Context: an optimization exercise on an open-source flow, tuned for small area. The choices shown serve that exercise and are no tape-out recipe.
The RTL was checked by simulation tests, not by an equivalence proof against the original design.
The series may have gaps, and a smaller design here may also do less where the tests do not look.
Power is estimated from default activity; no workload was simulated.

File: design/flow/rom_coefs_comp_cic.mem
000000001011110001
000000001101000100
111111101101111001
000000010111001011
111111101010111101
111111111110001010
000001010001111100
111010100000101101
011000101111011010
111010100000101101
000001010001111100
111111111110001010
111111101010111101
000000010111001011
111111101101111001
000000001101000100
000000001011110001
000000000000000000
000000000000000000
000000000000000000
000000000000000000
000000000000000000
000000000000000000
000000000000000000
000000000000000000
000000000000000000
000000000000000000
000000000000000000
000000000000000000
000000000000000000
000000000000000000
000000000000000000
File: design/flow/run.sh
#!/bin/bash
# synth_recipe.tcl (not shown) runs the flow's synth.tcl, then flattens the netlist and writes it again
# the make line also repeats each setting of config.mk as NAME=value (left out here)
make -C /OpenROAD-flow-scripts/flow DESIGN_CONFIG=/design/flow/config.mk WORK_HOME=/design/flow/orfs CLKGATE_MAP_FILE= SYNTH_SCRIPT=/design/flow/synth_recipe.tcl finish
File: design/flow/config.mk
export PLATFORM = sky130hd
export DESIGN_NAME = comp_cic
export DESIGN_NICKNAME = comp_cic
export VERILOG_FILES = /design/flow/design.v
export SDC_FILE = /design/flow/constraint.sdc
export NUM_CORES = 4
export LEC_CHECK = 0
export CAP_MARGIN = 20
export CORE_MARGIN = 2
export CORE_UTILIZATION = 40
export SLEW_MARGIN = 20
export SYNTH_MEMORY_MAX_BITS = 4096
File: design/flow/constraint.sdc
create_clock -name core_clock -period 10.0 [get_ports {clk}]
set_input_delay 2.0000 -clock core_clock [delete_from_list [all_inputs] [get_ports {clk}]]
set_output_delay 2.0000 -clock core_clock [all_outputs]
set_load 0.01 [all_outputs]
File: design/flow/design.v
module comp_cic_rom
#(parameter ADDR_WIDTH=13,  
  parameter DATA_WIDTH=14)  
(
	input [ADDR_WIDTH-1:0] ic_addr,			 
	input clk, 
	output signed [DATA_WIDTH-1:0] od_rom		 
);
reg signed [DATA_WIDTH-1:0] rom [0:2**ADDR_WIDTH-1];
logic [DATA_WIDTH-1:0] b0_rom_r;
initial begin
    $readmemb("rom_coefs_comp_cic.mem", rom);
end
always_ff@ (posedge clk) 
    b0_rom_r <= rom[ic_addr];
assign od_rom = b0_rom_r;
endmodule
module comp_cic_control #(parameter Num_coef = 17) (
    input clk, 
    input ic_rst, 
    input ic_val_data, 
    output reg oc_val_data, 
    output reg oc_en_acc, 
    output reg oc_rst_acc, 
    output reg oc_en_reg, 
    output [$clog2(Num_coef)-1:0] oc_addr 
);
enum logic [2:0] {IDLE, START_COUNTER, WAIT, FINISH_COUNTER, DONE} state;
logic [$clog2(Num_coef)-1:0] counter;
always_comb begin
    case(state)
    IDLE: begin
        oc_en_acc = 0;
        oc_rst_acc = 1;
        oc_en_reg = 0;
        oc_val_data = 0;
    end
    START_COUNTER: begin
        oc_en_acc = 0;
        oc_rst_acc = 1;
        oc_en_reg = 0;
        oc_val_data = 0;
    end
    WAIT: begin
        oc_en_acc = 1;
        oc_rst_acc = 0;
        oc_en_reg = 0;
        oc_val_data = 0;
    end
    FINISH_COUNTER: begin
        oc_en_acc = 1;
        oc_rst_acc = 0;
        oc_en_reg = 0;
        oc_val_data = 0;
    end
    DONE: begin 
        oc_en_acc = 0;
        oc_rst_acc = 0;
        oc_en_reg = 1;
        oc_val_data = 1;
    end
    default: begin
        oc_en_acc = 0;
        oc_rst_acc = 1;
        oc_en_reg = 0;
        oc_val_data = 0;
    end
    endcase
end
always_ff @(posedge clk) begin
    if(ic_rst) begin
        state <= IDLE;
    end else begin
        case(state)
        IDLE: begin
            if(ic_val_data) begin
                state <= START_COUNTER;
            end else begin
                state <= IDLE;
            end
        end
        START_COUNTER: state <= WAIT; 
        WAIT: begin
            if(counter == Num_coef - 1) begin
                state <= FINISH_COUNTER;
            end else begin
                state <= WAIT;
            end
        end
        FINISH_COUNTER: state <= DONE;
        DONE: state <= IDLE;
        default: state <= IDLE;
        endcase
    end
end
always_ff @(posedge clk) begin
    if(ic_rst) begin
        counter <= 0;
    end else begin
        if(state == IDLE) begin
            counter <= 0;
        end
        if(state == START_COUNTER || state == WAIT) begin
            if(counter < Num_coef - 1) begin
                counter <= counter + 1;
            end
        end
    end
end
assign oc_addr = counter;
endmodule
module comp_cic_reg_desp #(parameter Win = 16, parameter Num_coef = 17) (
    input clk,
    input ic_rst,
    input [Win-1:0] id_data,
    input ic_val_data,
    input [$clog2(Num_coef)-1:0] ic_addr,
    output [Win-1:0] od_reg_desp
);
logic [Num_coef-1:0][Win-1:0] desp_reg_r;  
logic [Win-1:0] reg_desp_out;
always_ff @(posedge clk) begin
    if(ic_rst) begin
        desp_reg_r <= '0;
    end else if(ic_val_data) begin
        for(int i = Num_coef-1; i >= 1; i--) begin
            desp_reg_r[i] <= desp_reg_r[i-1];    
        end
        desp_reg_r[0] <= id_data;
    end
    reg_desp_out <= desp_reg_r[ic_addr];
end
assign od_reg_desp = reg_desp_out;
endmodule
module comp_cic_mac #(
    parameter Win = 16, 
    parameter Wcoef = 18, 
    parameter Wmultout = 34, 
    parameter Waccum = 34) (
    input signed [Win-1:0] ic_reg_desp,
    input signed [Wcoef-1:0] ic_rom_coef,
    input clk,
    input ic_en_acc,
    input ic_rst_acc,
    output signed [Waccum-1:0] od_out
);
    logic signed [Wmultout-1:0] mult_res_s;
    logic signed [Waccum-1:0] accum_r;
    assign mult_res_s = ic_reg_desp * ic_rom_coef;
    always_ff @(posedge clk) begin
        if(ic_rst_acc) begin
            accum_r <= 0;
        end else begin
            if(ic_en_acc) begin
                accum_r <= accum_r + mult_res_s;  
            end
        end
    end
    assign od_out = accum_r;
endmodule
module comp_cic_pc
#(  parameter Win=16,      
    parameter Wcoef = 18,  
    parameter Num_coef=17)    
(input  signed [Win-1:0] id_data_filter,  
 input ic_val_data,
 input ic_rst,
 input  clk, 
 output signed [Win+Wcoef-1:0] od_data_filter,  
 output oc_val_data); 
logic [$clog2(Num_coef)-1:0] control_addr_s;
logic control_en_acc_s;
logic control_rst_acc_s;
logic control_en_reg_s;
logic control_control_val_data_s;
comp_cic_control #(.Num_coef(Num_coef)) control (
    .clk(clk),
    .ic_rst(ic_rst),
    .ic_val_data(ic_val_data),
    .oc_addr(control_addr_s),
    .oc_en_acc(control_en_acc_s),
    .oc_rst_acc(control_rst_acc_s),
    .oc_en_reg(control_en_reg_s),
    .oc_val_data(control_control_val_data_s)
);
logic signed [Win-1:0] reg_desp_s;
comp_cic_reg_desp #(.Win(Win), .Num_coef(Num_coef)) reg_desp (
    .clk(clk),
    .ic_rst(ic_rst),
    .id_data(id_data_filter),
    .ic_val_data(ic_val_data),
    .ic_addr(control_addr_s),
    .od_reg_desp(reg_desp_s)
);
logic signed [Wcoef-1:0] current_coef_s;
comp_cic_rom #(.ADDR_WIDTH($clog2(Num_coef)), .DATA_WIDTH(Wcoef)) rom (
    .clk(clk),
    .ic_addr(control_addr_s),
    .od_rom(current_coef_s)
);
logic signed [Win+Wcoef-1:0] mac_od_out_s;
comp_cic_mac #(
    .Win(Win), 
    .Wcoef(Wcoef), 
    .Wmultout(Win+Wcoef), 
    .Waccum(Win+Wcoef)) mac (
        .clk(clk),
        .ic_reg_desp(reg_desp_s),
        .ic_rom_coef(current_coef_s),
        .ic_en_acc(control_en_acc_s),
        .ic_rst_acc(control_rst_acc_s),
        .od_out(mac_od_out_s)
    );
logic signed [Win+Wcoef-1:0] od_data_r;
logic oc_val_data_r;
always_ff @(posedge clk) begin
    if(control_en_reg_s) begin
        od_data_r <= mac_od_out_s;        
    end
    if(ic_rst) begin
        oc_val_data_r <= 1'b0;
    end else begin
        oc_val_data_r <= control_control_val_data_s;
    end
end
assign od_data_filter = od_data_r;
assign oc_val_data = oc_val_data_r;
function integer log2;
   input integer value;
   begin
     value = value-1;
     for (log2=0; value>0; log2=log2+1)
       value = value>>1;
   end
 endfunction
endmodule
module comp_cic
#(  parameter Win=16,      
    parameter Wcoef = 18,  
    parameter Wout = 18,   
    parameter Num_coef=17)    
(input  signed [Win-1:0] id_data_filter,  
 input ic_val_data,
 input ic_rst,
 input  clk, 
 output signed [Wout-1:0] od_data_filter,  
 output oc_val_data); 
logic [Win+Wcoef-1:0] out_data_s;
logic out_val_s;
comp_cic_pc #(.Win(Win), .Wcoef(Wcoef), .Num_coef(Num_coef)) UUT (
	.id_data_filter(id_data_filter),
	.ic_val_data(ic_val_data),
	.ic_rst(ic_rst),
	.clk(clk),
	.od_data_filter(out_data_s),
	.oc_val_data(out_val_s)
);
assign od_data_filter = out_data_s[31+3-1:30-15+1];        
assign oc_val_data = out_val_s;
function integer log2;
   input integer value;
   begin
     value = value-1;
     for (log2=0; value>0; log2=log2+1)
       value = value>>1;
   end
 endfunction
endmodule
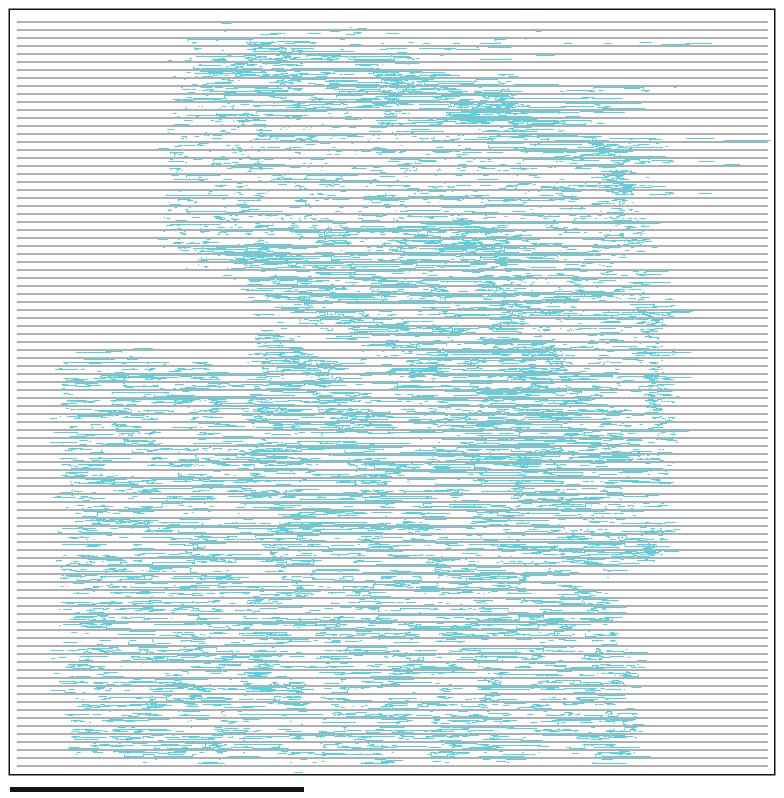
**Above:** run 1 (M1 wires).
Scale bar: 100 um. Supply wires on this layer in grey.
nets with wire on the layer	2,839
wire length on this layer	25.2 mm
total routed wirelength: 56,200 um
met1 usage in global routing: 22.7%
total vias in the final route: 17,000

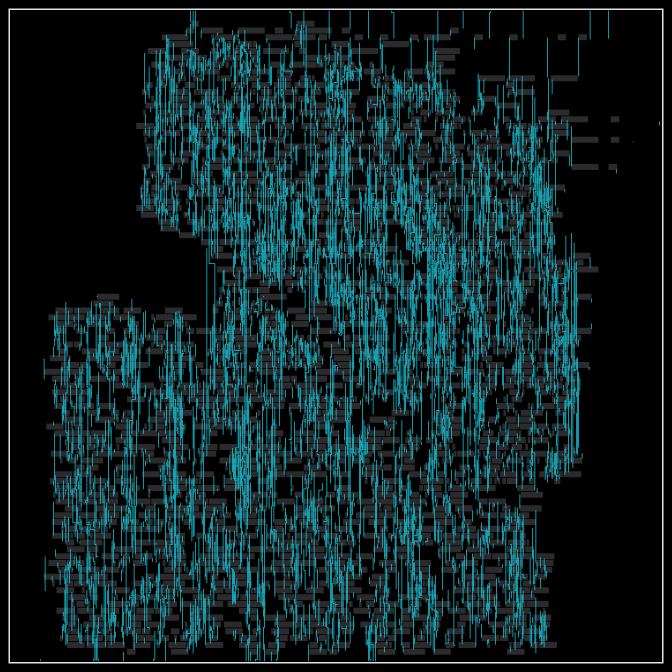
**Above:** run 1 (met2 routing).
main direction	vertical
longest straight run	82.6 um
share of all routed wire	49%
nets with wire on the layer	2,506
wire length on this layer	27.6 mm
global routing met2 resource utilization: 30.3%

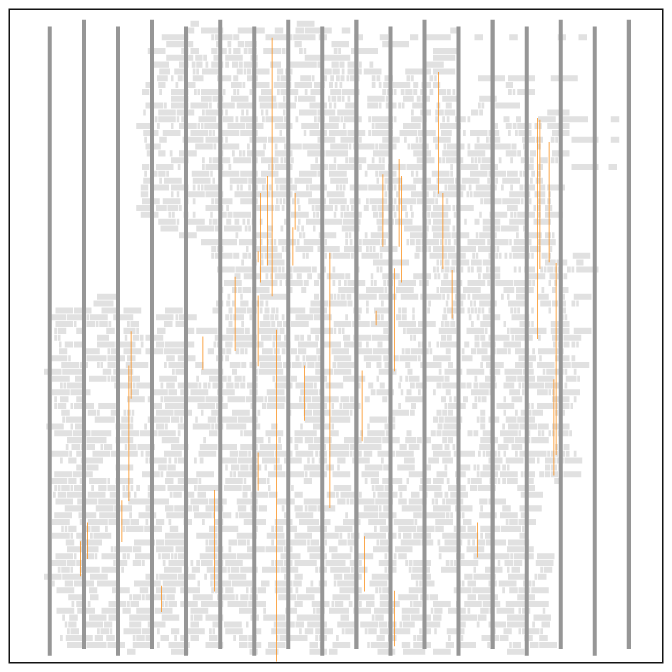
**Above:** run 1 (the metal 4 layer).
Supply wires on this layer in grey.
longest straight run	132 um
nets with wire on the layer	23

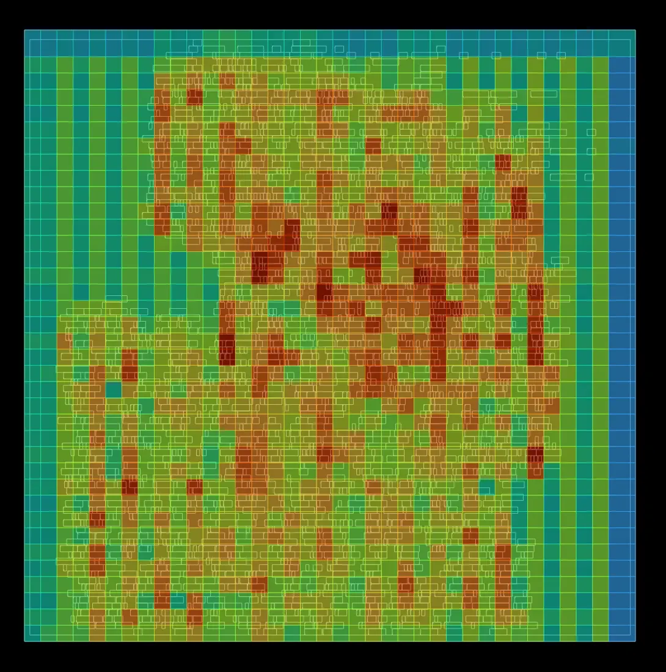
**Above:** run 1 (congestion heat map).
GRT Overall Usage: 17.3%
met3 layer usage reported by global route: 2.07%
post-route core utilization: 44.5%

==> flow_results.org, run 1 <==
** Synthesis
- Sorting the synthesized cells by how often they occur yields sky130_fd_sc_hd__inv_1 (396), sky130_fd_sc_hd__dfxtp_1 (346), sky130_fd_sc_hd__fa_1 (321), sky130_fd_sc_hd__nor2_1 (306), sky130_fd_sc_hd__mux2i_1 (276).
- Counting every net in the synthesized netlist gives 2,996.
- Synth area leader :: sky130_fd_sc_hd__dfxtp_1
- In this run the biggest area consumer among cell types represents 26.5% of the synthesized area.
- Counting flops and latches in the post-synthesis netlist gives 364.
- Mean instance size in the synthesized netlist :: 10.3 um2
- Number of instances in the synthesized netlist :: 2,546
- After synthesis, the share of cell area in mux cells is 17.6%.
- Synth Area in Compound Gates :: 3.79%
- Basic-gate share of the synthesized area counting and, or, nand and nor cells :: 11.3%
- Most repeated cell in the gate-level netlist after synthesis :: sky130_fd_sc_hd__inv_1
- Post-synth EDFFs :: 18
- In the post-synthesis netlist, the biggest area contributors are sky130_fd_sc_hd__dfxtp_1 (26%), sky130_fd_sc_hd__fa_1 (25%), sky130_fd_sc_hd__mux2i_1 (11%).
- Share of the yosys chip area belonging to registers :: 28.5%
- Synth cell types :: 56
- Adder and majority cell fraction of the synthesized area :: 29.8%
- Async set-or-reset flop fraction in the synthesized netlist :: 0%
- Summing the areas of all xor and xnor instances in the mapped netlist gives 1.31% of the synthesized area.
- Main combinational cell family by area after synthesis :: adder cells
- In this run the cell area of the synthesized design comes to 26,200 um2.
- Predominant post-synthesis flop cell :: sky130_fd_sc_hd__dfxtp_1
- Warnings, synthesis :: 5

** Clocking
- Clock tree synthesis inserted a total of 42 buffers.
- Worst-path clk slew :: 0.06 ns
- After clock tree synthesis, the repair step resized 0 gates.
- Root Driver :: sky130_fd_sc_hd__clkbuf_16
- Number of H-tree levels :: 2
- TritonCTS built the clock tree.
- For this design, the sink count on the clock tree is 364.
- Clock Tree Buf Depth :: 3
- Post-CTS Hold Fix Bufs :: 0
- Post-CTS repair timing setup buffer count :: 0

** Worst setup path
- Data arrival time at the worst-slack endpoint :: 7.36 ns
- Worst Setup Path Type :: reg2reg
- The critical path goes through nand2_1 > fa_1 > inv_1 > fa_1 > fa_1 > fa_1 > fa_1 > inv_1 > fa_1 > inv_1 > ha_1 > and3_1 > nand2_1 > o21ai_0 > o221a_2 > nor3_2 > o21ai_2 > a2111oi_1 > or4_1 > nand3_1.
- Critical path capture point type :: flip-flop
- At the worst endpoint, the required time is 10.47 ns.
- Delay-heaviest family, CP :: adder cells
- Crit path buffers/inverters :: 3
- Slowest cell on crit path :: sky130_fd_sc_hd__dfxtp_1
- STA classifies the critical path startpoint as a flip-flop.
- Worst path max stage delay :: 0.77 ns
- Along the worst path, the maximum fanout reaches 15.
- Counting stages on the worst path, the most repeated cell is sky130_fd_sc_hd__fa_1.

** Pwr
- The share of total power dissipated in sequential elements is 34.0%.
- For this design the total switching power over the nets is 1.64 mW.
- Share of total power consumed by net switching :: 34.6%
- Power spread over the standard cell area amounts to 165 nW/um2.
- For this design the static power due to leakage is 13.1 nW.
- In this run, the clock network consumes 33.6% of the power.
- Internal Power :: 3.10 mW
- The share of total power dissipated in combinational logic is 32.4%.

** STA
- Counting I/O delays and the setup requirement, the final critical path takes 6.89 ns.
- Tightest slew margin relative to the limit :: 27.9%
- The number of slew-limit violations in the final report is 0.
- Final clock skew :: 0.0256 ns
- Unrepaired setup endpoints after global routing :: no
- For the pin with the worst max-slew slack, the measured transition is 1.08 ns.
- Period utilisation layout :: 68.9%
- Final count of negative-setup-slack endpoints :: 0
- Derived from the worst setup path, the maximum achievable clock frequency is 145 MHz.
- Setup TNS after final layout :: 0 ns
- Number of hold violations in the final report :: 0

** Layout
- Leaving out the clock tree, the finished layout contains a buffer count of 51.
- 1,655 cells are multi-input combinational gates.
- Clock buffer cells :: 63
- Across the whole layout, multi-input logic makes up 58.2% of the cell area.
- In the final layout, the multi-input gates occupy 16,700 um2.
- Measured on the final layout, the clock distribution area share stands at 5.07%.
- Count of flip-flops and latches :: 364
- The post-route netlist has 7.12% of its cells at a drive strength greater than 1.
- Leaving out the clock tree, the finished layout contains an inverter count of 396.
- The repair_antennas step left the layout with diodes totalling 0.
- Commonest non-fill, non-tap cell in the layout :: sky130_fd_sc_hd__inv_1
- Post-layout net count :: 2,960
- Portion of the layout cell area used by non-clock buffers :: 1.80%
- Fill cell total of the finished layout :: 6,036
- Relative to the synthesized area, the layout overhead comes to 9.84%.
- Summing all flip-flop and latch instances after layout gives 7480 um2.
- Ranked by total area, the top cell class in this layout is multi-input combinational cells.

** Route
- Wire length per cell :: 16.5 um
- Detailed router's first-iteration violation count :: 1,000
- Via-per-instance ratio :: 5.00
- Routed Antenna Nets :: 0
- For this run, design rule violations remaining after detail routing come to 0.
- First-pass DRT Iterations :: 7

** Die
- For this floorplan the total number of well-tap instances is 855.
- The floorplan step defined a die boundary enclosing 67,500 um2.
- Starting density of the core :: 40.5%
- IO Count :: 38
- After floorplanning, the core was sized to cover 64,600 um2.
- Height of the chip :: 260 um
- The initialized floorplan defines 93 standard-cell rows.

** Flow run
- Max Cap Violations :: 0

** Place
- Detailed placement finished with a half-perimeter wire length of 40,400 um.
- Number of buffer cells added on primary ports :: 37
- At the end of routability-driven placement, the weighted congestion stood at 0.862.

** Global routing
- The first global-routing pass estimated 94,800 um of wire.
- The number of antenna violations at the first check in global routing came to 2.
- The via count of the first global-routing pass was 18,200.
- Congestion Overflow GR :: 0

** Status
- The flow ran to the end and the layout has no timing, DRC or antenna violations.

** Min path
- The path class of the tightest hold or removal check is reg2reg.
-- run 1: power groups by stage --
stage	logic, mW	clock network (mW)	registers, mW
detailed placement	1.54	0	1.64
floorplan	1.23	0	1.58
global route	1.77	1.70	1.62
CTS	1.54	1.63	1.61
global placement	1.50	0	1.64
finish	1.53	1.59	1.61
-- run 1: cell families (layout without fill, tap and decap cells) --
kind of cell / Yosys count / in the layout
simple gates: 671 / 671
buf+inv: 527 / 522
fa+ha+maj: 431 / 431
flops: 364 / 364
mux: 358 / 358
compound gates: 156 / 156
xor+xnor: 39 / 39
-- run 1: worst min-delay path, stage by stage, from the launching register on --
cell	delay, ns
sky130_fd_sc_hd__dfxtp_1	0.33
sky130_fd_sc_hd__nand2_1	0.04
sky130_fd_sc_hd__o21ai_0	0.06
-- run 1: sequential cells by signal, summed over array words and instances (netlist names) --
name                       count
UUT.reg_desp.reg_desp_out     16
UUT.od_data_r                 18
UUT.oc_val_data_r              1
UUT.control.state              3
UUT.mac.accum_r               34
UUT.rom.b0_rom_r              15
UUT.control.counter            5
UUT.reg_desp.desp_reg_r      272
-- run 1: routing by layer --
layer	share of wire [%]	up-vias	global-route usage, %	wire [um]
li1	-	8043	-	-
met1	45	8592	22.7	25200
met2	49	263	30.3	27600
met3	3.5	88	2.07	1940
met4	2.4	0	4.84	1360
met5	0	-	0	0
-- run 1: per-stage QoR --
step                      power, mW  setup WS [ns]  hold WS [ns]  cells  area (um2)
after floorplan                2.80           3.78         0.424   2546       26200
after global placement         3.14           3.16         0.444   3320       27300
after detailed placement       3.18           3.03         0.455   3320       27300
after CTS                      4.79           3.02         0.467   3395       28700
after global routing           5.09           2.60         0.489   3396       28700
final                          4.74           3.11         0.462   3396       28700
-- run 1: worst paths after layout --
kind | from | end | depth (start not counted) | slack (ns)
hold / removal | UUT.reg_desp.desp_reg_r[269]$_SDFFE_PP0P_ | UUT.reg_desp.reg_desp_out[13]$_DFF_P_ | 2 | 0.46
setup reg to reg | UUT.reg_desp.reg_desp_out[7]$_DFF_P_ | UUT.mac.accum_r[32]$_SDFFE_PN0N_ | 20 | 3.11
setup / recovery | UUT.reg_desp.reg_desp_out[7]$_DFF_P_ | UUT.mac.accum_r[32]$_SDFFE_PN0N_ | 20 | 3.11
hold reg to reg | UUT.reg_desp.desp_reg_r[269]$_SDFFE_PP0P_ | UUT.reg_desp.reg_desp_out[13]$_DFF_P_ | 2 | 0.46
## Run 2: files that changed since run 1, shown whole
removed: design/flow/rom_coefs_comp_cic.mem
==> design/flow/design.v <==
module comp_cic_mac (
  input  [8:0] t,
  input  [18:0] rin,
  output [18:0] rn
);
  wire s1;
  wire c2;
  assign s1 = rin[1] ^ t[0];
  assign c2 = rin[1] & t[0];
  wire s3;
  wire c4;
  assign s3 = rin[3] ^ t[1];
  assign c4 = rin[3] & t[1];
  wire s5;
  wire c6;
  assign s5 = rin[11] ^ t[0] ^ t[1];
  assign c6 = (rin[11] & t[0]) | (rin[11] & t[1]) | (t[0] & t[1]);
  wire s7;
  wire c8;
  assign s7 = t[2] ^ ~t[3] ^ t[4];
  assign c8 = (t[2] & ~t[3]) | (t[2] & t[4]) | (~t[3] & t[4]);
  wire s9;
  wire c10;
  assign s9 = rin[2] ^ t[5];
  assign c10 = rin[2] & t[5];
  wire s11;
  wire c12;
  assign s11 = ~t[3] ^ ~t[4] ^ ~t[6];
  assign c12 = (~t[3] & ~t[4]) | (~t[3] & ~t[6]) | (~t[4] & ~t[6]);
  wire s13;
  wire c14;
  assign s13 = ~t[7] ^ 1'b1;
  assign c14 = ~t[7] & 1'b1;
  wire s15;
  wire c16;
  assign s15 = rin[4] ^ ~t[2] ^ t[5];
  assign c16 = (rin[4] & ~t[2]) | (rin[4] & t[5]) | (~t[2] & t[5]);
  wire s17;
  wire c18;
  assign s17 = ~t[8] ^ 1'b1 ^ c4;
  assign c18 = (~t[8] & 1'b1) | (~t[8] & c4) | (1'b1 & c4);
  wire s19;
  wire c20;
  assign s19 = rin[5] ^ ~t[0] ^ t[3];
  assign c20 = (rin[5] & ~t[0]) | (rin[5] & t[3]) | (~t[0] & t[3]);
  wire s21;
  wire c22;
  assign s21 = ~t[7] ^ 1'b1;
  assign c22 = ~t[7] & 1'b1;
  wire s23;
  wire c24;
  assign s23 = rin[6] ^ ~t[8];
  assign c24 = rin[6] & ~t[8];
  wire s25;
  wire c26;
  assign s25 = rin[7] ^ t[1] ^ ~t[3];
  assign c26 = (rin[7] & t[1]) | (rin[7] & ~t[3]) | (t[1] & ~t[3]);
  wire s27;
  wire c28;
  assign s27 = ~t[4] ^ t[7];
  assign c28 = ~t[4] & t[7];
  wire s29;
  wire c30;
  assign s29 = rin[8] ^ ~t[2] ^ ~t[5];
  assign c30 = (rin[8] & ~t[2]) | (rin[8] & ~t[5]) | (~t[2] & ~t[5]);
  wire s31;
  wire c32;
  assign s31 = t[6] ^ 1'b1;
  assign c32 = t[6] & 1'b1;
  wire s33;
  wire c34;
  assign s33 = rin[9] ^ ~t[0] ^ ~t[1];
  assign c34 = (rin[9] & ~t[0]) | (rin[9] & ~t[1]) | (~t[0] & ~t[1]);
  wire s35;
  wire c36;
  assign s35 = ~t[4] ^ 1'b1;
  assign c36 = ~t[4] & 1'b1;
  wire s37;
  wire c38;
  assign s37 = rin[10] ^ ~t[3];
  assign c38 = rin[10] & ~t[3];
  wire s39;
  wire c40;
  assign s39 = ~t[2] ^ ~t[4] ^ t[6];
  assign c40 = (~t[2] & ~t[4]) | (~t[2] & t[6]) | (~t[4] & t[6]);
  wire s41;
  wire c42;
  assign s41 = ~t[8] ^ 1'b1;
  assign c42 = ~t[8] & 1'b1;
  wire s43;
  wire c44;
  assign s43 = rin[12] ^ t[3] ^ t[7];
  assign c44 = (rin[12] & t[3]) | (rin[12] & t[7]) | (t[3] & t[7]);
  wire s45;
  wire c46;
  assign s45 = t[7] ^ 1'b1;
  assign c46 = t[7] & 1'b1;
  wire s47;
  wire c48;
  assign s47 = t[8] ^ c2 ^ s9;
  assign c48 = (t[8] & c2) | (t[8] & s9) | (c2 & s9);
  wire s49;
  wire c50;
  assign s49 = s3 ^ s11 ^ s13;
  assign c50 = (s3 & s11) | (s3 & s13) | (s11 & s13);
  wire s51;
  wire c52;
  assign s51 = s15 ^ s17 ^ c12;
  assign c52 = (s15 & s17) | (s15 & c12) | (s17 & c12);
  wire s53;
  wire c54;
  assign s53 = s19 ^ s21 ^ c16;
  assign c54 = (s19 & s21) | (s19 & c16) | (s21 & c16);
  wire s55;
  wire c56;
  assign s55 = 1'b1 ^ s23 ^ c20;
  assign c56 = (1'b1 & s23) | (1'b1 & c20) | (s23 & c20);
  wire s57;
  wire c58;
  assign s57 = 1'b1 ^ s25 ^ s27;
  assign c58 = (1'b1 & s25) | (1'b1 & s27) | (s25 & s27);
  wire s59;
  wire c60;
  assign s59 = s29 ^ s31 ^ c26;
  assign c60 = (s29 & s31) | (s29 & c26) | (s31 & c26);
  wire s61;
  wire c62;
  assign s61 = s33 ^ s35 ^ c30;
  assign c62 = (s33 & s35) | (s33 & c30) | (s35 & c30);
  wire s63;
  wire c64;
  assign s63 = 1'b1 ^ s37 ^ c34;
  assign c64 = (1'b1 & s37) | (1'b1 & c34) | (s37 & c34);
  wire s65;
  wire c66;
  assign s65 = s5 ^ s39 ^ s41;
  assign c66 = (s5 & s39) | (s5 & s41) | (s39 & s41);
  wire s67;
  wire c68;
  assign s67 = c6 ^ s43 ^ c40;
  assign c68 = (c6 & s43) | (c6 & c40) | (s43 & c40);
  wire s69;
  wire c70;
  assign s69 = rin[13] ^ t[6] ^ t[8];
  assign c70 = (rin[13] & t[6]) | (rin[13] & t[8]) | (t[6] & t[8]);
  wire s71;
  wire c72;
  assign s71 = s1 ^ s7;
  assign c72 = s1 & s7;
  wire s73;
  wire c74;
  assign s73 = c8 ^ s47 ^ c46;
  assign c74 = (c8 & s47) | (c8 & c46) | (s47 & c46);
  wire s75;
  wire c76;
  assign s75 = c10 ^ s49 ^ c48;
  assign c76 = (c10 & s49) | (c10 & c48) | (s49 & c48);
  wire s77;
  wire c78;
  assign s77 = c14 ^ s51 ^ c50;
  assign c78 = (c14 & s51) | (c14 & c50) | (s51 & c50);
  wire s79;
  wire c80;
  assign s79 = c18 ^ s53 ^ c52;
  assign c80 = (c18 & s53) | (c18 & c52) | (s53 & c52);
  wire s81;
  wire c82;
  assign s81 = c22 ^ s55 ^ c54;
  assign c82 = (c22 & s55) | (c22 & c54) | (s55 & c54);
  wire s83;
  wire c84;
  assign s83 = c24 ^ s57 ^ c56;
  assign c84 = (c24 & s57) | (c24 & c56) | (s57 & c56);
  wire s85;
  wire c86;
  assign s85 = c28 ^ s59 ^ c58;
  assign c86 = (c28 & s59) | (c28 & c58) | (s59 & c58);
  wire s87;
  wire c88;
  assign s87 = c32 ^ s61 ^ c60;
  assign c88 = (c32 & s61) | (c32 & c60) | (s61 & c60);
  wire s89;
  wire c90;
  assign s89 = c36 ^ s63 ^ c62;
  assign c90 = (c36 & s63) | (c36 & c62) | (s63 & c62);
  wire s91;
  wire c92;
  assign s91 = c38 ^ s65 ^ c64;
  assign c92 = (c38 & s65) | (c38 & c64) | (s65 & c64);
  wire s93;
  wire c94;
  assign s93 = c42 ^ s67 ^ c66;
  assign c94 = (c42 & s67) | (c42 & c66) | (s67 & c66);
  wire s95;
  wire c96;
  assign s95 = c44 ^ s69 ^ c68;
  assign c96 = (c44 & s69) | (c44 & c68) | (s69 & c68);
  wire s97;
  wire c98;
  assign s97 = rin[14] ^ t[7] ^ c70;
  assign c98 = (rin[14] & t[7]) | (rin[14] & c70) | (t[7] & c70);
  wire s99;
  wire c100;
  assign s99 = rin[15] ^ 1'b1;
  assign c100 = rin[15] & 1'b1;
  wire s101;
  wire c102;
  assign s101 = rin[16] ^ ~t[7] ^ ~t[8];
  assign c102 = (rin[16] & ~t[7]) | (rin[16] & ~t[8]) | (~t[7] & ~t[8]);
  wire s103;
  wire c104;
  assign s103 = rin[18] ^ t[8];
  assign c104 = rin[18] & t[8];
  wire s105;
  wire c106;
  assign s105 = rin[18] ^ 1'b1;
  assign c106 = rin[18] & 1'b1;
  wire s107;
  wire c108;
  assign s107 = s45 ^ s71;
  assign c108 = s45 & s71;
  wire s109;
  wire c110;
  assign s109 = s73 ^ c72 ^ c108;
  assign c110 = (s73 & c72) | (s73 & c108) | (c72 & c108);
  wire s111;
  wire c112;
  assign s111 = s75 ^ c74 ^ c110;
  assign c112 = (s75 & c74) | (s75 & c110) | (c74 & c110);
  wire s113;
  wire c114;
  assign s113 = s77 ^ c76 ^ c112;
  assign c114 = (s77 & c76) | (s77 & c112) | (c76 & c112);
  wire s115;
  wire c116;
  assign s115 = s79 ^ c78 ^ c114;
  assign c116 = (s79 & c78) | (s79 & c114) | (c78 & c114);
  wire s117;
  wire c118;
  assign s117 = s81 ^ c80 ^ c116;
  assign c118 = (s81 & c80) | (s81 & c116) | (c80 & c116);
  wire s119;
  wire c120;
  assign s119 = s83 ^ c82 ^ c118;
  assign c120 = (s83 & c82) | (s83 & c118) | (c82 & c118);
  wire s121;
  wire c122;
  assign s121 = s85 ^ c84 ^ c120;
  assign c122 = (s85 & c84) | (s85 & c120) | (c84 & c120);
  wire s123;
  wire c124;
  assign s123 = s87 ^ c86 ^ c122;
  assign c124 = (s87 & c86) | (s87 & c122) | (c86 & c122);
  wire s125;
  wire c126;
  assign s125 = s89 ^ c88 ^ c124;
  assign c126 = (s89 & c88) | (s89 & c124) | (c88 & c124);
  wire s127;
  wire c128;
  assign s127 = s91 ^ c90 ^ c126;
  assign c128 = (s91 & c90) | (s91 & c126) | (c90 & c126);
  wire s129;
  wire c130;
  assign s129 = s93 ^ c92 ^ c128;
  assign c130 = (s93 & c92) | (s93 & c128) | (c92 & c128);
  wire s131;
  wire c132;
  assign s131 = s95 ^ c94 ^ c130;
  assign c132 = (s95 & c94) | (s95 & c130) | (c94 & c130);
  wire s133;
  wire c134;
  assign s133 = s97 ^ c96 ^ c132;
  assign c134 = (s97 & c96) | (s97 & c132) | (c96 & c132);
  wire s135;
  wire c136;
  assign s135 = s99 ^ c98 ^ c134;
  assign c136 = (s99 & c98) | (s99 & c134) | (c98 & c134);
  wire s137;
  wire c138;
  assign s137 = s101 ^ c100 ^ c136;
  assign c138 = (s101 & c100) | (s101 & c136) | (c100 & c136);
  wire s139;
  wire c140;
  assign s139 = rin[17] ^ c102 ^ c138;
  assign c140 = (rin[17] & c102) | (rin[17] & c138) | (c102 & c138);
  wire s141;
  wire c142;
  assign s141 = 1'b1 ^ s103 ^ c140;
  assign c142 = (1'b1 & s103) | (1'b1 & c140) | (s103 & c140);
  wire s143;
  wire c144;
  assign s143 = s105 ^ c104 ^ c142;
  assign c144 = (s105 & c104) | (s105 & c142) | (c104 & c142);
  assign rn[0] = s107;
  assign rn[1] = s109;
  assign rn[2] = s111;
  assign rn[3] = s113;
  assign rn[4] = s115;
  assign rn[5] = s117;
  assign rn[6] = s119;
  assign rn[7] = s121;
  assign rn[8] = s123;
  assign rn[9] = s125;
  assign rn[10] = s127;
  assign rn[11] = s129;
  assign rn[12] = s131;
  assign rn[13] = s133;
  assign rn[14] = s135;
  assign rn[15] = s137;
  assign rn[16] = s139;
  assign rn[17] = s141;
  assign rn[18] = s143;
endmodule
module comp_cic
#(  parameter Win=16,
    parameter Wcoef = 18,
    parameter Wout = 18,
    parameter Num_coef=17)
(input  signed [Win-1:0] id_data_filter,
 input ic_val_data,
 input ic_rst,
 input  clk,
 output signed [Wout-1:0] od_data_filter,
 output oc_val_data);
logic [1:0] ph;           
logic [1:0] qc;           
logic run, tail, pend, vld;
logic [4:0] cnt;          
logic [15:0] xin;         
logic [255:0] ring;       
logic [8:0] cr;           
logic [18:0] acc;
wire start = (ic_val_data | pend) & (ph == 2'd3);
wire l15   = run & (qc == 2'd3) & (ph == 2'd3);
wire first = run & (qc == 2'd0) & (ph == 2'd0);
wire inbit = xin[{qc, ph}];
logic [16:0] tap;
always_comb begin
    tap[0] = inbit & run;
    for (int w = 1; w <= 16; w++)
        tap[w] = ring[(w-1)*16 + qc*4] & run & (cnt >= w);
end
logic [8:0] t, crn;
always_comb begin
    for (int k = 0; k <= 8; k++) begin
        logic a, b, c;
        a = tap[k];
        b = (k < 8) ? tap[16-k] : 1'b0;
        c = cr[k];
        t[k] = a ^ b ^ c;
        if (l15) crn[k] = (a ~^ b) ? ~a : c;    
        else     crn[k] = (a & b) | (a & c) | (b & c);
    end
end
logic [18:0] rin, rn;
assign rin = first ? 19'd46524 : acc;
comp_cic_mac tree (.t(t), .rin(rin), .rn(rn));
always_ff @(posedge clk) begin
    cr  <= crn;
    acc <= rn;
    if (ic_val_data) xin <= id_data_filter;
    for (int w = 1; w <= 16; w++)
        for (int q = 0; q < 4; q++) begin
            ring[(w-1)*16 + q*4 +: 3] <= ring[(w-1)*16 + q*4 + 1 +: 3];
            if (run && qc == q)
                ring[(w-1)*16 + q*4 + 3] <= (w == 1) ? inbit : ring[(w-2)*16 + q*4];
            else
                ring[(w-1)*16 + q*4 + 3] <= ring[(w-1)*16 + q*4];
        end
end
always_ff @(posedge clk) begin
    if (ic_rst) begin
        ph <= 2'd0; qc <= 2'd0;
        run <= 1'b0; tail <= 1'b0; pend <= 1'b0; vld <= 1'b0;
        cnt <= 5'd0;
    end else begin
        ph   <= ph + 2'd1;
        tail <= l15;
        vld  <= tail;
        if (start) begin
            run <= 1'b1; pend <= 1'b0;
        end else if (ic_val_data)
            pend <= 1'b1;
        if (run && ph == 2'd3) begin
            qc <= qc + 2'd1;
            if (qc == 2'd3) begin
                run <= 1'b0;
                if (!cnt[4]) cnt <= cnt + 5'd1;
            end
        end
    end
end
assign od_data_filter = acc[17:0];
assign oc_val_data = vld;
endmodule
==> flow_results.org, run 2 <==
** Place
- The count of buffers inserted at the top-level ports is 37 (unchanged).
- Cell count after placement :: 1,089 (was 3,320)
- Post-place instance area :: 11,100 um2 (was 27,300 um2)
- Half-perimeter wire length after placement :: 12,300 um (was 40,400 um)
- Setup slack at placement :: 0.248 ns (was 3.03 ns)

** Worst setup path
- The worst endpoint required time was 10.41 ns (was 10.47 ns).
- The cell type with the highest occurrence count on the critical path is sky130_fd_sc_hd__fa_1 (unchanged).
- The highest cell delay on the worst timing path came to 0.56 ns (was 0.77 ns).
- CP Max Fanout :: 8 (was 15)
- Critical path capture point type :: flip-flop (unchanged)
- Kind of start point of the critical path :: flip-flop (unchanged)

** Clocking
- Root Driver :: sky130_fd_sc_hd__clkbuf_16 (unchanged)
- The count of H-tree levels built during CTS is 1 (was 2).
- The clock-pin slew of the registers on the worst-case setup and hold paths was 0.06 ns (about the same).
- Total clock buffers created by CTS :: 30 (was 42)
- The hold buffer count at CTS is 0 (unchanged).
- Clock tree from TritonCTS :: built (unchanged)

** Global routing
- The via count of the first global-routing pass is 5,207 (was 18,200).
- Congestion Overflow GR :: 0 (unchanged)
- The wire length of the first global-routing pass is 28,300 um (was 94,800 um).
- The number of antenna violations at the first check in global routing came to 0 (was 2).

** Synthesis
- The cell area after synthesis is 10,500 um2 (was 26,200 um2).
- Synth cell types :: 45 (was 56)
- The synthesized area divided by synthesized cell count was 14.1 um2 (was 10.3 um2).
- The area fraction of the dominant cell type after synthesis came to 55.0% (was 26.5%).
- The warning count from the yosys run was 1 (was 5).
- The number of enable-type register cells in the synthesized netlist was 25 (was 18).
- Most repeated cell in the gate-level netlist after synthesis :: sky130_fd_sc_hd__dfxtp_1 (was sky130_fd_sc_hd__inv_1)
- The share of synthesized area occupied by flip-flops and latches was 62.2% (was 28.5%).
- Largest cells by area after synthesis: sky130_fd_sc_hd__dfxtp_1 (55%), sky130_fd_sc_hd__fa_1 (9.9%), sky130_fd_sc_hd__edfxtp_1 (7.2%) (was sky130_fd_sc_hd__dfxtp_1 (26%), sky130_fd_sc_hd__fa_1 (25%), sky130_fd_sc_hd__mux2i_1 (11%)).
- Predominant post-synthesis flop cell :: sky130_fd_sc_hd__dfxtp_1 (unchanged)
- Number of instances in the synthesized netlist :: 743 (was 2,546)
- The post-synthesis async set-or-reset flop share was 0% (unchanged).

** Die
- IO Count :: 38 (unchanged)
- The initial standard-cell utilization of the core came to 40.4% (was 40.5%).
- The overall die area is 27,500 um2 (was 67,500 um2).
- The row count came to 59 (was 93).

** Status
- Result of the run: timing/DRC/antenna clean (unchanged).

** STA
- The worst clock skew is 0.0353 ns (was 0.0256 ns).
- Max-slew violation count :: 0 (unchanged)
- WHS :: 0.304 ns (was 0.462 ns)
- Maximum achievable frequency :: 104 MHz (was 145 MHz)
- The max-slew headroom at the worst pin was 49.4% (was 27.9%).
- The time the worst path needs with I/O delays and setup came to 9.60 ns (was 6.89 ns).
- The total negative setup slack came to 0 ns (unchanged).
- Worst-case setup margin in the final layout :: 0.400 ns (was 3.11 ns)
- The final worst-path cycle share is 96.0% (was 68.9%).

** Layout
- Most flop-heavy register :: ring (was UUT.reg_desp.desp_reg_r)
- The number of antenna repair diodes is 0 (unchanged).
- The final instance area came to 12,100 um2 (was 28,700 um2).
- Share of post-route cells with drive strength above 1 :: 11.6% (was 7.12%)
- The layout-stage area growth over the synthesis result is 15.9% (was 9.84%).
- The most common cell after layout, fill and taps aside is sky130_fd_sc_hd__dfxtp_1 (was sky130_fd_sc_hd__inv_1).
- The flip-flop count of the largest register, all copies and words added is 256 (was 272).
- The number of standard cells in the final layout excluding fillers was 1,143 (was 3,396).

** Pwr
- The switching power total is 763 uW (was 1.64 mW).
- The part of the power in combinational logic is 18.3% (was 32.4%).
- Lkg Pwr :: 5.19 nW (was 13.1 nW)
- Internal Power :: 2.25 mW (was 3.10 mW)
- The power density normalized to cell area came to 248 nW/um2 (was 165 nW/um2).
- Power share of the clock group :: 36.5% (was 33.6%)
- The relative contribution of sequential cells to total power was 45.2% (was 34.0%).

** Flow run
- The max-cap violation count is 0 (unchanged).

** Route
- The via-per-instance ratio was 4.38 (was 5.00).
- The remaining antenna violation count after routing came to 0 (unchanged).
## run 2: changes by cell type after synthesis, moves of 54 or more
cell / change
sky130_fd_sc_hd__dfxtp_1: -58
sky130_fd_sc_hd__clkbuf_1: -83
sky130_fd_sc_hd__and2_1: -101
sky130_fd_sc_hd__mux2i_1: -270
sky130_fd_sc_hd__mux4_2: -65
sky130_fd_sc_hd__ha_1: -77
sky130_fd_sc_hd__nand2_1: -150
sky130_fd_sc_hd__o21ai_0: -54
sky130_fd_sc_hd__nor2_1: -281
sky130_fd_sc_hd__fa_1: -269
sky130_fd_sc_hd__inv_1: -334
sky130_fd_sc_hd__mux2_1: +58
## run 2: repair_timing
action                                  4_1_cts  5_1_grt
buffers inserted                              0        1
gates resized for setup                       0       10
endpoints found under the setup margin        0        2
## run 2: cell type report
type / instances / area (um2)
Fill cell: 2287 / 13800
Clock inverter: 12 / 140
Tap cell: 335 / 419
Inverter: 63 / 239
Multi-Input combinational cell: 326 / 3480
Clock buffer: 41 / 842
Timing Repair Buffer: 53 / 507
Sequential cell: 313 / 6520
## run 2: path summary, 6_finish.rpt
path         depth (start not counted)          startpoint  slack, ns               end
min                                  0    ring[14]$_DFF_P_       0.30  ring[13]$_DFF_P_
max                                 30  qc[0]$_SDFFE_PP0P_       0.40   acc[17]$_DFF_P_
max reg2reg                         30  qc[0]$_SDFFE_PP0P_       0.40   acc[17]$_DFF_P_
min reg2reg                          0    ring[14]$_DFF_P_       0.30  ring[13]$_DFF_P_
## run 2: cell families after synthesis
family | synth area share, %
buffers and inverters | 4.69
DFF | 62.2
muxes | 10.7
adders and majority gates | 14.1
and+or+nand+nor | 4.74
AOI/OAI and AO/OA | 2.64
xor gates and xnor gates | 1.00
## run 2: worst max-delay path: cells and delay by family (launching register included)
kind	cells	cell delay (ns)
mux	1	0.52
simple gates	1	0.24
flops	1	0.36
fa+ha+maj	21	7.80
buf+inv	7	0.52
## run 2: power by group through the flow
stage                     Clock, mW  Sequential (mW)  Combinational [mW]
after floorplan                   0             1.38               0.430
after global placement            0             1.39               0.555
after detailed placement          0             1.39               0.561
after CTS                      1.13             1.37               0.573
after global routing           1.18             1.37               0.654
final                          1.10             1.36               0.551
## run 2: layer usage
metal	track usage [%]	vias to the layer above	share of wire, %
met1	18.4	2417	50
met2	20.4	69	44
met4	3.71	0	2.1
met5	0	-	0
li1	-	2497	-
met3	2.26	26	3.1
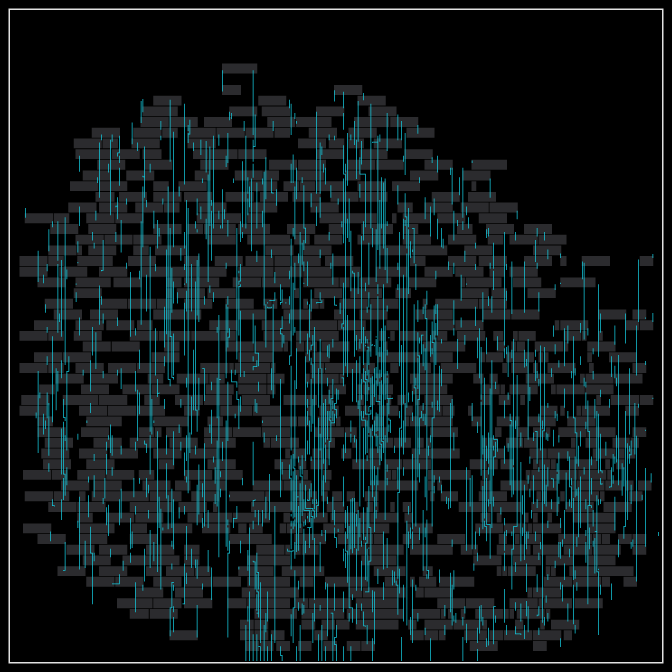
**Above:** run 2 (met2 routing).
main direction	vertical
share of all routed wire	44%
longest straight run	72.4 um
total vias in the final route: 5,009
global routing met2 resource utilization: 20.4%
total routed wirelength: 17,500 um

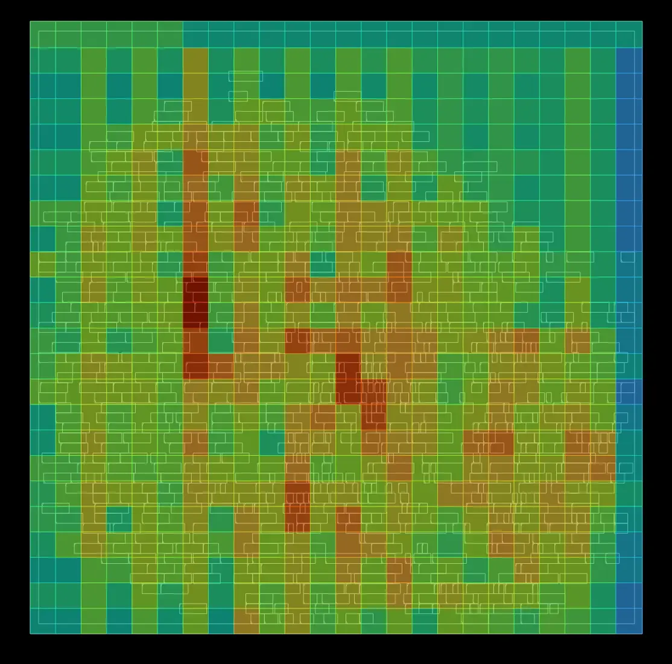
**Above:** run 2 (congestion heat map).
GRT Overall Usage: 12.9%
post-route core utilization: 46.9%
wire length per cell: 15.3 um

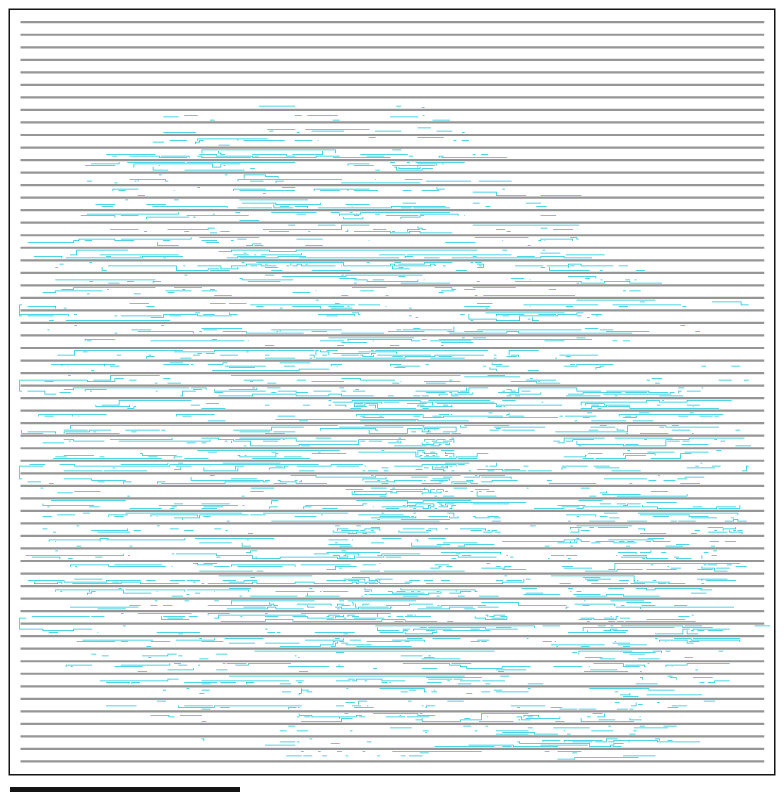
**Above:** run 2 (M1 wires).
Scale bar: 50 um. Supply wires on this layer in grey.
main direction	horizontal
nets with wire on the layer	838
wire length on this layer	8,860 um
longest straight run	58.0 um
met1 usage in global routing: 18.4%

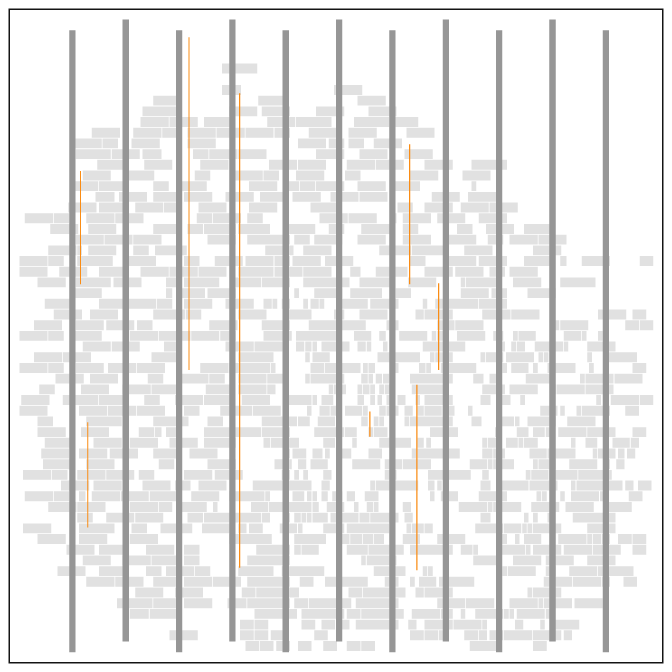
**Above:** run 2 (the metal 4 layer).
Supply wires on this layer in grey.
longest straight run	120 um
wire length on this layer	370 um
nets with wire on the layer	4
share of all routed wire	2.1%

==> run 3: changes to the inputs <==
--- a/design/flow/config.mk
+++ b/design/flow/config.mk
@@ -5,6 +5,7 @@
 export SDC_FILE = /design/flow/constraint.sdc
 export NUM_CORES = 4
 export LEC_CHECK = 0
+export ABC_AREA = 1
 export CAP_MARGIN = 20
 export CORE_MARGIN = 2
 export CORE_UTILIZATION = 40
==> flow_results.org, run 3 <==
** Die
- Placement Rows :: 59 (unchanged)
- Placeable core region :: 26,100 um2 (was 25,900 um2)
- The initial standard-cell utilization of the core is 40.9% (was 40.4%).
- IO Count :: 38 (unchanged)
- Height of the chip :: 168 um (was 166 um)
- The die width came to 168 um (was 166 um).
- The overall die area is 28,100 um2 (was 27,500 um2).

** Layout
- Final antenna diode count :: 0 (unchanged)
- The flip-flop count of the largest register, all copies and words added is 256 (unchanged).
- Most flop-heavy register :: ring (unchanged)
- The fraction of final layout cells sized beyond drive strength 1 came to 7.72% (was 11.6%).
- Post-layout net count :: 1,144 (was 891)
- Biggest regs :: ring: 256 flops, acc: 19 flops, xin: 16 flops (unchanged)
- Commonest non-fill, non-tap cell in the layout :: sky130_fd_sc_hd__dfxtp_1 (unchanged)
- Commonest cells after routing, fill and taps aside :: sky130_fd_sc_hd__dfxtp_1 (286), sky130_fd_sc_hd__nand2_1 (224), sky130_fd_sc_hd__inv_1 (138) (was sky130_fd_sc_hd__dfxtp_1 (285), sky130_fd_sc_hd__inv_1 (60), sky130_fd_sc_hd__mux2_1 (58))
- Area overhead of the layout relative to synthesis :: 14.9% (was 15.9%)

** Clocking
- The number of buffers inserted to repair setup after CTS was 0 (unchanged).
- Post-CTS Hold Fix Bufs :: 0 (unchanged)
- The number of gates given a new drive strength after cts was 0 (unchanged).
- The number of buffers on the longest clock path was 3 (unchanged).
- Total clock buffers created by CTS :: 29 (was 30)
- The count of H-tree levels built during CTS came to 1 (unchanged).
- Worst-path clk slew :: 0.06 ns (about the same)
- The count of clock tree sinks is 313 (unchanged).
- The later-pin clock latency in the skew report is 0.55 ns (was 0.56 ns).
- The clock tree from TritonCTS is built (unchanged).
- Root Driver :: sky130_fd_sc_hd__clkbuf_16 (unchanged)

** Synthesis
- Warnings, synthesis :: 1 (unchanged)
- The synthesized-area fraction occupied by and/or/nand/nor cells came to 10.7% (was 4.74%).
- The area fraction of the dominant cell type after synthesis is 53.9% (was 55.0%).
- Synth cell types :: 32 (was 45)
- The post-synthesis instance total was 1,009 (was 743).
- Portion of netlist area occupied by mux cells :: 0% (was 10.7%)
- The xor-xnor portion of the synthesized cell area was 0.491% (was 1.00%).
- The prevailing post-synth register cell was sky130_fd_sc_hd__dfxtp_1 (unchanged).
- Most common library cells after synthesis :: sky130_fd_sc_hd__dfxtp_1 (288), sky130_fd_sc_hd__nand2_1 (224), sky130_fd_sc_hd__inv_1 (138), sky130_fd_sc_hd__o21ai_0 (73), sky130_fd_sc_hd__fa_1 (52) (was sky130_fd_sc_hd__dfxtp_1 (288), sky130_fd_sc_hd__inv_1 (62), sky130_fd_sc_hd__mux2_1 (58), sky130_fd_sc_hd__fa_1 (52), sky130_fd_sc_hd__nand2_1 (38))
- Share of the yosys chip area belonging to registers :: 60.9% (was 62.2%)
- Adder and majority cell fraction of the synthesized area :: 13.6% (was 14.1%)
- Synthesized cell area :: 10,700 um2 (was 10,500 um2)
- Most repeated cell in the gate-level netlist after synthesis :: sky130_fd_sc_hd__dfxtp_1 (unchanged)
- The compound-gate portion of the synthesized area was 6.24% (was 2.64%).
- Synth area leader :: sky130_fd_sc_hd__dfxtp_1 (unchanged)
- The post-synthesis async set-or-reset flop share is 0% (unchanged).
- The combinational family with the most area after synthesis is adder cells (unchanged).
- The count of state elements after synthesis was 313 (unchanged).
- Mean instance size in the synthesized netlist :: 10.6 um2 (was 14.1 um2)
- Number of nets in the synthesized netlist :: 1,113 (was 847)
- Largest cells by area after synthesis :: sky130_fd_sc_hd__dfxtp_1 (54%), sky130_fd_sc_hd__fa_1 (9.7%), sky130_fd_sc_hd__nand2_1 (7.9%) (was sky130_fd_sc_hd__dfxtp_1 (55%), sky130_fd_sc_hd__fa_1 (9.9%), sky130_fd_sc_hd__edfxtp_1 (7.2%))
- The number of enable-type register cells in the synthesized netlist came to 25 (unchanged).

** STA
- The hold violation total from the final report came to 0 (unchanged).
- Final count of negative-setup-slack endpoints :: 0 (unchanged)
- Post-layout minimum cycle time :: 9.55 ns (was 9.60 ns)
- Pin slew with the least headroom to its limit :: 0.759 ns (was 0.756 ns)
- Maximum achievable frequency :: 105 MHz (was 104 MHz)
- Max-slew violation count :: 0 (unchanged)
- The max-slew headroom at the worst pin came to 49.3% (was 49.4%).
- Setup TNS after final layout :: 0 ns (unchanged)
- Unrepaired setup endpoints after global routing :: no
- Final clock skew :: 0.0174 ns (was 0.0353 ns)
- The final worst-path cycle share is 95.5% (was 96.0%).

** Worst setup path
- The critical path endpoint category is a flip-flop (unchanged).
- The buffer and inverter count on the worst path came to 7 (unchanged).
- Setup slack on the worst flop-to-flop path :: 0.45 ns (was 0.40 ns)
- CP Max Fanout :: 44 (was 8)
- The start-to-end type of the worst setup path is reg2reg (unchanged).
- Worst path most repeated cell :: sky130_fd_sc_hd__fa_1 (unchanged)
- Slowest cell on crit path :: sky130_fd_sc_hd__fa_1 (unchanged)
- The worst endpoint required time was 10.42 ns (was 10.41 ns).
- The startpoint type of the worst setup path is a flip-flop (unchanged).
- Data arrival time at the worst-slack endpoint :: 9.97 ns (was 10.01 ns)
- The highest cell delay on the worst timing path was 0.58 ns (was 0.56 ns).
- The dominant delay contributor by cell family on the critical path was adder cells (unchanged).

** Global routing
- The via count of the first global-routing pass is 5,979 (was 5,207).
- Number of antenna violations at the first check in global routing :: 0 (unchanged)
- Congestion Overflow GR :: 0 (unchanged)
- Pin count of the biggest net entering global routing :: 45 (was 20)
- The wire length of the first global-routing pass is 31,900 um (was 28,300 um).

** Place
- Number of buffer cells added on primary ports :: 37 (unchanged)
- Half-perimeter wire length after placement :: 14,100 um (was 12,300 um)
- The final weighted congestion of routability-driven global placement is 0.827 (was 0.808).

** Pwr
- The largest voltage drop on the vdd net is 0.153 mV (was 0.184 mV).
- Cell Pwr Density :: 256 nW/um2 (was 248 nW/um2)
- The post-route total power is 3.14 mW (was 3.02 mW).
- The leakage power came to 5.48 nW (was 5.19 nW).

** Flow run
- Max Cap Violations :: 0 (unchanged)

** Route
- Via-per-instance ratio :: 4.41 (was 4.38)
- Detailed router's first-iteration violation count :: 390 (was 163)
- The remaining antenna violation count after routing came to 0 (unchanged).
- First-pass DRT Iterations :: 15 (was 4)
- The remaining design rule violation count came to 0 (unchanged).

** Status
- Result of the run: timing/DRC/antenna clean (unchanged).

** Min path
- Worst min path class :: reg2reg (unchanged)
-- run 3: changes by cell type after synthesis, sizes merged, moves of 6 or more --
cell   before  now
and3        9    1
xnor2       8    1
nand2      38  228
mux2i       6    0
o21ai      13   82
nand3       2   24
or2         7    0
nor2b      10    0
inv        63  149
a21oi       9   42
mux2       60    0
mux4       17    0
buf        28   38
-- run 3: cell type report --
| class | count | area (um2) |
|---|---|---|
| clock buffer | 40 | 858 |
| clock inverter | 13 | 161 |
| fill | 2421 | 13800 |
| inverter | 149 | 567 |
| multi-input combinational | 501 | 3320 |
| sequential | 313 | 6520 |
| tap | 335 | 419 |
| timing repair buffer | 46 | 442 |
-- run 3: logic make-up after synthesis --
group	after synthesis
adder cells (fa/ha/maj)	85
AND/OR/NAND/NOR	280
XOR/XNOR	6
AO/OA/AOI/OAI	130
buffers and inverters	195
flip-flops	313
-- run 3: worst register-to-register path, delay by kind of cell (launching register included) --
family,cells,cell delay (ns)
adders and majority gates,21,7.80
buffers and inverters,7,0.66
AOI/OAI and AO/OA,2,0.61
DFF,1,0.38
-- run 3: where the power goes --
group,internal (mW),switching (mW)
Combinational,0.278,0.303
Sequential,1.38,0.0431
Clock,0.680,0.460
Total,2.34,0.807
-- run 3: final timing paths --
path | start | end | cells past startpoint
setup reg to reg | qc[0]$_SDFFE_PP0P_ | acc[17]$_DFF_P_ | 30
hold reg to reg | ring[38]$_DFF_P_ | ring[37]$_DFF_P_ | 0
setup / recovery | qc[0]$_SDFFE_PP0P_ | acc[17]$_DFF_P_ | 30
hold / removal | ring[38]$_DFF_P_ | ring[37]$_DFF_P_ | 0
-- run 3: routing by layer --
metal	up-vias	wire, um	share of wire [%]	track usage [%]
met5	-	0	0	0
met4	0	670	3.5	5.60
met3	48	722	3.7	2.46
met2	98	8450	44	22.2
met1	2848	9560	49	20.1
li1	3162	-	-	-
-- run 3: per-stage QoR --
stage	worst slack, ns	area [um2]	hold WS, ns	std cells
global placement	0.423	11300	0.310	1344
global route	0.00790	12300	0.327	1397
floorplan	0.736	10700	0.310	1009
detailed placement	0.326	11300	0.312	1344
CTS	0.313	12300	0.324	1397
finish	0.448	12300	0.317	1397
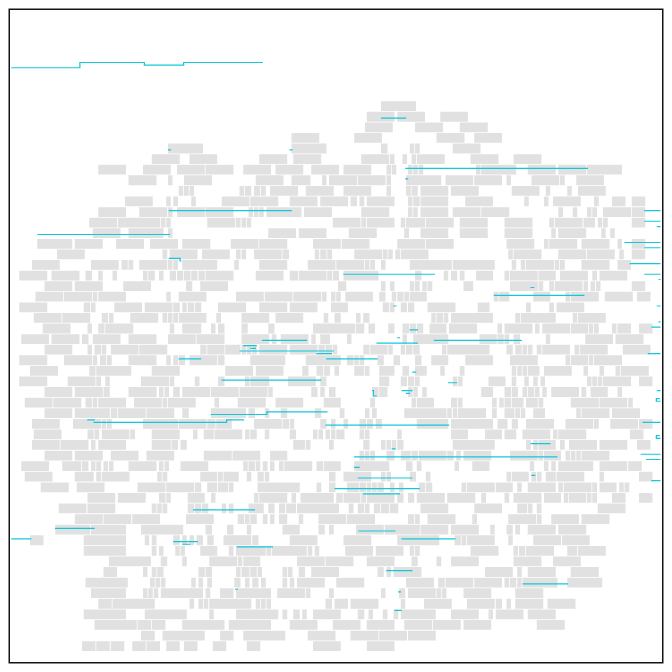
**Above:** run 3 (M3 wires).
nets with wire on the layer	42
main direction	horizontal
met3 layer usage reported by global route: 2.46%
total routed wirelength: 19,400 um
total vias in the final route: 6,156

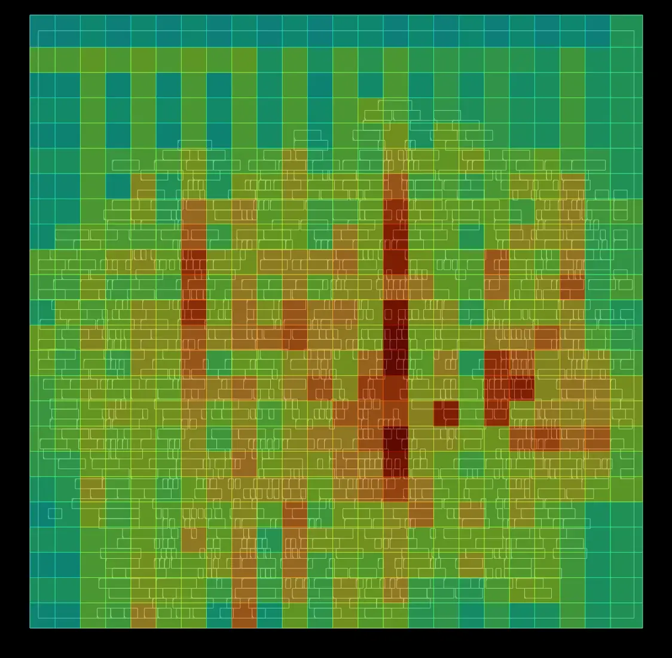
**Above:** run 3 (congestion heat map).
gr busiest metal: met2
GRT Overall Usage: 14.3%
met1 usage in global routing: 20.1%
wire length per cell: 13.9 um
post-route core utilization: 47.0%

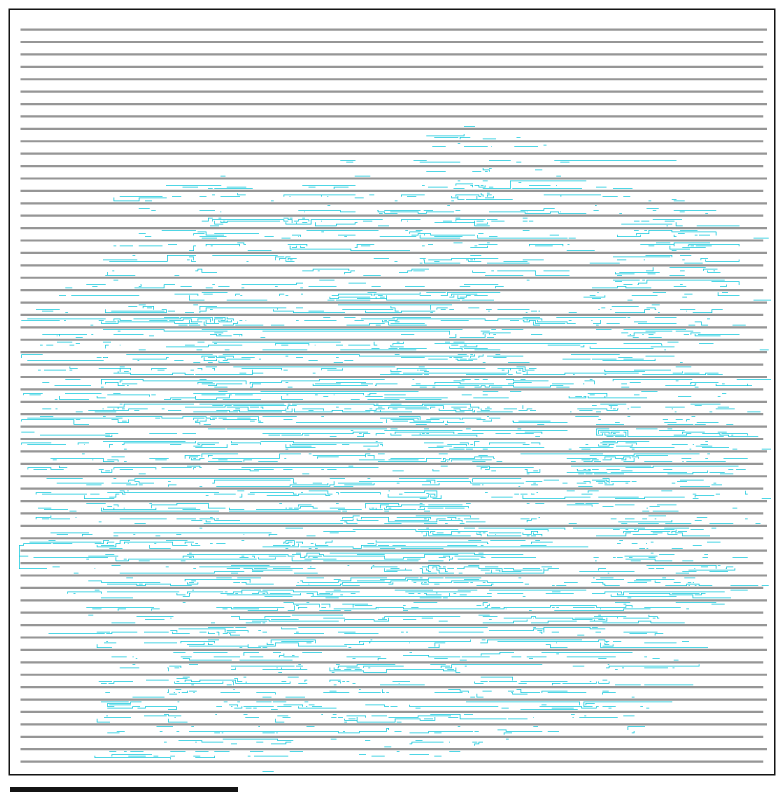
**Above:** run 3 (M1 wires).
Scale bar: 50 um. Supply wires on this layer in grey.
main direction	horizontal
nets with wire on the layer	1,073
longest straight run	57.0 um
share of all routed wire	49%

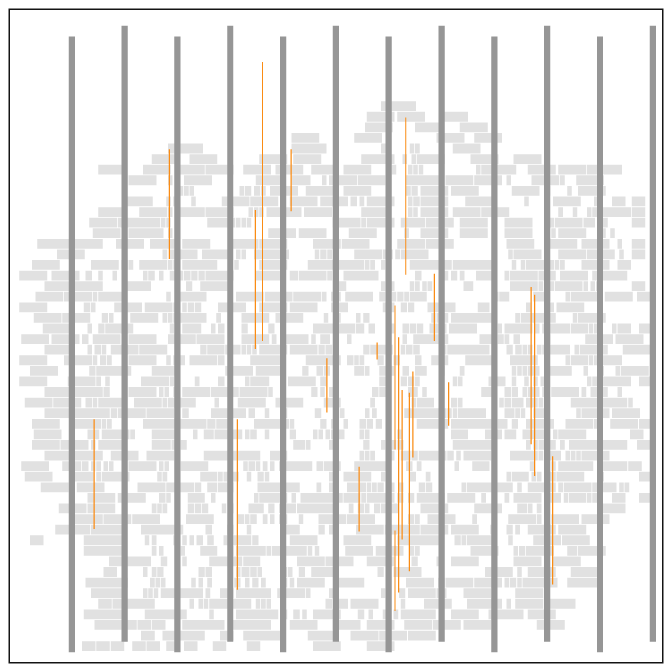
**Above:** run 3 (the metal 4 layer).
Supply wires on this layer in grey.
main direction	vertical
longest straight run	71.4 um

==> run 4: changes to the inputs <==
--- a/design/flow/design.v
+++ b/design/flow/design.v
@@ -338,7 +338,7 @@
 always_comb begin
     tap[0] = inbit & run;
     for (int w = 1; w <= 16; w++)
-        tap[w] = ring[(w-1)*16 + qc*4] & run & (cnt >= w);
+        tap[w] = ring[(w-1)*16] & run & (cnt >= w);
 end
 logic [8:0] t, crn;
 always_comb begin
@@ -362,10 +362,12 @@
     for (int w = 1; w <= 16; w++)
         for (int q = 0; q < 4; q++) begin
             ring[(w-1)*16 + q*4 +: 3] <= ring[(w-1)*16 + q*4 + 1 +: 3];
-            if (run && qc == q)
-                ring[(w-1)*16 + q*4 + 3] <= (w == 1) ? inbit : ring[(w-2)*16 + q*4];
-            else
+            if (!run)
                 ring[(w-1)*16 + q*4 + 3] <= ring[(w-1)*16 + q*4];
+            else if (q < 3)
+                ring[(w-1)*16 + q*4 + 3] <= ring[(w-1)*16 + q*4 + 4];
+            else
+                ring[(w-1)*16 + q*4 + 3] <= (w == 1) ? inbit : ring[(w-2)*16];
         end
 end
 always_ff @(posedge clk) begin
--- a/design/flow/config.mk
+++ b/design/flow/config.mk
@@ -5,7 +5,6 @@
 export SDC_FILE = /design/flow/constraint.sdc
 export NUM_CORES = 4
 export LEC_CHECK = 0
-export ABC_AREA = 1
 export CAP_MARGIN = 20
 export CORE_MARGIN = 2
 export CORE_UTILIZATION = 40
==> flow_results.org, run 4 <==
** Status
- Result of the run :: timing/DRC/antenna clean (unchanged)

** Global routing
- Vias in the first global route :: 4,858 (was 5,979)
- Congestion Overflow GR :: 0 (unchanged)
- Number of antenna violations at the first check in global routing :: 0 (unchanged)
- First-pass GRT wire length :: 24,700 um (was 31,900 um)
- Pin count of the biggest net entering global routing :: 28 (was 45)

** Die
- The number of top-level design ports came to 38 (unchanged).
- The die width is 162 um (was 168 um).
- The row count came to 57 (was 59).
- Total Die Area :: 26,300 um2 (was 28,100 um2)
- The overall die height was 162 um (was 168 um).
- Starting density of the core :: 40.9% (about the same)
- Placeable core region :: 24,500 um2 (was 26,100 um2)

** Layout
- The most common cell after layout, fill and taps aside is sky130_fd_sc_hd__dfxtp_1 (unchanged).
- Final antenna diode count :: 0 (unchanged)
- The final instance area came to 11,700 um2 (was 12,300 um2).
- Area overhead of the layout relative to synthesis :: 17.2% (was 14.9%)
- The fraction of final layout cells sized beyond drive strength 1 is 16.3% (was 7.72%).
- Commonest cells after routing, fill and taps aside :: sky130_fd_sc_hd__dfxtp_1 (285), sky130_fd_sc_hd__inv_1 (78), sky130_fd_sc_hd__mux2_2 (51) (was sky130_fd_sc_hd__dfxtp_1 (286), sky130_fd_sc_hd__nand2_1 (224), sky130_fd_sc_hd__inv_1 (138))
- Non-filler instance count after layout :: 1,127 (was 1,397)
- Biggest regs: ring: 256 flops, acc: 19 flops, xin: 16 flops (unchanged).
- The net total in the final layout was 883 (was 1,144).
- Most flop-heavy register :: ring (unchanged)
- Flip-flop count of the largest register, all copies and words added :: 256 (unchanged)

** Place
- Post-place instance area :: 10,600 um2 (was 11,300 um2)
- Setup slack at placement :: 0.276 ns (was 0.326 ns)
- Number of buffer cells added on primary ports :: 37 (unchanged)
- Half-perimeter wire length after placement :: 9840 um (was 14,100 um)
- Cell count after placement :: 1,072 (was 1,344)
- The final weighted congestion of routability-driven global placement was 0.762 (was 0.827).

** Synthesis
- The number of enable-type register cells in the synthesized netlist is 25 (unchanged).
- Most common library cells after synthesis: sky130_fd_sc_hd__dfxtp_1 (288), sky130_fd_sc_hd__inv_1 (78), sky130_fd_sc_hd__fa_1 (52), sky130_fd_sc_hd__mux2_2 (51), sky130_fd_sc_hd__nand2_1 (43) (was sky130_fd_sc_hd__dfxtp_1 (288), sky130_fd_sc_hd__nand2_1 (224), sky130_fd_sc_hd__inv_1 (138), sky130_fd_sc_hd__o21ai_0 (73), sky130_fd_sc_hd__fa_1 (52)).
- Most repeated cell in the gate-level netlist after synthesis :: sky130_fd_sc_hd__dfxtp_1 (unchanged)
- Portion of synthesized cell area occupied by the leading cell type :: 57.6% (was 53.9%)
- The biggest area consumer among synthesized cells was sky130_fd_sc_hd__dfxtp_1 (unchanged).
- Warnings, synthesis :: 1 (unchanged)
- The post-synthesis cell type count came to 39 (was 32).
- Synthesized cell area :: 10,000 um2 (was 10,700 um2)
- The prevailing post-synth register cell is sky130_fd_sc_hd__dfxtp_1 (unchanged).
- The share of synthesized area occupied by flip-flops and latches was 65.1% (was 60.9%).
- Async set-or-reset flop fraction in the synthesized netlist :: 0% (unchanged)
- Number of storage elements in the synthesis netlist :: 313 (unchanged)
- Number of nets in the synthesized netlist :: 840 (was 1,113)
- Number of instances in the synthesized netlist :: 738 (was 1,009)
- Largest cells by area after synthesis :: sky130_fd_sc_hd__dfxtp_1 (58%), sky130_fd_sc_hd__fa_1 (10%), sky130_fd_sc_hd__edfxtp_1 (7.5%) (was sky130_fd_sc_hd__dfxtp_1 (54%), sky130_fd_sc_hd__fa_1 (9.7%), sky130_fd_sc_hd__nand2_1 (7.9%))
- Mean instance size in the synthesized netlist :: 13.6 um2 (was 10.6 um2)

** Worst setup path
- CP Max Fanout :: 3 (was 44)
- Critical path capture point type :: flip-flop (unchanged)
- Data arrival time at the worst-slack endpoint :: 9.94 ns (was 9.97 ns)
- The standard cell with the maximum stage delay on the critical path was sky130_fd_sc_hd__fa_2 (was sky130_fd_sc_hd__fa_1).
- The start-to-end type of the worst setup path is reg2reg (unchanged).
- Required time at the endpoint of the critical path :: 10.42 ns (about the same)
- The highest cell delay on the worst timing path was 0.59 ns (was 0.58 ns).
- Kind of start point of the critical path :: flip-flop (unchanged)
- The cell type with the highest occurrence count on the critical path is sky130_fd_sc_hd__fa_1 (unchanged).

** STA
- Unrepaired setup endpoints after global routing :: no (unchanged)
- Setup TNS after final layout :: 0 ns (unchanged)
- The number of slew-limit violations in the final report came to 0 (unchanged).
- Worst-case setup margin in the final layout :: 0.478 ns (was 0.448 ns)
- Final clock skew :: 0.0126 ns (was 0.0174 ns)
- The pin slew with the least headroom to its limit came to 0.752 ns (was 0.759 ns).
- The worst hold slack was 0.317 ns (about the same).
- The time the worst path needs with I/O delays and setup was 9.52 ns (was 9.55 ns).
- The final worst-path cycle share is 95.2% (was 95.5%).
- Final count of negative-setup-slack endpoints :: 0 (unchanged)
- Tightest slew margin relative to the limit :: 49.7% (was 49.3%)
- Maximum achievable frequency :: 105 MHz (about the same)
- The hold violation total from the final report came to 0 (unchanged).

** Clocking
- The number of buffers on the longest clock path is 3 (unchanged).
- The count of clock tree sinks is 313 (unchanged).
- Clock network latency to the later pin of the worst-skew pair :: 0.55 ns (about the same)
- Root Driver :: sky130_fd_sc_hd__clkbuf_16 (unchanged)
- Worst-path clk slew :: 0.06 ns (about the same)
- Clock tree from TritonCTS :: built (unchanged)
- The hold buffer count at CTS is 0 (unchanged).
- The count of H-tree levels built during CTS was 1 (unchanged).
- The clock buffer count from CTS came to 30 (was 29).

** Route
- First-pass DRT Iterations :: 4 (was 15)
- Wire length per cell :: 12.9 um (was 13.9 um)
- Via-per-instance ratio :: 4.19 (was 4.41)
- Routed Antenna Nets :: 0 (unchanged)
- The remaining design rule violation count was 0 (unchanged).
- Detailed router's first-iteration violation count :: 243 (was 390)

** Pwr
- The power density normalized to cell area came to 288 nW/um2 (was 256 nW/um2).
- The leakage power came to 4.94 nW (was 5.48 nW).
- The largest voltage drop on the vdd net is 0.151 mV (was 0.153 mV).

** Flow run
- Max Cap Violations :: 0 (unchanged)

** Min path
- Worst min path class :: reg2reg (unchanged)
-- run 4: cell type report --
class | count | area [um2]
clock inverters | 15 | 190
clock buffers | 39 | 857
flip-flops and latches | 313 | 6520
fillers | 2140 | 12700
well taps | 324 | 405
repair buffers | 51 | 475
inverters | 78 | 293
multi-input cells | 307 | 2990
-- run 4: logic make-up (layout without fill, tap and decap cells) --
family                     after synthesis  in the layout  share of synthesized area, %
buffers and inverters                  118            183                          5.25
muxes                                   55             55                          6.44
xor gates and xnor gates                12             12                          1.05
AOI/OAI and AO/OA                       54             54                          2.95
DFF                                    313            313                          65.1
adders and majority gates               85             85                          14.5
and+or+nand+nor                        101            101                          4.68
-- run 4: stage by stage --
step                utilization, %  total power, mW
finish                        47.9             3.38
global route                  47.9             3.59
CTS                           47.8             3.42
detailed placement            43.5             2.24
global placement              43.5             2.23
floorplan                        -             2.08
-- run 4: layer usage --
layer	wire [um]	part of all wire [%]	track usage, %
met1	7340	50	16.3
met2	6180	42	18.1
met3	669	4.6	2.66
met4	370	2.5	4.02
met5	0	0	0
-- run 4: critical path: cells and delay by family, from the launching register on --
| kind | cells | cell delay (ns) |
|---|---|---|
| buf+inv | 6 | 0.37 |
| simple gates | 1 | 0.20 |
| compound gates | 2 | 0.30 |
| mux | 1 | 0.52 |
| flops | 1 | 0.37 |
| fa+ha+maj | 21 | 7.64 |
-- run 4: worst paths after layout --
path / startpoint / slack, ns / end / cells past startpoint
max: ph[0]$_SDFF_PP0_ / 0.48 / acc[17]$_DFF_P_ / 31
min: ring[218]$_DFF_P_ / 0.32 / ring[217]$_DFF_P_ / 0
max reg2reg: ph[0]$_SDFF_PP0_ / 0.48 / acc[17]$_DFF_P_ / 31
min reg2reg: ring[218]$_DFF_P_ / 0.32 / ring[217]$_DFF_P_ / 0
-- run 4: power by group --
group | leakage, nW | switching (mW) | internal [mW]
combinational | 1.78 | 0.285 | 0.304
clock | 0.519 | 0.461 | 0.707
sequential | 2.64 | 0.0816 | 1.54
-- run 4: repair_timing --
| item | CTS | global route |
|---|---|---|
| endpoints found under the setup margin | 0 | 2 |
| buffers inserted | 0 | 1 |
| resized for setup | 0 | 9 |
| hold endpoints to repair | 0 | 0 |
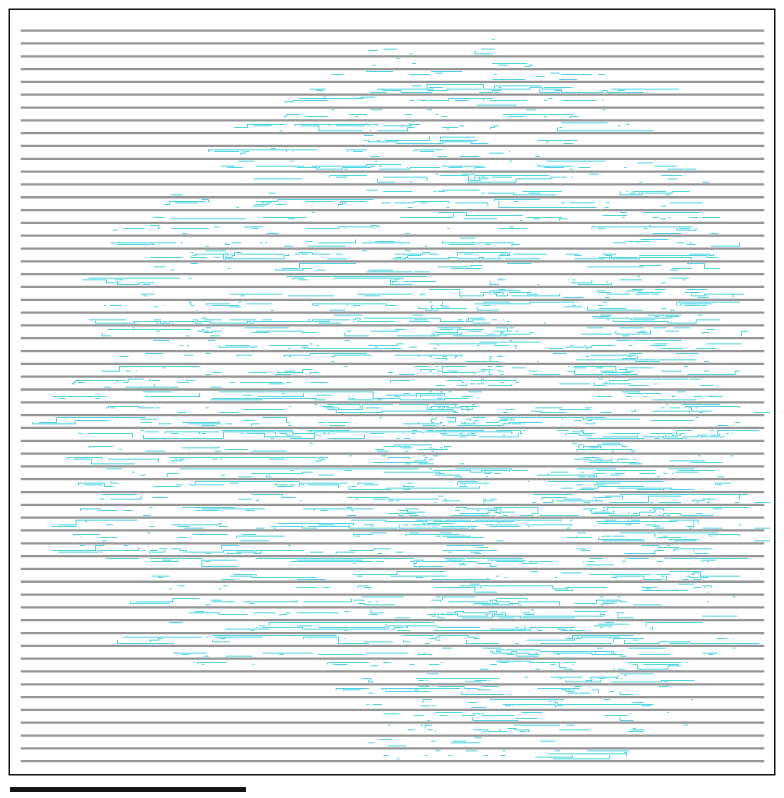
**Above:** run 4 (M1 wires).
Scale bar: 50 um. Supply wires on this layer in grey.
longest straight run	50.6 um
wire length on this layer	7,340 um
nets with wire on the layer	838
main direction	horizontal
met1 usage in global routing: 16.3%
total vias in the final route: 4,722
total routed wirelength: 14,600 um

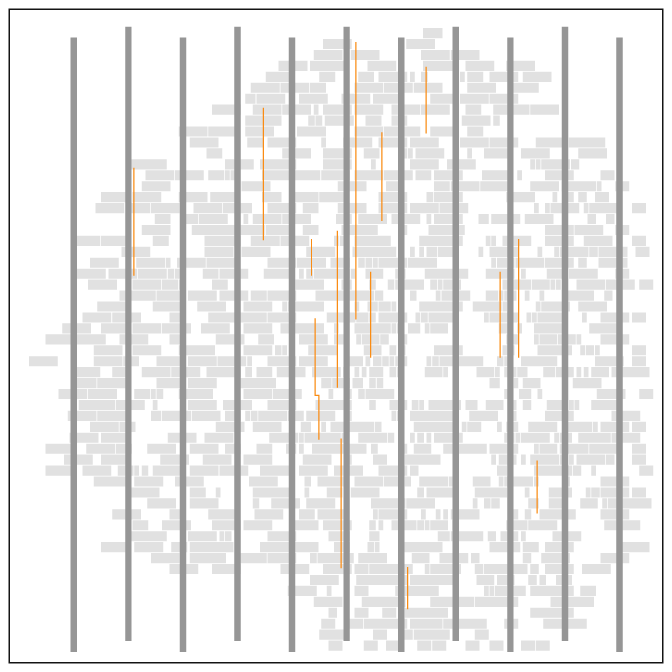
**Above:** run 4 (the metal 4 layer).
Supply wires on this layer in grey.
main direction	vertical
longest straight run	68.7 um
wire length on this layer	371 um

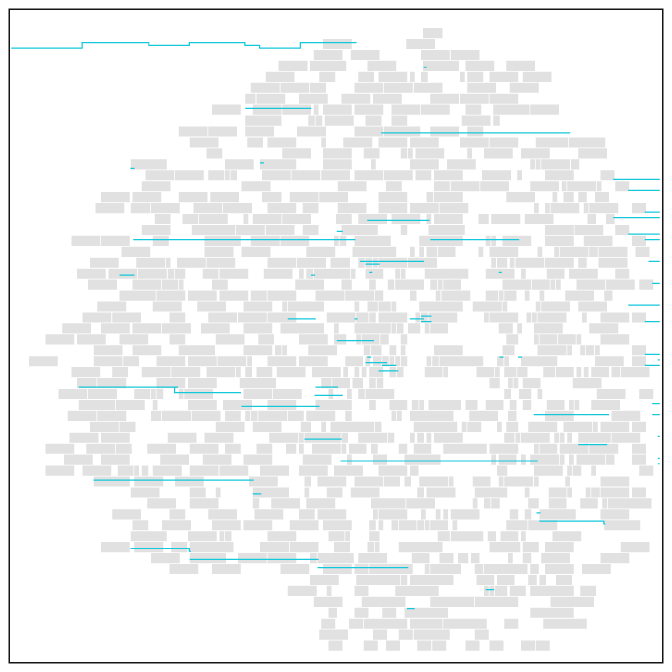
**Above:** run 4 (M3 wires).
longest straight run	55.0 um
wire length on this layer	669 um
share of all routed wire	4.6%
nets with wire on the layer	34
met3 layer usage reported by global route: 2.66%

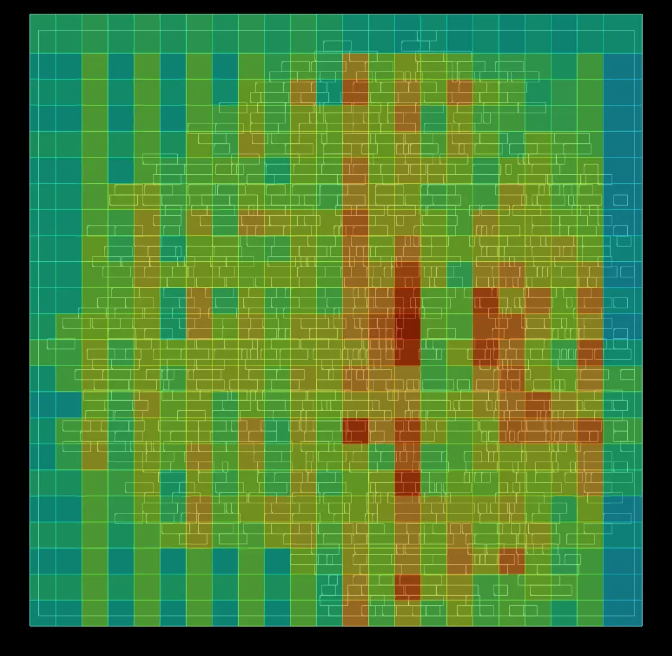
**Above:** run 4 (congestion heat map).
post-route core utilization: 47.9%
GRT Overall Usage: 11.7%
global routing met2 resource utilization: 18.1%

==> run 5: changes to the inputs <==
==> design/flow/flow/run.sh (new file) <==
#!/bin/bash
# The standard layout (standard.sh), with the clock tree built from
# clkbuf_4 cells and no dummy loads, and buf_1 cells as the port buffers.
set -euo pipefail
export CTS_ARGS="-sink_clustering_enable -repair_clock_nets -dont_use_dummy_load -buf_list sky130_fd_sc_hd__clkbuf_8 -sink_clustering_size 20 -sink_clustering_max_diameter 100"
export BUFFER_PORTS_ARGS="-buffer_cell sky130_fd_sc_hd__buf_1"
bash standard.sh > standard_flow.log 2>&1
==> design/flow/standard.sh (new file) <==
#!/bin/bash
# synth_recipe.tcl (not shown) runs the flow's synth.tcl, then flattens the netlist and writes it again
# the make line also repeats each setting of config.mk as NAME=value (left out here)
make -C /OpenROAD-flow-scripts/flow DESIGN_CONFIG=/design/flow/config.mk WORK_HOME=/design/flow/orfs CLKGATE_MAP_FILE= SYNTH_SCRIPT=/design/flow/synth_recipe.tcl "${@:-finish}"
removed: design/flow/run.sh
==> flow_results.org, run 5 <==
** Worst setup path
- Required time at the endpoint of the critical path :: 10.38 ns (was 10.42 ns)
- Worst path most repeated cell :: sky130_fd_sc_hd__fa_1 (unchanged)
- Delay-heaviest family, CP :: adder cells (unchanged)
- The arrival time at the worst endpoint is 10.01 ns (was 9.94 ns).
- The top fanout value on the critical path was 3 (unchanged).

** Synthesis
- Warnings, synthesis :: 1 (unchanged)
- The net count after synthesis is 840 (unchanged).
- The prevailing post-synth register cell was sky130_fd_sc_hd__dfxtp_1 (unchanged).
- Portion of synthesized cell area occupied by the leading cell type :: 57.6% (unchanged)
- The leading cell type by number of instances after synthesis is sky130_fd_sc_hd__dfxtp_1 (unchanged).
- Largest cells by area after synthesis :: sky130_fd_sc_hd__dfxtp_1 (58%), sky130_fd_sc_hd__fa_1 (10%), sky130_fd_sc_hd__edfxtp_1 (7.5%) (unchanged)
- Most common library cells after synthesis :: sky130_fd_sc_hd__dfxtp_1 (288), sky130_fd_sc_hd__inv_1 (78), sky130_fd_sc_hd__fa_1 (52), sky130_fd_sc_hd__mux2_2 (51), sky130_fd_sc_hd__nand2_1 (43) (unchanged)
- The share of synthesized area occupied by flip-flops and latches is 65.1% (unchanged).
- Async set-or-reset flop fraction in the synthesized netlist :: 0% (unchanged)
- Synth area leader :: sky130_fd_sc_hd__dfxtp_1 (unchanged)

** STA
- Setup TNS after final layout :: 0 ns (unchanged)
- Pin slew with the least headroom to its limit :: 0.867 ns (was 0.752 ns)
- The maximum clock frequency is 104 MHz (was 105 MHz).
- Unrepaired setup endpoints after global routing :: no (unchanged)
- Period utilisation layout :: 96.3% (was 95.2%)
- The worst clock skew was 0.0612 ns (was 0.0126 ns).

** Place
- The detailed-placement wirelength estimate is 9770 um (was 9840 um).
- The count of buffers inserted at the top-level ports was 37 (unchanged).
- The area after detailed placement came to 10,400 um2 (was 10,600 um2).

** Layout
- The net total in the final layout is 877 (was 883).
- Biggest regs :: ring: 256 flops, acc: 19 flops, xin: 16 flops (unchanged)
- The layout-stage area growth over the synthesis result was 7.41% (was 17.2%).
- The flip-flop count of the largest register, all copies and words added is 256 (unchanged).
- Fill cell total of the finished layout :: 2,242 (was 2,140)
- The register bank with the most flops is ring (unchanged).
- The most common cell after layout, fill and taps aside is sky130_fd_sc_hd__dfxtp_1 (unchanged).
- The combined area of the multi-input logic cells was 2970 um2 (was 2990 um2).
- The register area came to 6530 um2 (was 6520 um2).
- The number of antenna repair diodes came to 0 (unchanged).
- The final instance area was 10,700 um2 (was 11,700 um2).

** Global routing
- Congestion Overflow GR :: 0 (unchanged)
- First-pass GRT wire length :: 23,600 um (was 24,700 um)
- Pin count of the biggest net entering global routing :: 23 (was 28)

** Clocking
- The number of buffers on the longest clock path came to 3 (unchanged).
- Total clock buffers created by CTS :: 20 (was 30)
- Root Driver :: sky130_fd_sc_hd__clkbuf_8 (was sky130_fd_sc_hd__clkbuf_16)
- Clock network latency to the later pin of the worst-skew pair :: 0.53 ns (was 0.55 ns)
- The count of H-tree levels built during CTS was 1 (unchanged).
- The clock tree from TritonCTS was built (unchanged).

** Pwr
- The relative contribution of sequential cells to total power was 60.4% (was 48.0%).
- The share of power burned in the clock network was 19.8% (was 34.6%).
- Portion of total power attributed to combinational logic :: 19.9% (was 17.4%)
- The power density normalized to cell area was 249 nW/um2 (was 288 nW/um2).
- Worst vdd rail ir drop :: 0.159 mV (was 0.151 mV)

** Route
- Detailed router's first-iteration violation count :: 207 (was 243)
- The count of TritonRoute iterations in the first routing pass was 4 (unchanged).
- The remaining antenna violation count after routing came to 0 (unchanged).
- Residual DRC :: 0 (unchanged)
- The via-per-instance ratio came to 4.22 (was 4.19).

** Die
- IO Count :: 38 (unchanged)
- Starting density of the core :: 40.9% (unchanged)
- Height of the chip :: 162 um (unchanged)
- The placeable core area is 24,500 um2 (unchanged).
- The die width came to 162 um (unchanged).
- The row count is 57 (unchanged).

** Status
- Result of the run :: timing/DRC/antenna clean (unchanged)
-- run 5: cell counts after synthesis --
Identical to the previous run, type by type.
-- run 5: path summary, 6_finish.rpt --
check	startpoint	end	slack, ns	cells after the start
worst max-delay path	ph[0]$_SDFF_PP0_	acc[17]$_DFF_P_	0.37	31
worst min-delay path	ring[90]$_DFF_P_	ring[89]$_DFF_P_	0.28	0
worst min register to register	ring[90]$_DFF_P_	ring[89]$_DFF_P_	0.28	0
worst max register to register	ph[0]$_SDFF_PP0_	acc[17]$_DFF_P_	0.37	31
-- run 5: cell type report --
type / instances / area share, %
Inverter: 78 / 2.73
Multi-Input combinational cell: 307 / 27.6
Clock buffer: 20 / 2.56
Tap cell: 324 / 3.77
Timing Repair Buffer: 55 / 2.55
Sequential cell: 313 / 60.8
-- run 5: cell families (layout without fill, tap and decap cells) --
kind of cell / count (synthesis) / count (layout) / share of synthesized area (%)
multiplexers: 55 / 55 / 6.44
adder cells (fa/ha/maj): 85 / 85 / 14.5
buffers and inverters: 118 / 153 / 5.25
AO/OA/AOI/OAI: 54 / 54 / 2.95
XOR/XNOR: 12 / 12 / 1.05
flip-flops: 313 / 313 / 65.1
AND/OR/NAND/NOR: 101 / 101 / 4.68
-- run 5: timing repair --
item | in CTS | in global routing
setup buffers | 0 | 1
setup endpoints to repair | 0 | 2
resized for setup | 0 | 8
-- run 5: per-stage QoR --
| stage | setup WS [ns] | std cells | total power, mW | hold WS [ns] |
|---|---|---|---|---|
| 2_1_floorplan | 0.466 | 738 | 2.08 | 0.310 |
| 3_3_place_gp | 0.406 | 1076 | 2.18 | 0.310 |
| 3_5_place_dp | 0.318 | 1076 | 2.19 | 0.312 |
| 4_1_cts | 0.241 | 1096 | 2.73 | 0.281 |
| 5_1_grt | 0.00133 | 1097 | 2.90 | 0.281 |
| 6_report | 0.374 | 1097 | 2.68 | 0.278 |
-- run 5: per-layer routing --
layer | up-vias | GRT usage (%) | part of all wire, %
li1 | 2369 | - | -
met1 | 2171 | 16.2 | 52
met2 | 58 | 17.1 | 42
met3 | 28 | 1.94 | 3.0
met4 | 0 | 4.06 | 2.9
met5 | - | 0 | 0
-- run 5: power by group through the flow --
stage	Combinational, mW	Clock (mW)	Sequential (mW)
floorplan	0.470	0	1.61
global placement	0.537	0	1.64
detailed placement	0.544	0	1.65
CTS	0.547	0.562	1.62
global route	0.650	0.603	1.65
finish	0.532	0.529	1.62
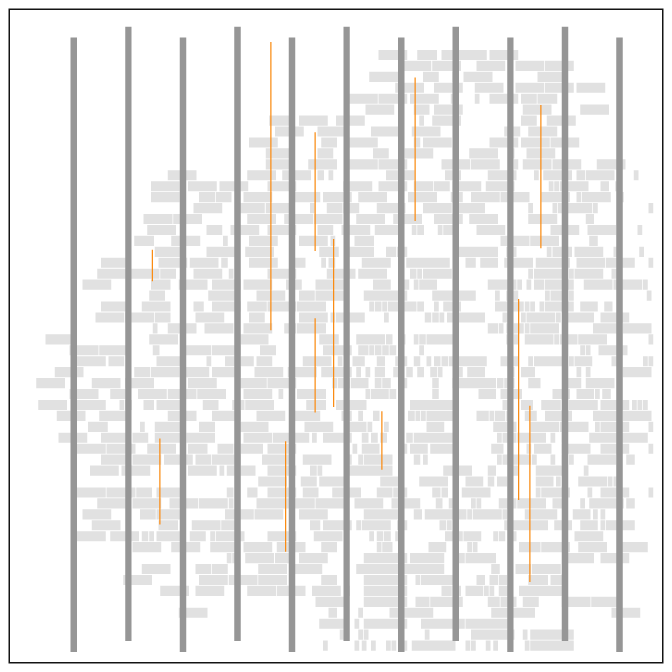
**Above:** run 5 (the metal 4 layer).
Supply wires on this layer in grey.
main direction	vertical
nets with wire on the layer	5
share of all routed wire	2.9%
total routed wirelength: 13,900 um
total vias in the final route: 4,626

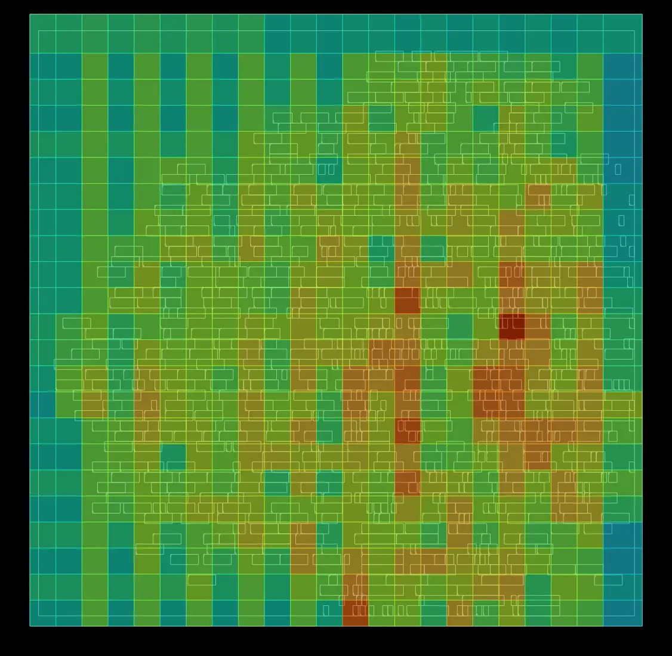
**Above:** run 5 (congestion heat map).
global routing met2 resource utilization: 17.1%
wire length per cell: 12.7 um
post-route core utilization: 43.9%
GRT Overall Usage: 11.2%

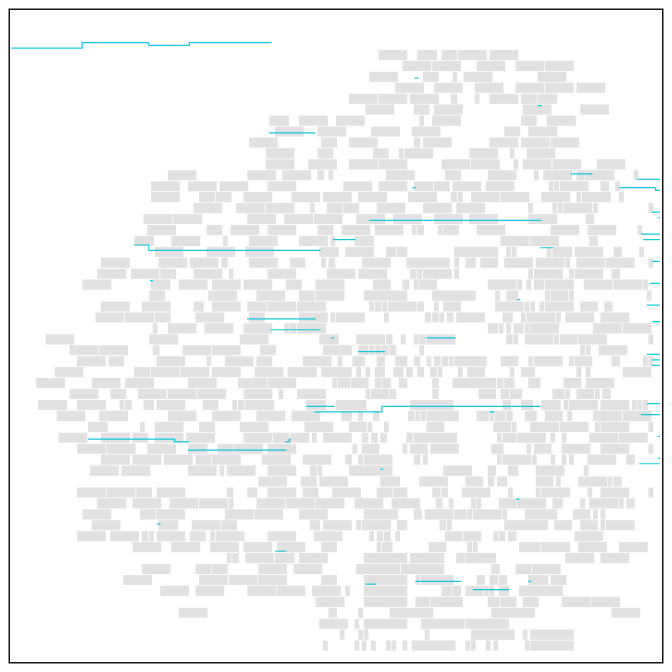
**Above:** run 5 (M3 wires).
share of all routed wire	3.0%
wire length on this layer	421 um
nets with wire on the layer	30
main direction	horizontal
longest straight run	42.6 um
met3 layer usage reported by global route: 1.94%

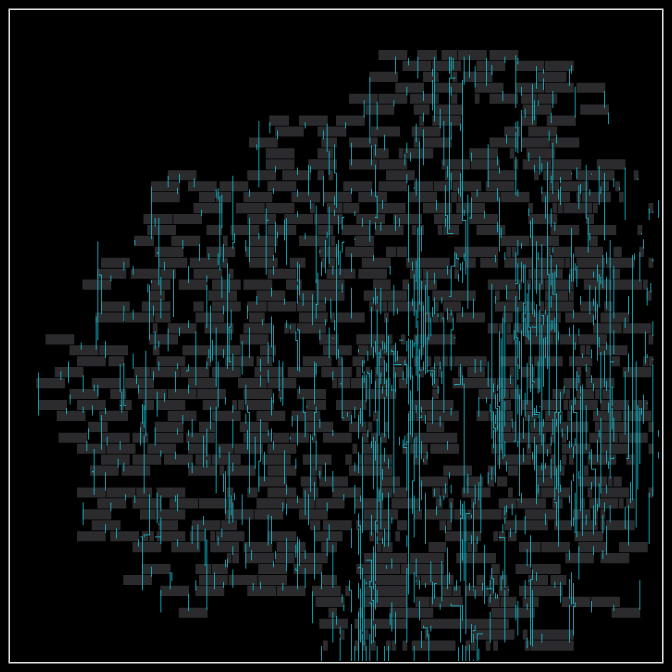
**Above:** run 5 (met2 routing).
share of all routed wire	42%
wire length on this layer	5,840 um
nets with wire on the layer	702

==> run 6: changes to the inputs <==
==> design/flow/flow/run.sh (replaced) <==
#!/bin/bash
# The standard layout (standard.sh), with the clock tree built from
# clkbuf_4 cells and no dummy loads, and buf_1 cells as the port buffers.
set -euo pipefail
export CTS_ARGS="-sink_clustering_enable -repair_clock_nets -dont_use_dummy_load -buf_list sky130_fd_sc_hd__clkbuf_4"
export BUFFER_PORTS_ARGS="-buffer_cell sky130_fd_sc_hd__buf_1"
bash standard.sh > standard_flow.log 2>&1
==> flow_results.org, run 6 <==
** Synthesis
- Largest cells by area after synthesis :: sky130_fd_sc_hd__dfxtp_1 (58%), sky130_fd_sc_hd__fa_1 (10%), sky130_fd_sc_hd__edfxtp_1 (7.5%) (unchanged)
- Number of nets in the synthesized netlist :: 840 (unchanged)
- Number of instances in the synthesized netlist :: 738 (unchanged)
- Post-synth EDFFs :: 25 (unchanged)
- The biggest area consumer among synthesized cells was sky130_fd_sc_hd__dfxtp_1 (unchanged).
- The synthesized area divided by synthesized cell count is 13.6 um2 (unchanged).
- Most repeated cell in the gate-level netlist after synthesis :: sky130_fd_sc_hd__dfxtp_1 (unchanged)
- Number of storage elements in the synthesis netlist :: 313 (unchanged)
- The share of synthesized area occupied by flip-flops and latches was 65.1% (unchanged).
- Portion of synthesized cell area occupied by the leading cell type :: 57.6% (unchanged)
- Async set-or-reset flop fraction in the synthesized netlist :: 0% (unchanged)
- Most common library cells after synthesis :: sky130_fd_sc_hd__dfxtp_1 (288), sky130_fd_sc_hd__inv_1 (78), sky130_fd_sc_hd__fa_1 (52), sky130_fd_sc_hd__mux2_2 (51), sky130_fd_sc_hd__nand2_1 (43) (unchanged)
- The prevailing post-synth register cell is sky130_fd_sc_hd__dfxtp_1 (unchanged).
- The post-synthesis cell type count is 39 (unchanged).
- The cell area after synthesis came to 10,000 um2 (unchanged).
- The warning count from the yosys run was 1 (unchanged).

** Global routing
- Vias in the first global route :: 5,102 (was 4,597)
- The total global routing overflow was 0 (unchanged).
- First-pass GRT wire length :: 24,600 um (was 23,600 um)
- Number of antenna violations at the first check in global routing :: 1 (was 0)
- The maximum number of pins on one net before global-route repair came to 23 (unchanged).

** Pwr
- Worst vdd rail ir drop :: 0.139 mV (was 0.159 mV)
- Internal Power :: 2.14 mW (was 1.97 mW)
- The leakage power is 4.69 nW (was 4.48 nW).
- The power density normalized to cell area was 264 nW/um2 (was 249 nW/um2).
- Net Switching :: 769 uW (was 710 uW)
- The fraction of power spent switching nets came to 26.4% (was 26.5%).
- Portion of total power attributed to combinational logic :: 18.3% (was 19.9%)
- Sequential fraction of design power :: 55.6% (was 60.4%)
- Power share of the clock group :: 26.1% (was 19.8%)

** Layout
- The register area was 6520 um2 (was 6530 um2).
- Total area of multi-input combinational cells :: 2970 um2 (about the same)
- Flip-flop count of the largest register, all copies and words added :: 256 (unchanged)
- The layout-stage area growth over the synthesis result is 10.4% (was 7.41%).
- Final cell area excluding filler cells :: 11,000 um2 (was 10,700 um2)
- The net total in the final layout is 934 (was 877).
- Biggest regs :: ring: 256 flops, acc: 19 flops, xin: 16 flops (unchanged)
- Commonest cells after routing, fill and taps aside: sky130_fd_sc_hd__dfxtp_1 (285), sky130_fd_sc_hd__inv_1 (78), sky130_fd_sc_hd__clkbuf_4 (78) (was sky130_fd_sc_hd__dfxtp_1 (283), sky130_fd_sc_hd__inv_1 (78), sky130_fd_sc_hd__mux2_2 (51)).
- The register bank with the most flops was ring (unchanged).
- Share of post-route cells with drive strength above 1 :: 18.7% (was 13.1%)
- The count of filler cells inserted in the layout is 2,240 (was 2,242).
- Commonest non-fill, non-tap cell in the layout :: sky130_fd_sc_hd__dfxtp_1 (unchanged)

** Worst setup path
- Worst Setup Path Type :: reg2reg (unchanged)
- CP Max Fanout :: 3 (unchanged)
- Worst path max stage delay :: 0.58 ns (about the same)
- Slowest cell on crit path :: sky130_fd_sc_hd__fa_2 (unchanged)
- The critical path endpoint category is a flip-flop (unchanged).
- Worst path most repeated cell :: sky130_fd_sc_hd__fa_1 (unchanged)
- The arrival time at the worst endpoint was 10.10 ns (was 10.01 ns).
- Delay-heaviest family, CP :: adder cells (unchanged)
- Crit path buffers/inverters :: 6 (unchanged)
- The worst endpoint required time is 10.51 ns (was 10.38 ns).
- Kind of start point of the critical path :: flip-flop (unchanged)

** Flow run
- Max Cap Violations :: 0 (unchanged)

** Die
- The overall die height is 162 um (unchanged).
- The number of top-level design ports came to 38 (unchanged).
- The die width was 162 um (unchanged).
- Placement Rows :: 57 (unchanged)
- The placeable core area came to 24,500 um2 (unchanged).
- Starting density of the core :: 40.9% (unchanged)
- The overall die area was 26,300 um2 (unchanged).

** Clocking
- Clock Tree Buf Depth :: 3 (unchanged)
- The hold buffer count at CTS is 0 (unchanged).
- The count of H-tree levels built during CTS is 3 (was 1).
- The clock-pin slew of the registers on the worst-case setup and hold paths was 0.06 ns (was 0.11 ns).
- The clock buffer count from CTS came to 78 (was 20).
- The CTS root buffer is sky130_fd_sc_hd__clkbuf_4 (was sky130_fd_sc_hd__clkbuf_8).
- Sinks on the clock net :: 313 (unchanged)
- Post-CTS repair timing setup buffer count :: 0 (unchanged)
- Clock network latency to the later pin of the worst-skew pair :: 0.67 ns (was 0.53 ns)
- The clock tree from TritonCTS is built (unchanged).

** STA
- Post-layout minimum cycle time :: 9.59 ns (was 9.63 ns)
- The total of endpoints with negative setup slack in the final report is 0 (unchanged).
- Max-slew violation count :: 0 (unchanged)
- The maximum clock frequency came to 104 MHz (about the same).
- Period utilisation layout :: 95.9% (was 96.3%)
- The worst clock skew came to 0.0831 ns (was 0.0612 ns).
- Pin slew with the least headroom to its limit :: 0.851 ns (was 0.867 ns)
- Number of hold violations in the final report :: 0 (unchanged)
- Tightest slew margin relative to the limit :: 43.3% (was 42.2%)

** Min path
- The worst min-delay path category was reg2reg (unchanged).

** Place
- Post-place instance area :: 10,400 um2 (unchanged)
- The count of buffers inserted at the top-level ports came to 37 (unchanged).
- Placer's final routability congestion estimate :: 0.784 (unchanged)
- The detailed-placement wirelength estimate was 9770 um (unchanged).

** Route
- The remaining design rule violation count came to 0 (unchanged).
- The detailed-route wire length per cell is 12.5 um (was 12.7 um).
- The via-per-instance ratio was 4.26 (was 4.22).
- The remaining antenna violation count after routing was 0 (unchanged).
- First-pass DRT Iterations :: 4 (unchanged)
- The detailed router's first-iteration violation count is 189 (was 207).

** Status
- Result of the run :: timing/DRC/antenna clean (unchanged)
==> run 6: cell counts after synthesis <==
No cell type changed its count.
==> run 6: area by class of cell <==
type	count	area share, %
clock buffer	78	5.30
antenna	1	0.0227
multi-input combinational	307	26.9
tap	324	3.67
timing repair buffer	54	2.41
inverter	78	2.65
sequential	313	59.1
==> run 6: repair_timing <==
action,in CTS,in global routing
setup endpoints to repair,0,2
resized for setup,0,4
endpoints found under the hold margin,0,0
==> run 6: stage by stage <==
stage / setup slack (ns) / power [mW] / setup TNS, ns / hold WS [ns] / instances
finish: 0.408 / 2.91 / 0 / 0.256 / 1155
global route: -0.00379 / 3.16 / -0.00379 / 0.242 / 1155
CTS: 0.266 / 2.98 / 0 / 0.242 / 1154
detailed placement: 0.318 / 2.19 / 0 / 0.312 / 1076
global placement: 0.406 / 2.18 / 0 / 0.310 / 1076
floorplan: 0.466 / 2.08 / 0 / 0.310 / 738
==> run 6: layer usage <==
metal | wire length, um | vias to the layer above | global-route usage, %
met3 | 715 | 35 | 3.93
li1 | - | 2502 | -
met5 | 0 | - | 0
met1 | 7180 | 2287 | 15.7
met2 | 6180 | 96 | 17.3
met4 | 401 | 0 | 7.12
==> run 6: kinds of logic after synthesis <==
group	Yosys count	synth area share [%]
compound gates	54	2.95
xor+xnor	12	1.05
fa+ha+maj	85	14.5
buf+inv	118	5.25
flops	313	65.1
mux	55	6.44
simple gates	101	4.68
==> run 6: power groups by stage <==
stage | Clock (mW) | Combinational, mW | Sequential, mW
floorplan | 0 | 0.470 | 1.61
global placement | 0 | 0.537 | 1.64
detailed placement | 0 | 0.544 | 1.65
CTS | 0.807 | 0.547 | 1.62
global route | 0.864 | 0.650 | 1.65
finish | 0.761 | 0.532 | 1.62
==> run 6: worst reg2reg max path, delay by kind of cell, from the launching register on <==
kind	cells	cell delay, ns
AOI/OAI and AO/OA	2	0.29
adders and majority gates	21	7.72
buffers and inverters	6	0.37
DFF	1	0.37
muxes	1	0.47
and+or+nand+nor	1	0.21
==> run 6: final timing paths <==
check	start	end	slack (ns)	depth (start not counted)
setup reg to reg	xin[13]$_DFFE_PP_	acc[17]$_DFF_P_	0.41	31
hold / removal	ring[54]$_DFF_P_	ring[53]$_DFF_P_	0.26	0
setup / recovery	xin[13]$_DFFE_PP_	acc[17]$_DFF_P_	0.41	31
hold reg to reg	ring[54]$_DFF_P_	ring[53]$_DFF_P_	0.26	0
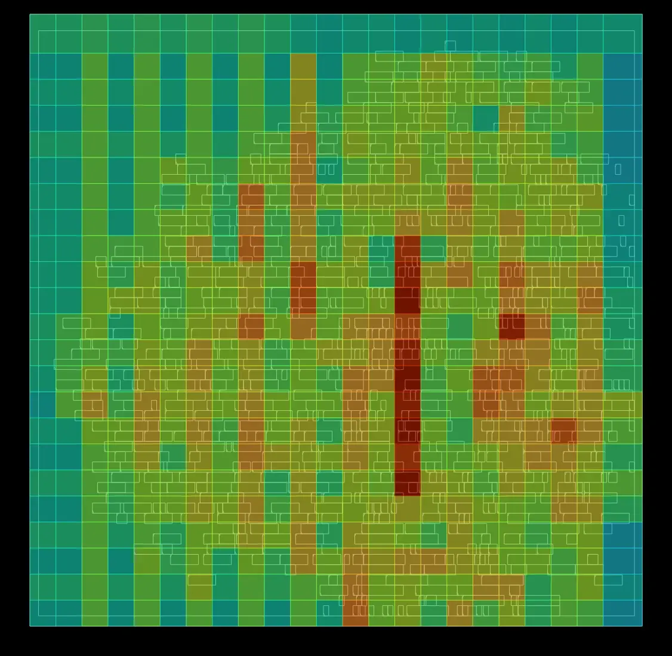
**Above:** run 6 (congestion heat map).
post-route core utilization: 45.1%
met3 layer usage reported by global route: 3.93%
GRT Overall Usage: 12.0%
met1 usage in global routing: 15.7%

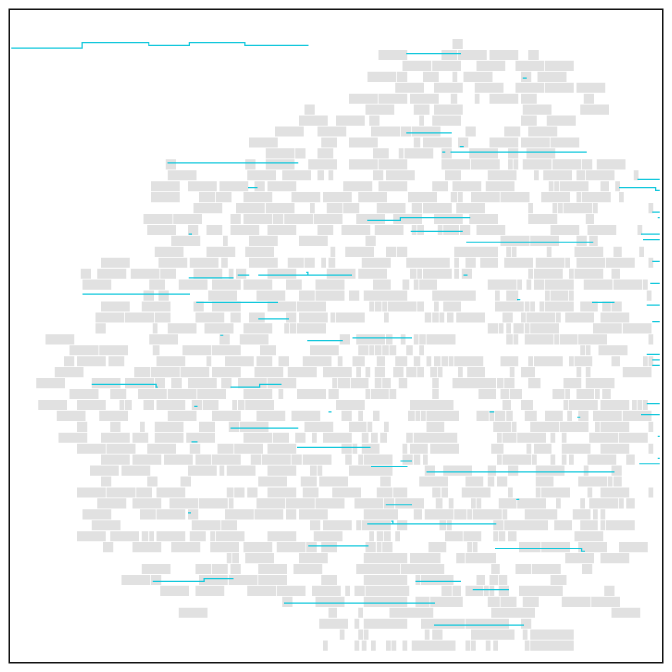
**Above:** run 6 (M3 wires).
main direction	horizontal
share of all routed wire	4.9%
nets with wire on the layer	32
wire length on this layer	716 um
longest straight run	46.5 um
total vias in the final route: 4,920
total routed wirelength: 14,500 um

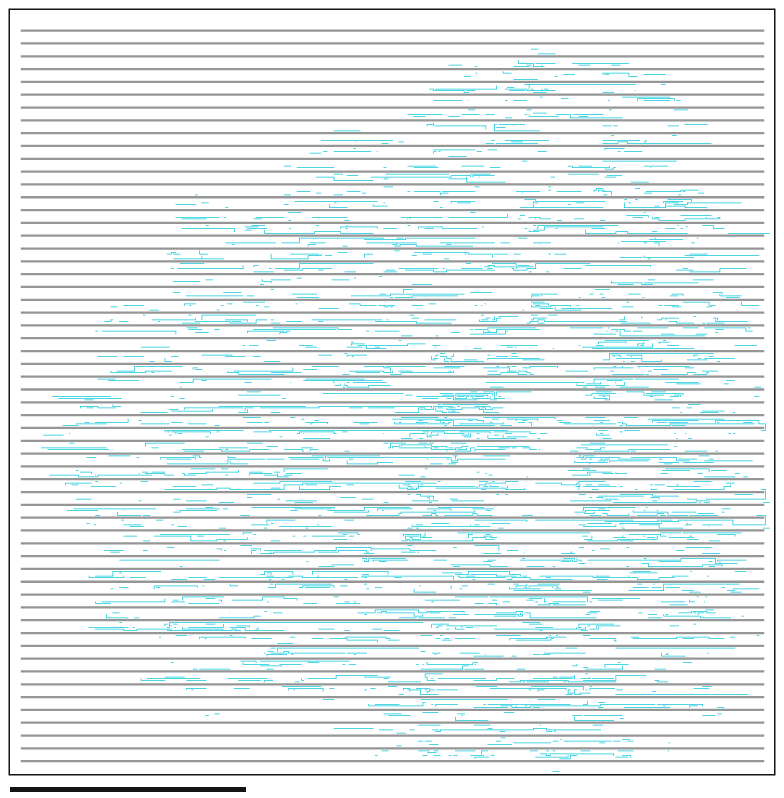
**Above:** run 6 (M1 wires).
Scale bar: 50 um. Supply wires on this layer in grey.
longest straight run	53.8 um
wire length on this layer	7,180 um

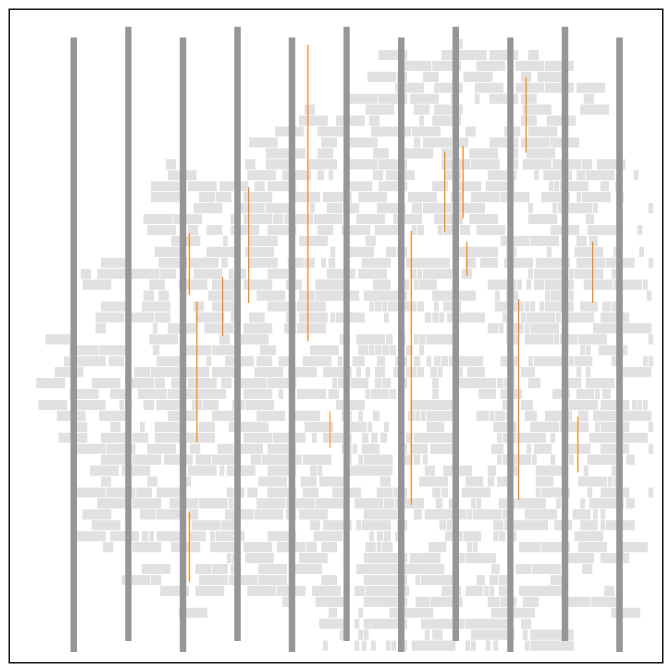
**Above:** run 6 (the metal 4 layer).
Supply wires on this layer in grey.
longest straight run	73.4 um
nets with wire on the layer	8
share of all routed wire	2.8%

--- run 7: outline of the changes from run 6 ---
design/flow/design.v: 397 -> 357 lines; modules unchanged: 1
  comp_cic_mac: edited, 313 -> 273 lines
==> design/flow/flow/run.sh (replaced) <==
#!/bin/bash
# The standard layout (standard.sh), with the clock tree built from
# clkbuf_8 cells in clusters of up to 20 sinks and no dummy loads, and buf_1 cells as the port buffers.
set -euo pipefail
export CTS_ARGS="-sink_clustering_enable -repair_clock_nets -dont_use_dummy_load -buf_list sky130_fd_sc_hd__clkbuf_16 -sink_clustering_size 30 -sink_clustering_max_diameter 100"
export BUFFER_PORTS_ARGS="-buffer_cell sky130_fd_sc_hd__buf_1"
bash standard.sh > standard_flow.log 2>&1
==> flow_results.org, run 7 <==
** Status
- Result of the run :: timing/DRC/antenna clean (unchanged)

** Clocking
- The clock tree from TritonCTS is built (unchanged).
- The clock buffer count from CTS came to 14 (was 78).
- Clock Tree Buf Depth :: 3 (unchanged)
- The number of gates given a new drive strength after cts was 0 (unchanged).
- Worst-path clk slew :: 0.10 ns (was 0.06 ns)
- Post-CTS repair timing setup buffer count :: 0 (unchanged)
- Post-CTS Hold Fix Bufs :: 0 (unchanged)
- Clock network latency to the later pin of the worst-skew pair :: 0.48 ns (was 0.67 ns)
- The count of H-tree levels built during CTS came to 1 (was 3).
- The CTS root buffer is sky130_fd_sc_hd__clkbuf_16 (was sky130_fd_sc_hd__clkbuf_4).
- The count of clock tree sinks is 313 (unchanged).

** Flow run
- The max-cap violation count came to 0 (unchanged).

** Worst setup path
- Worst Setup Path Type :: reg2reg (unchanged)
- The arrival time at the worst endpoint came to 9.85 ns (was 10.10 ns).
- Kind of start point of the critical path :: flip-flop (unchanged)
- CP Max Fanout :: 11 (was 3)
- Worst path most repeated cell :: sky130_fd_sc_hd__fa_1 (unchanged)
- Worst path max stage delay :: 0.53 ns (was 0.58 ns)
- Critical path capture point type :: flip-flop (unchanged)
- The standard cell with the maximum stage delay on the critical path is sky130_fd_sc_hd__fa_1 (was sky130_fd_sc_hd__fa_2).
- Required time at the endpoint of the critical path :: 10.34 ns (was 10.51 ns)

** Synthesis
- The post-synthesis instance total came to 709 (was 738).
- Most common library cells after synthesis :: sky130_fd_sc_hd__dfxtp_1 (288), sky130_fd_sc_hd__inv_1 (68), sky130_fd_sc_hd__fa_1 (52), sky130_fd_sc_hd__mux2_2 (50), sky130_fd_sc_hd__nand2_1 (41) (was sky130_fd_sc_hd__dfxtp_1 (288), sky130_fd_sc_hd__inv_1 (78), sky130_fd_sc_hd__fa_1 (52), sky130_fd_sc_hd__mux2_2 (51), sky130_fd_sc_hd__nand2_1 (43))
- Async set-or-reset flop fraction in the synthesized netlist :: 0% (unchanged)
- The net count after synthesis is 813 (was 840).
- Largest cells by area after synthesis :: sky130_fd_sc_hd__dfxtp_1 (59%), sky130_fd_sc_hd__fa_1 (11%), sky130_fd_sc_hd__edfxtp_1 (7.6%) (was sky130_fd_sc_hd__dfxtp_1 (58%), sky130_fd_sc_hd__fa_1 (10%), sky130_fd_sc_hd__edfxtp_1 (7.5%))
- Mean instance size in the synthesized netlist :: 13.9 um2 (was 13.6 um2)
- Warnings, synthesis :: 1 (unchanged)
- The count of state elements after synthesis was 313 (unchanged).
- The share of synthesized area occupied by flip-flops and latches came to 66.2% (was 65.1%).
- The leading cell type by number of instances after synthesis was sky130_fd_sc_hd__dfxtp_1 (unchanged).
- The prevailing post-synth register cell was sky130_fd_sc_hd__dfxtp_1 (unchanged).
- The cell area after synthesis is 9850 um2 (was 10,000 um2).
- The area fraction of the dominant cell type after synthesis was 58.5% (was 57.6%).
- Synth cell types :: 36 (was 39)
- The biggest area consumer among synthesized cells is sky130_fd_sc_hd__dfxtp_1 (unchanged).
- Post-synth EDFFs :: 25 (unchanged)

** Pwr
- The power density normalized to cell area is 262 nW/um2 (was 264 nW/um2).
- Lkg Pwr :: 4.38 nW (was 4.69 nW)
- Worst vdd rail ir drop :: 0.120 mV (was 0.139 mV)

** STA
- The total of endpoints with negative setup slack in the final report is 0 (unchanged).
- Pin slew with the least headroom to its limit :: 0.843 ns (was 0.851 ns)
- Setup repair after global routing left no endpoint under its margin.
- The number of slew-limit violations in the final report was 0 (unchanged).
- The total negative setup slack is 0 ns (unchanged).
- The worst clock skew came to 0.0285 ns (was 0.0831 ns).
- Maximum achievable frequency :: 105 MHz (was 104 MHz)
- Worst-case setup margin in the final layout :: 0.486 ns (was 0.408 ns)
- Post-layout minimum cycle time :: 9.51 ns (was 9.59 ns)
- Period utilisation layout :: 95.1% (was 95.9%)
- Tightest slew margin relative to the limit :: 43.8% (was 43.3%)
- Number of hold violations in the final report :: 0 (unchanged)

** Layout
- The flip-flop count of the largest register, all copies and words added came to 256 (unchanged).
- Final antenna diode count :: 0 (was 1)
- Commonest non-fill, non-tap cell in the layout :: sky130_fd_sc_hd__dfxtp_1 (unchanged)
- The layout-stage area growth over the synthesis result came to 7.51% (was 10.4%).
- Post-layout net count :: 835 (was 934)
- Biggest regs :: ring: 256 flops, acc: 19 flops, xin: 16 flops (unchanged)
- The fraction of final layout cells sized beyond drive strength 1 came to 10.7% (was 18.7%).
- The number of standard cells in the final layout excluding fillers came to 1,053 (was 1,155).
- The final instance area came to 10,600 um2 (was 11,000 um2).
- Most flop-heavy register :: ring (unchanged)
- Commonest cells after routing, fill and taps aside: sky130_fd_sc_hd__dfxtp_1 (286), sky130_fd_sc_hd__inv_1 (68), sky130_fd_sc_hd__fa_1 (52) (was sky130_fd_sc_hd__dfxtp_1 (285), sky130_fd_sc_hd__inv_1 (78), sky130_fd_sc_hd__clkbuf_4 (78)).

** Route
- Via-per-instance ratio :: 4.27 (was 4.26)
- Residual DRC :: 0 (unchanged)
- The detailed-route wire length per cell was 13.1 um (was 12.5 um).
- The remaining antenna violation count after routing is 0 (unchanged).
- Detailed router's first-iteration violation count :: 271 (was 189)
- First-pass DRT Iterations :: 6 (was 4)

** Die
- Height of the chip :: 161 um (was 162 um)
- IO Count :: 38 (unchanged)
- The overall die area is 25,900 um2 (was 26,300 um2).
- The die width came to 161 um (was 162 um).
- The row count is 57 (unchanged).
- Placeable core region :: 24,200 um2 (was 24,500 um2)
- Starting density of the core :: 40.6% (was 40.9%)

** Place
- The final weighted congestion of routability-driven global placement was 0.778 (was 0.784).
- Setup slack at placement :: 0.383 ns (was 0.318 ns)
- Half-perimeter wire length after placement :: 9750 um (was 9770 um)
- Number of buffer cells added on primary ports :: 37 (unchanged)
- Cell count after placement :: 1,039 (was 1,076)
- The area after detailed placement was 10,200 um2 (was 10,400 um2).

** Global routing
- First-pass GRT wire length :: 22,900 um (was 24,600 um)
- Congestion Overflow GR :: 0 (unchanged)
- The via count of the first global-routing pass was 4,480 (was 5,102).
- Number of antenna violations at the first check in global routing :: 0 (was 1)
- The maximum number of pins on one net before global-route repair came to 31 (was 23).

** Min path
- The worst min-delay path category was reg2reg (unchanged).
-- run 7: cell types whose count changed in the layout (fill, tap and decap cells not counted), moves of 4 or more --
cell                        delta
sky130_fd_sc_hd__o21ai_0       -4
sky130_fd_sc_hd__clkbuf_4     -78
sky130_fd_sc_hd__clkbuf_16    +14
sky130_fd_sc_hd__buf_4        -10
sky130_fd_sc_hd__inv_1        -10
-- run 7: final timing paths --
| path | cells past startpoint | slack, ns | start | endpoint |
|---|---|---|---|---|
| hold / removal | 0 | 0.32 | ring[218]$_DFF_P_ | ring[217]$_DFF_P_ |
| setup / recovery | 30 | 0.49 | cnt[1]$_SDFFE_PP0P_ | acc[17]$_DFF_P_ |
| hold reg to reg | 0 | 0.32 | ring[218]$_DFF_P_ | ring[217]$_DFF_P_ |
| setup reg to reg | 30 | 0.49 | cnt[1]$_SDFFE_PP0P_ | acc[17]$_DFF_P_ |
-- run 7: report_power, final --
group	switching, mW	total (mW)	internal [mW]
Sequential	0.0833	1.62	1.54
Clock	0.346	0.599	0.254
Combinational	0.293	0.557	0.264
Total	0.721	2.78	2.06
-- run 7: area by class of cell --
type / count / area (um2)
sequential: 313 / 6520
fill: 2224 / 13700
inverter: 68 / 255
clock buffer: 14 / 350
tap: 324 / 405
timing repair buffer: 44 / 191
multi-input combinational: 290 / 2870
-- run 7: cells by family (layout without fill, tap and decap cells) --
family,after synthesis,after routing,share of synthesized area [%]
buffers and inverters,106,126,4.75
DFF,313,313,66.2
and+or+nand+nor,96,96,4.46
muxes,56,56,6.72
xor gates and xnor gates,6,6,0.533
adders and majority gates,85,85,14.8
AOI/OAI and AO/OA,47,47,2.63
-- run 7: worst max-delay path, delay by kind of cell, from the launching register on --
kind                       cells  cell delay [ns]
adders and majority gates     21             7.98
buffers and inverters          6             0.41
DFF                            1             0.44
and+or+nand+nor                2             0.41
AOI/OAI and AO/OA              1             0.11
-- run 7: metal layers --
metal,vias up,GRT usage (%),part of all wire [%]
li1,2258,-,-
met1,2158,16.4,53
met2,62,16.5,42
met3,16,1.81,3.8
met4,0,2.68,1.5
met5,-,0,0
-- run 7: stage by stage --
step                      hold WS [ns]  utilization (%)  total power, mW
after floorplan                  0.310                -             2.09
after global routing             0.337             43.7             2.98
after CTS                        0.327             43.7             2.83
after global placement           0.310             42.2             2.21
final                            0.324             43.7             2.78
after detailed placement         0.312             42.2             2.22
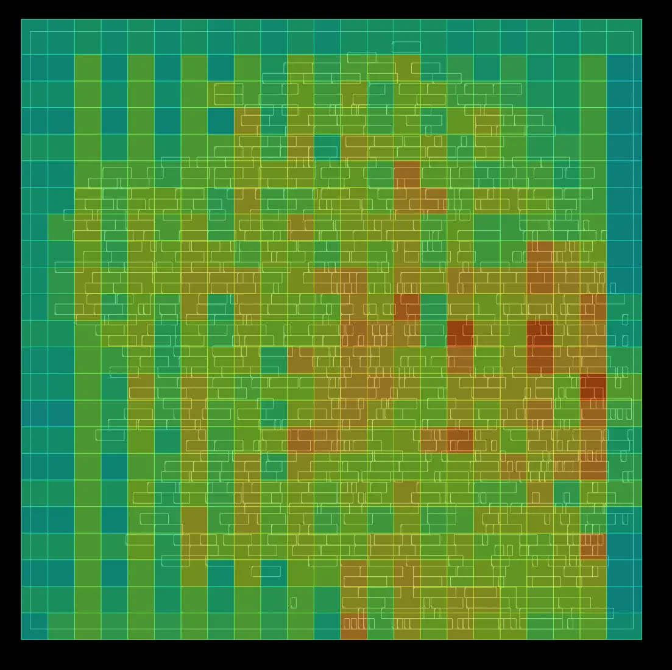
**Above:** run 7 (congestion heat map).
GRT Overall Usage: 10.9%
met3 layer usage reported by global route: 1.81%

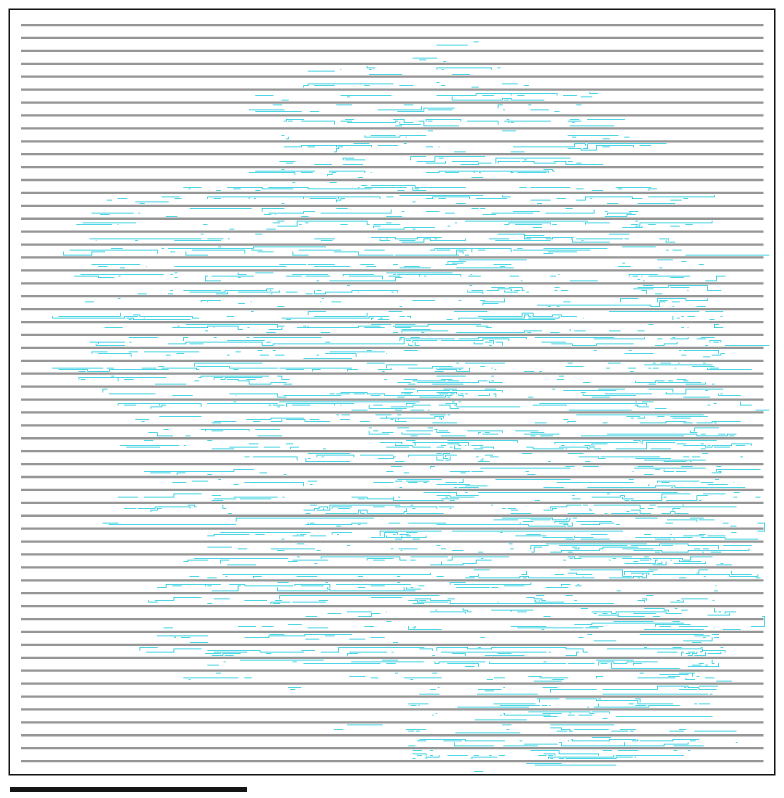
**Above:** run 7 (M1 wires).
Scale bar: 50 um. Supply wires on this layer in grey.
nets with wire on the layer	785
longest straight run	43.7 um
total routed wirelength: 13,800 um
met1 usage in global routing: 16.4%
total vias in the final route: 4,494

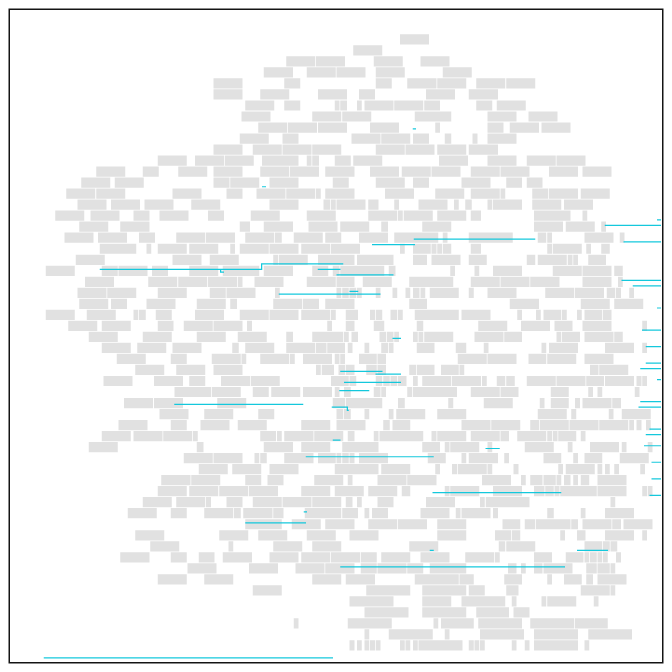
**Above:** run 7 (M3 wires).
main direction	horizontal
wire length on this layer	525 um
nets with wire on the layer	32
share of all routed wire	3.8%

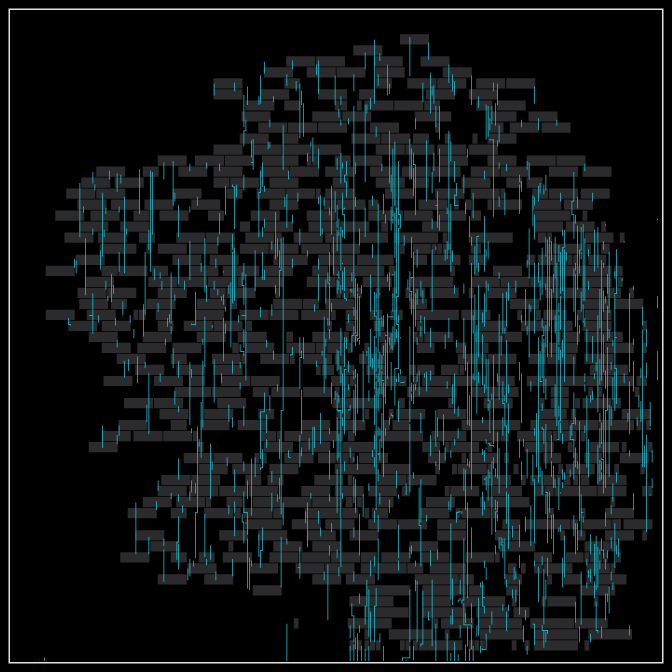
**Above:** run 7 (met2 routing).
nets with wire on the layer	677
share of all routed wire	42%
main direction	vertical
longest straight run	55.8 um
wire length on this layer	5,810 um
global routing met2 resource utilization: 16.5%

==> run 8: changes to the inputs <==
==> design/flow/flow/run.sh (replaced) <==
#!/bin/bash
# The standard layout (standard.sh), with the clock tree built from
# clkbuf_8 cells in clusters of up to 20 sinks and no dummy loads, and buf_1 cells as the port buffers.
set -euo pipefail
export CTS_ARGS="-sink_clustering_enable -repair_clock_nets -dont_use_dummy_load -buf_list sky130_fd_sc_hd__clkbuf_8 -sink_clustering_size 24 -sink_clustering_max_diameter 50"
export BUFFER_PORTS_ARGS="-buffer_cell sky130_fd_sc_hd__buf_1"
bash standard.sh > standard_flow.log 2>&1
==> flow_results.org, run 8 <==
** Worst setup path
- Worst path max stage delay :: 0.53 ns (about the same)
- The setup slack on the worst flop-to-flop path was 0.39 ns (was 0.49 ns).
- Delay-heaviest family, CP :: adder cells (unchanged)

** Status
- Result of the run :: timing/DRC/antenna clean (unchanged)

** Place
- The final weighted congestion of routability-driven global placement was 0.778 (unchanged).

** Clocking
- The count of H-tree levels built during CTS was 1 (unchanged).
- The clock buffer count from CTS is 27 (was 14).
- Clock network latency to the later pin of the worst-skew pair :: 0.56 ns (was 0.48 ns)

** Die
- The overall die height was 161 um (unchanged).

** Synthesis
- Synth Area in Compound Gates :: 2.63% (unchanged)
- The share of synthesized area spent on multiplexers came to 6.72% (unchanged).
- The xor-xnor portion of the synthesized cell area came to 0.533% (unchanged).
- The post-synthesis cell type count came to 36 (unchanged).

** Pwr
- Lkg Pwr :: 4.40 nW (was 4.38 nW)

** Route
- The post-route met1 wirelength is 7360 um (was 7240 um).

** STA
- Maximum achievable frequency :: 104 MHz (was 105 MHz)

** Min path
- Worst min path class :: reg2reg (unchanged)
-- run 8: cell counts after synthesis --
No cell type changed its count.
-- run 8: metrics by stage --
step | hold WS [ns] | power (mW)
floorplan | 0.310 | 2.09
global placement | 0.310 | 2.21
detailed placement | 0.312 | 2.22
CTS | 0.223 | 2.83
global route | 0.214 | 2.99
finish | 0.224 | 2.78
-- run 8: layout make-up --
class,count,area (um2)
Fill cell,2233,13600
Sequential cell,313,6520
Multi-Input combinational cell,290,2870
Tap cell,324,405
Clock buffer,27,372
Inverter,68,255
Timing Repair Buffer,44,191
-- run 8: path summary, 6_finish.rpt --
kind	startpoint	end	depth (start not counted)
hold / removal	ring[58]$_DFF_P_	ring[57]$_DFF_P_	0
hold reg to reg	ring[58]$_DFF_P_	ring[57]$_DFF_P_	0
setup reg to reg	cnt[1]$_SDFFE_PP0P_	acc[17]$_DFF_P_	30
setup / recovery	cnt[1]$_SDFFE_PP0P_	acc[17]$_DFF_P_	30
-- run 8: where the power goes --
part / switching (mW) / total (mW) / leakage, nW / internal, mW
Clock: 0.360 / 0.600 / 0.194 / 0.240
Sequential: 0.0832 / 1.62 / 2.64 / 1.54
Combinational: 0.293 / 0.558 / 1.57 / 0.265
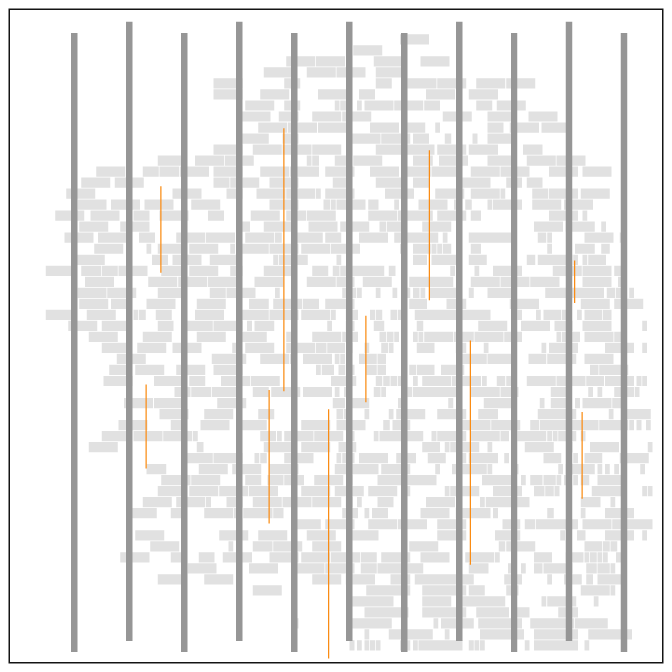
**Above:** run 8 (the metal 4 layer).
Supply wires on this layer in grey.
nets with wire on the layer	4
main direction	vertical
wire length on this layer	344 um
total vias in the final route: 4,554
total routed wirelength: 14,000 um

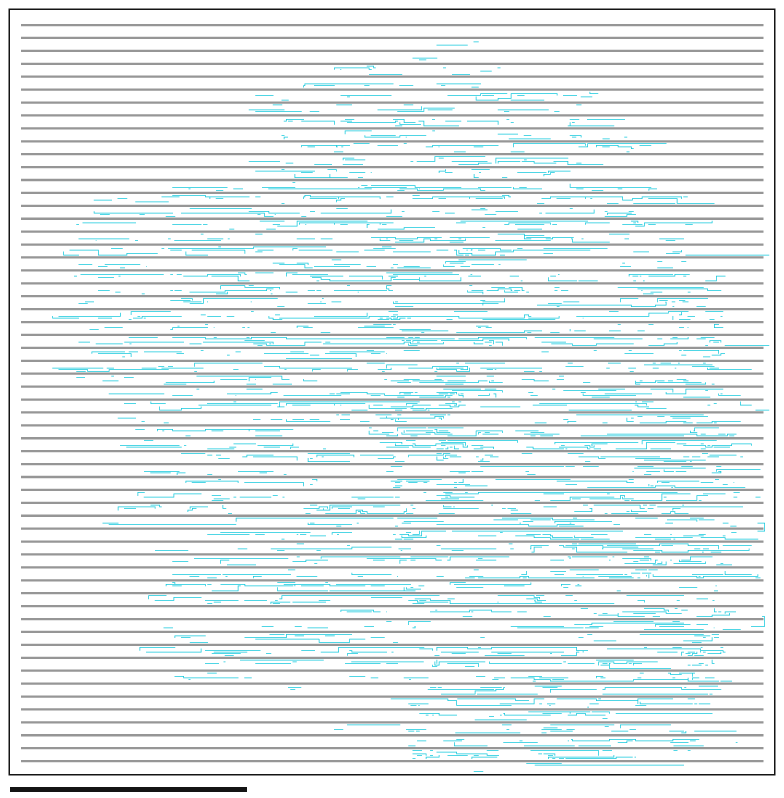
**Above:** run 8 (M1 wires).
Scale bar: 50 um. Supply wires on this layer in grey.
main direction	horizontal
wire length on this layer	7,360 um
met1 usage in global routing: 16.4%

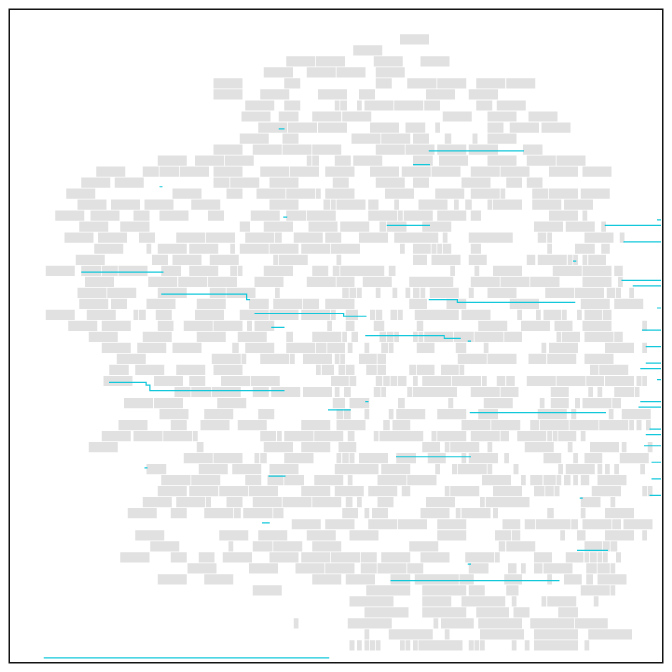
**Above:** run 8 (M3 wires).
wire length on this layer	485 um
share of all routed wire	3.5%
main direction	horizontal
nets with wire on the layer	24
longest straight run	70.2 um
met3 layer usage reported by global route: 2.48%

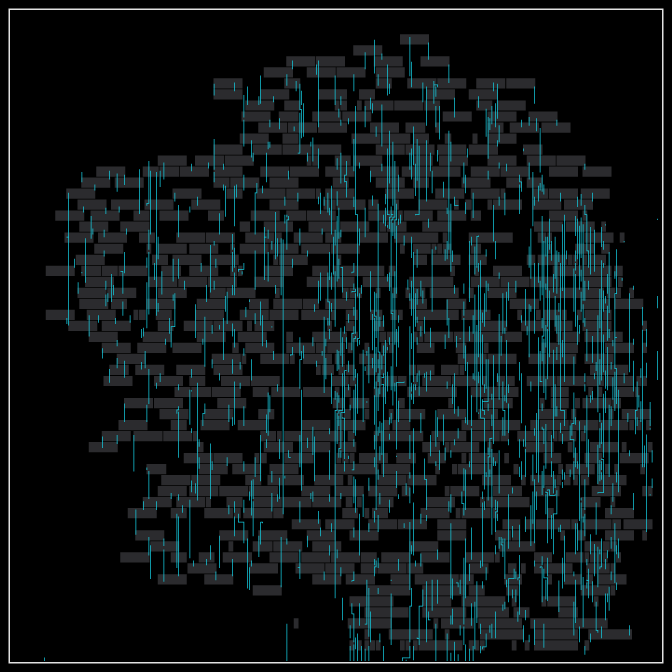
**Above:** run 8 (met2 routing).
share of all routed wire	42%
wire length on this layer	5,860 um
main direction	vertical
nets with wire on the layer	694
longest straight run	67.7 um
global routing met2 resource utilization: 16.8%

==> port drivers added, routing unchanged <==
The flow's constraints put no driver on any port. The routed layouts listed below were extracted and timed again, unchanged, in two steps.
Step 1 assumes that a clkbuf_16 drives the clock port and a buf_2 every other input.
Step 2 times the ports against the registers' clock, not the clock port: input delays grow and output delays shrink by t, the midpoint of the rising clock arrivals with the driver on.
a / b / c = ideal ports / drivers / drivers and shift; a / b = the first two.
run	t, ns	setup slack, ns
run 1	0.631	3.106 / 3.106 / 3.106
run 2	0.597	0.400 / 0.400 / 0.400
run 3	0.587	0.448 / 0.448 / 0.448
run 4	0.585	0.478 / 0.478 / 0.478
run 5	0.543	0.374 / 0.374 / 0.374
run 6	0.664	0.408 / 0.408 / 0.408
run 7	0.506	0.486 / 0.486 / 0.486
run 8	0.566	0.385 / 0.385 / 0.385
After both steps setup and hold are still met in every run listed.
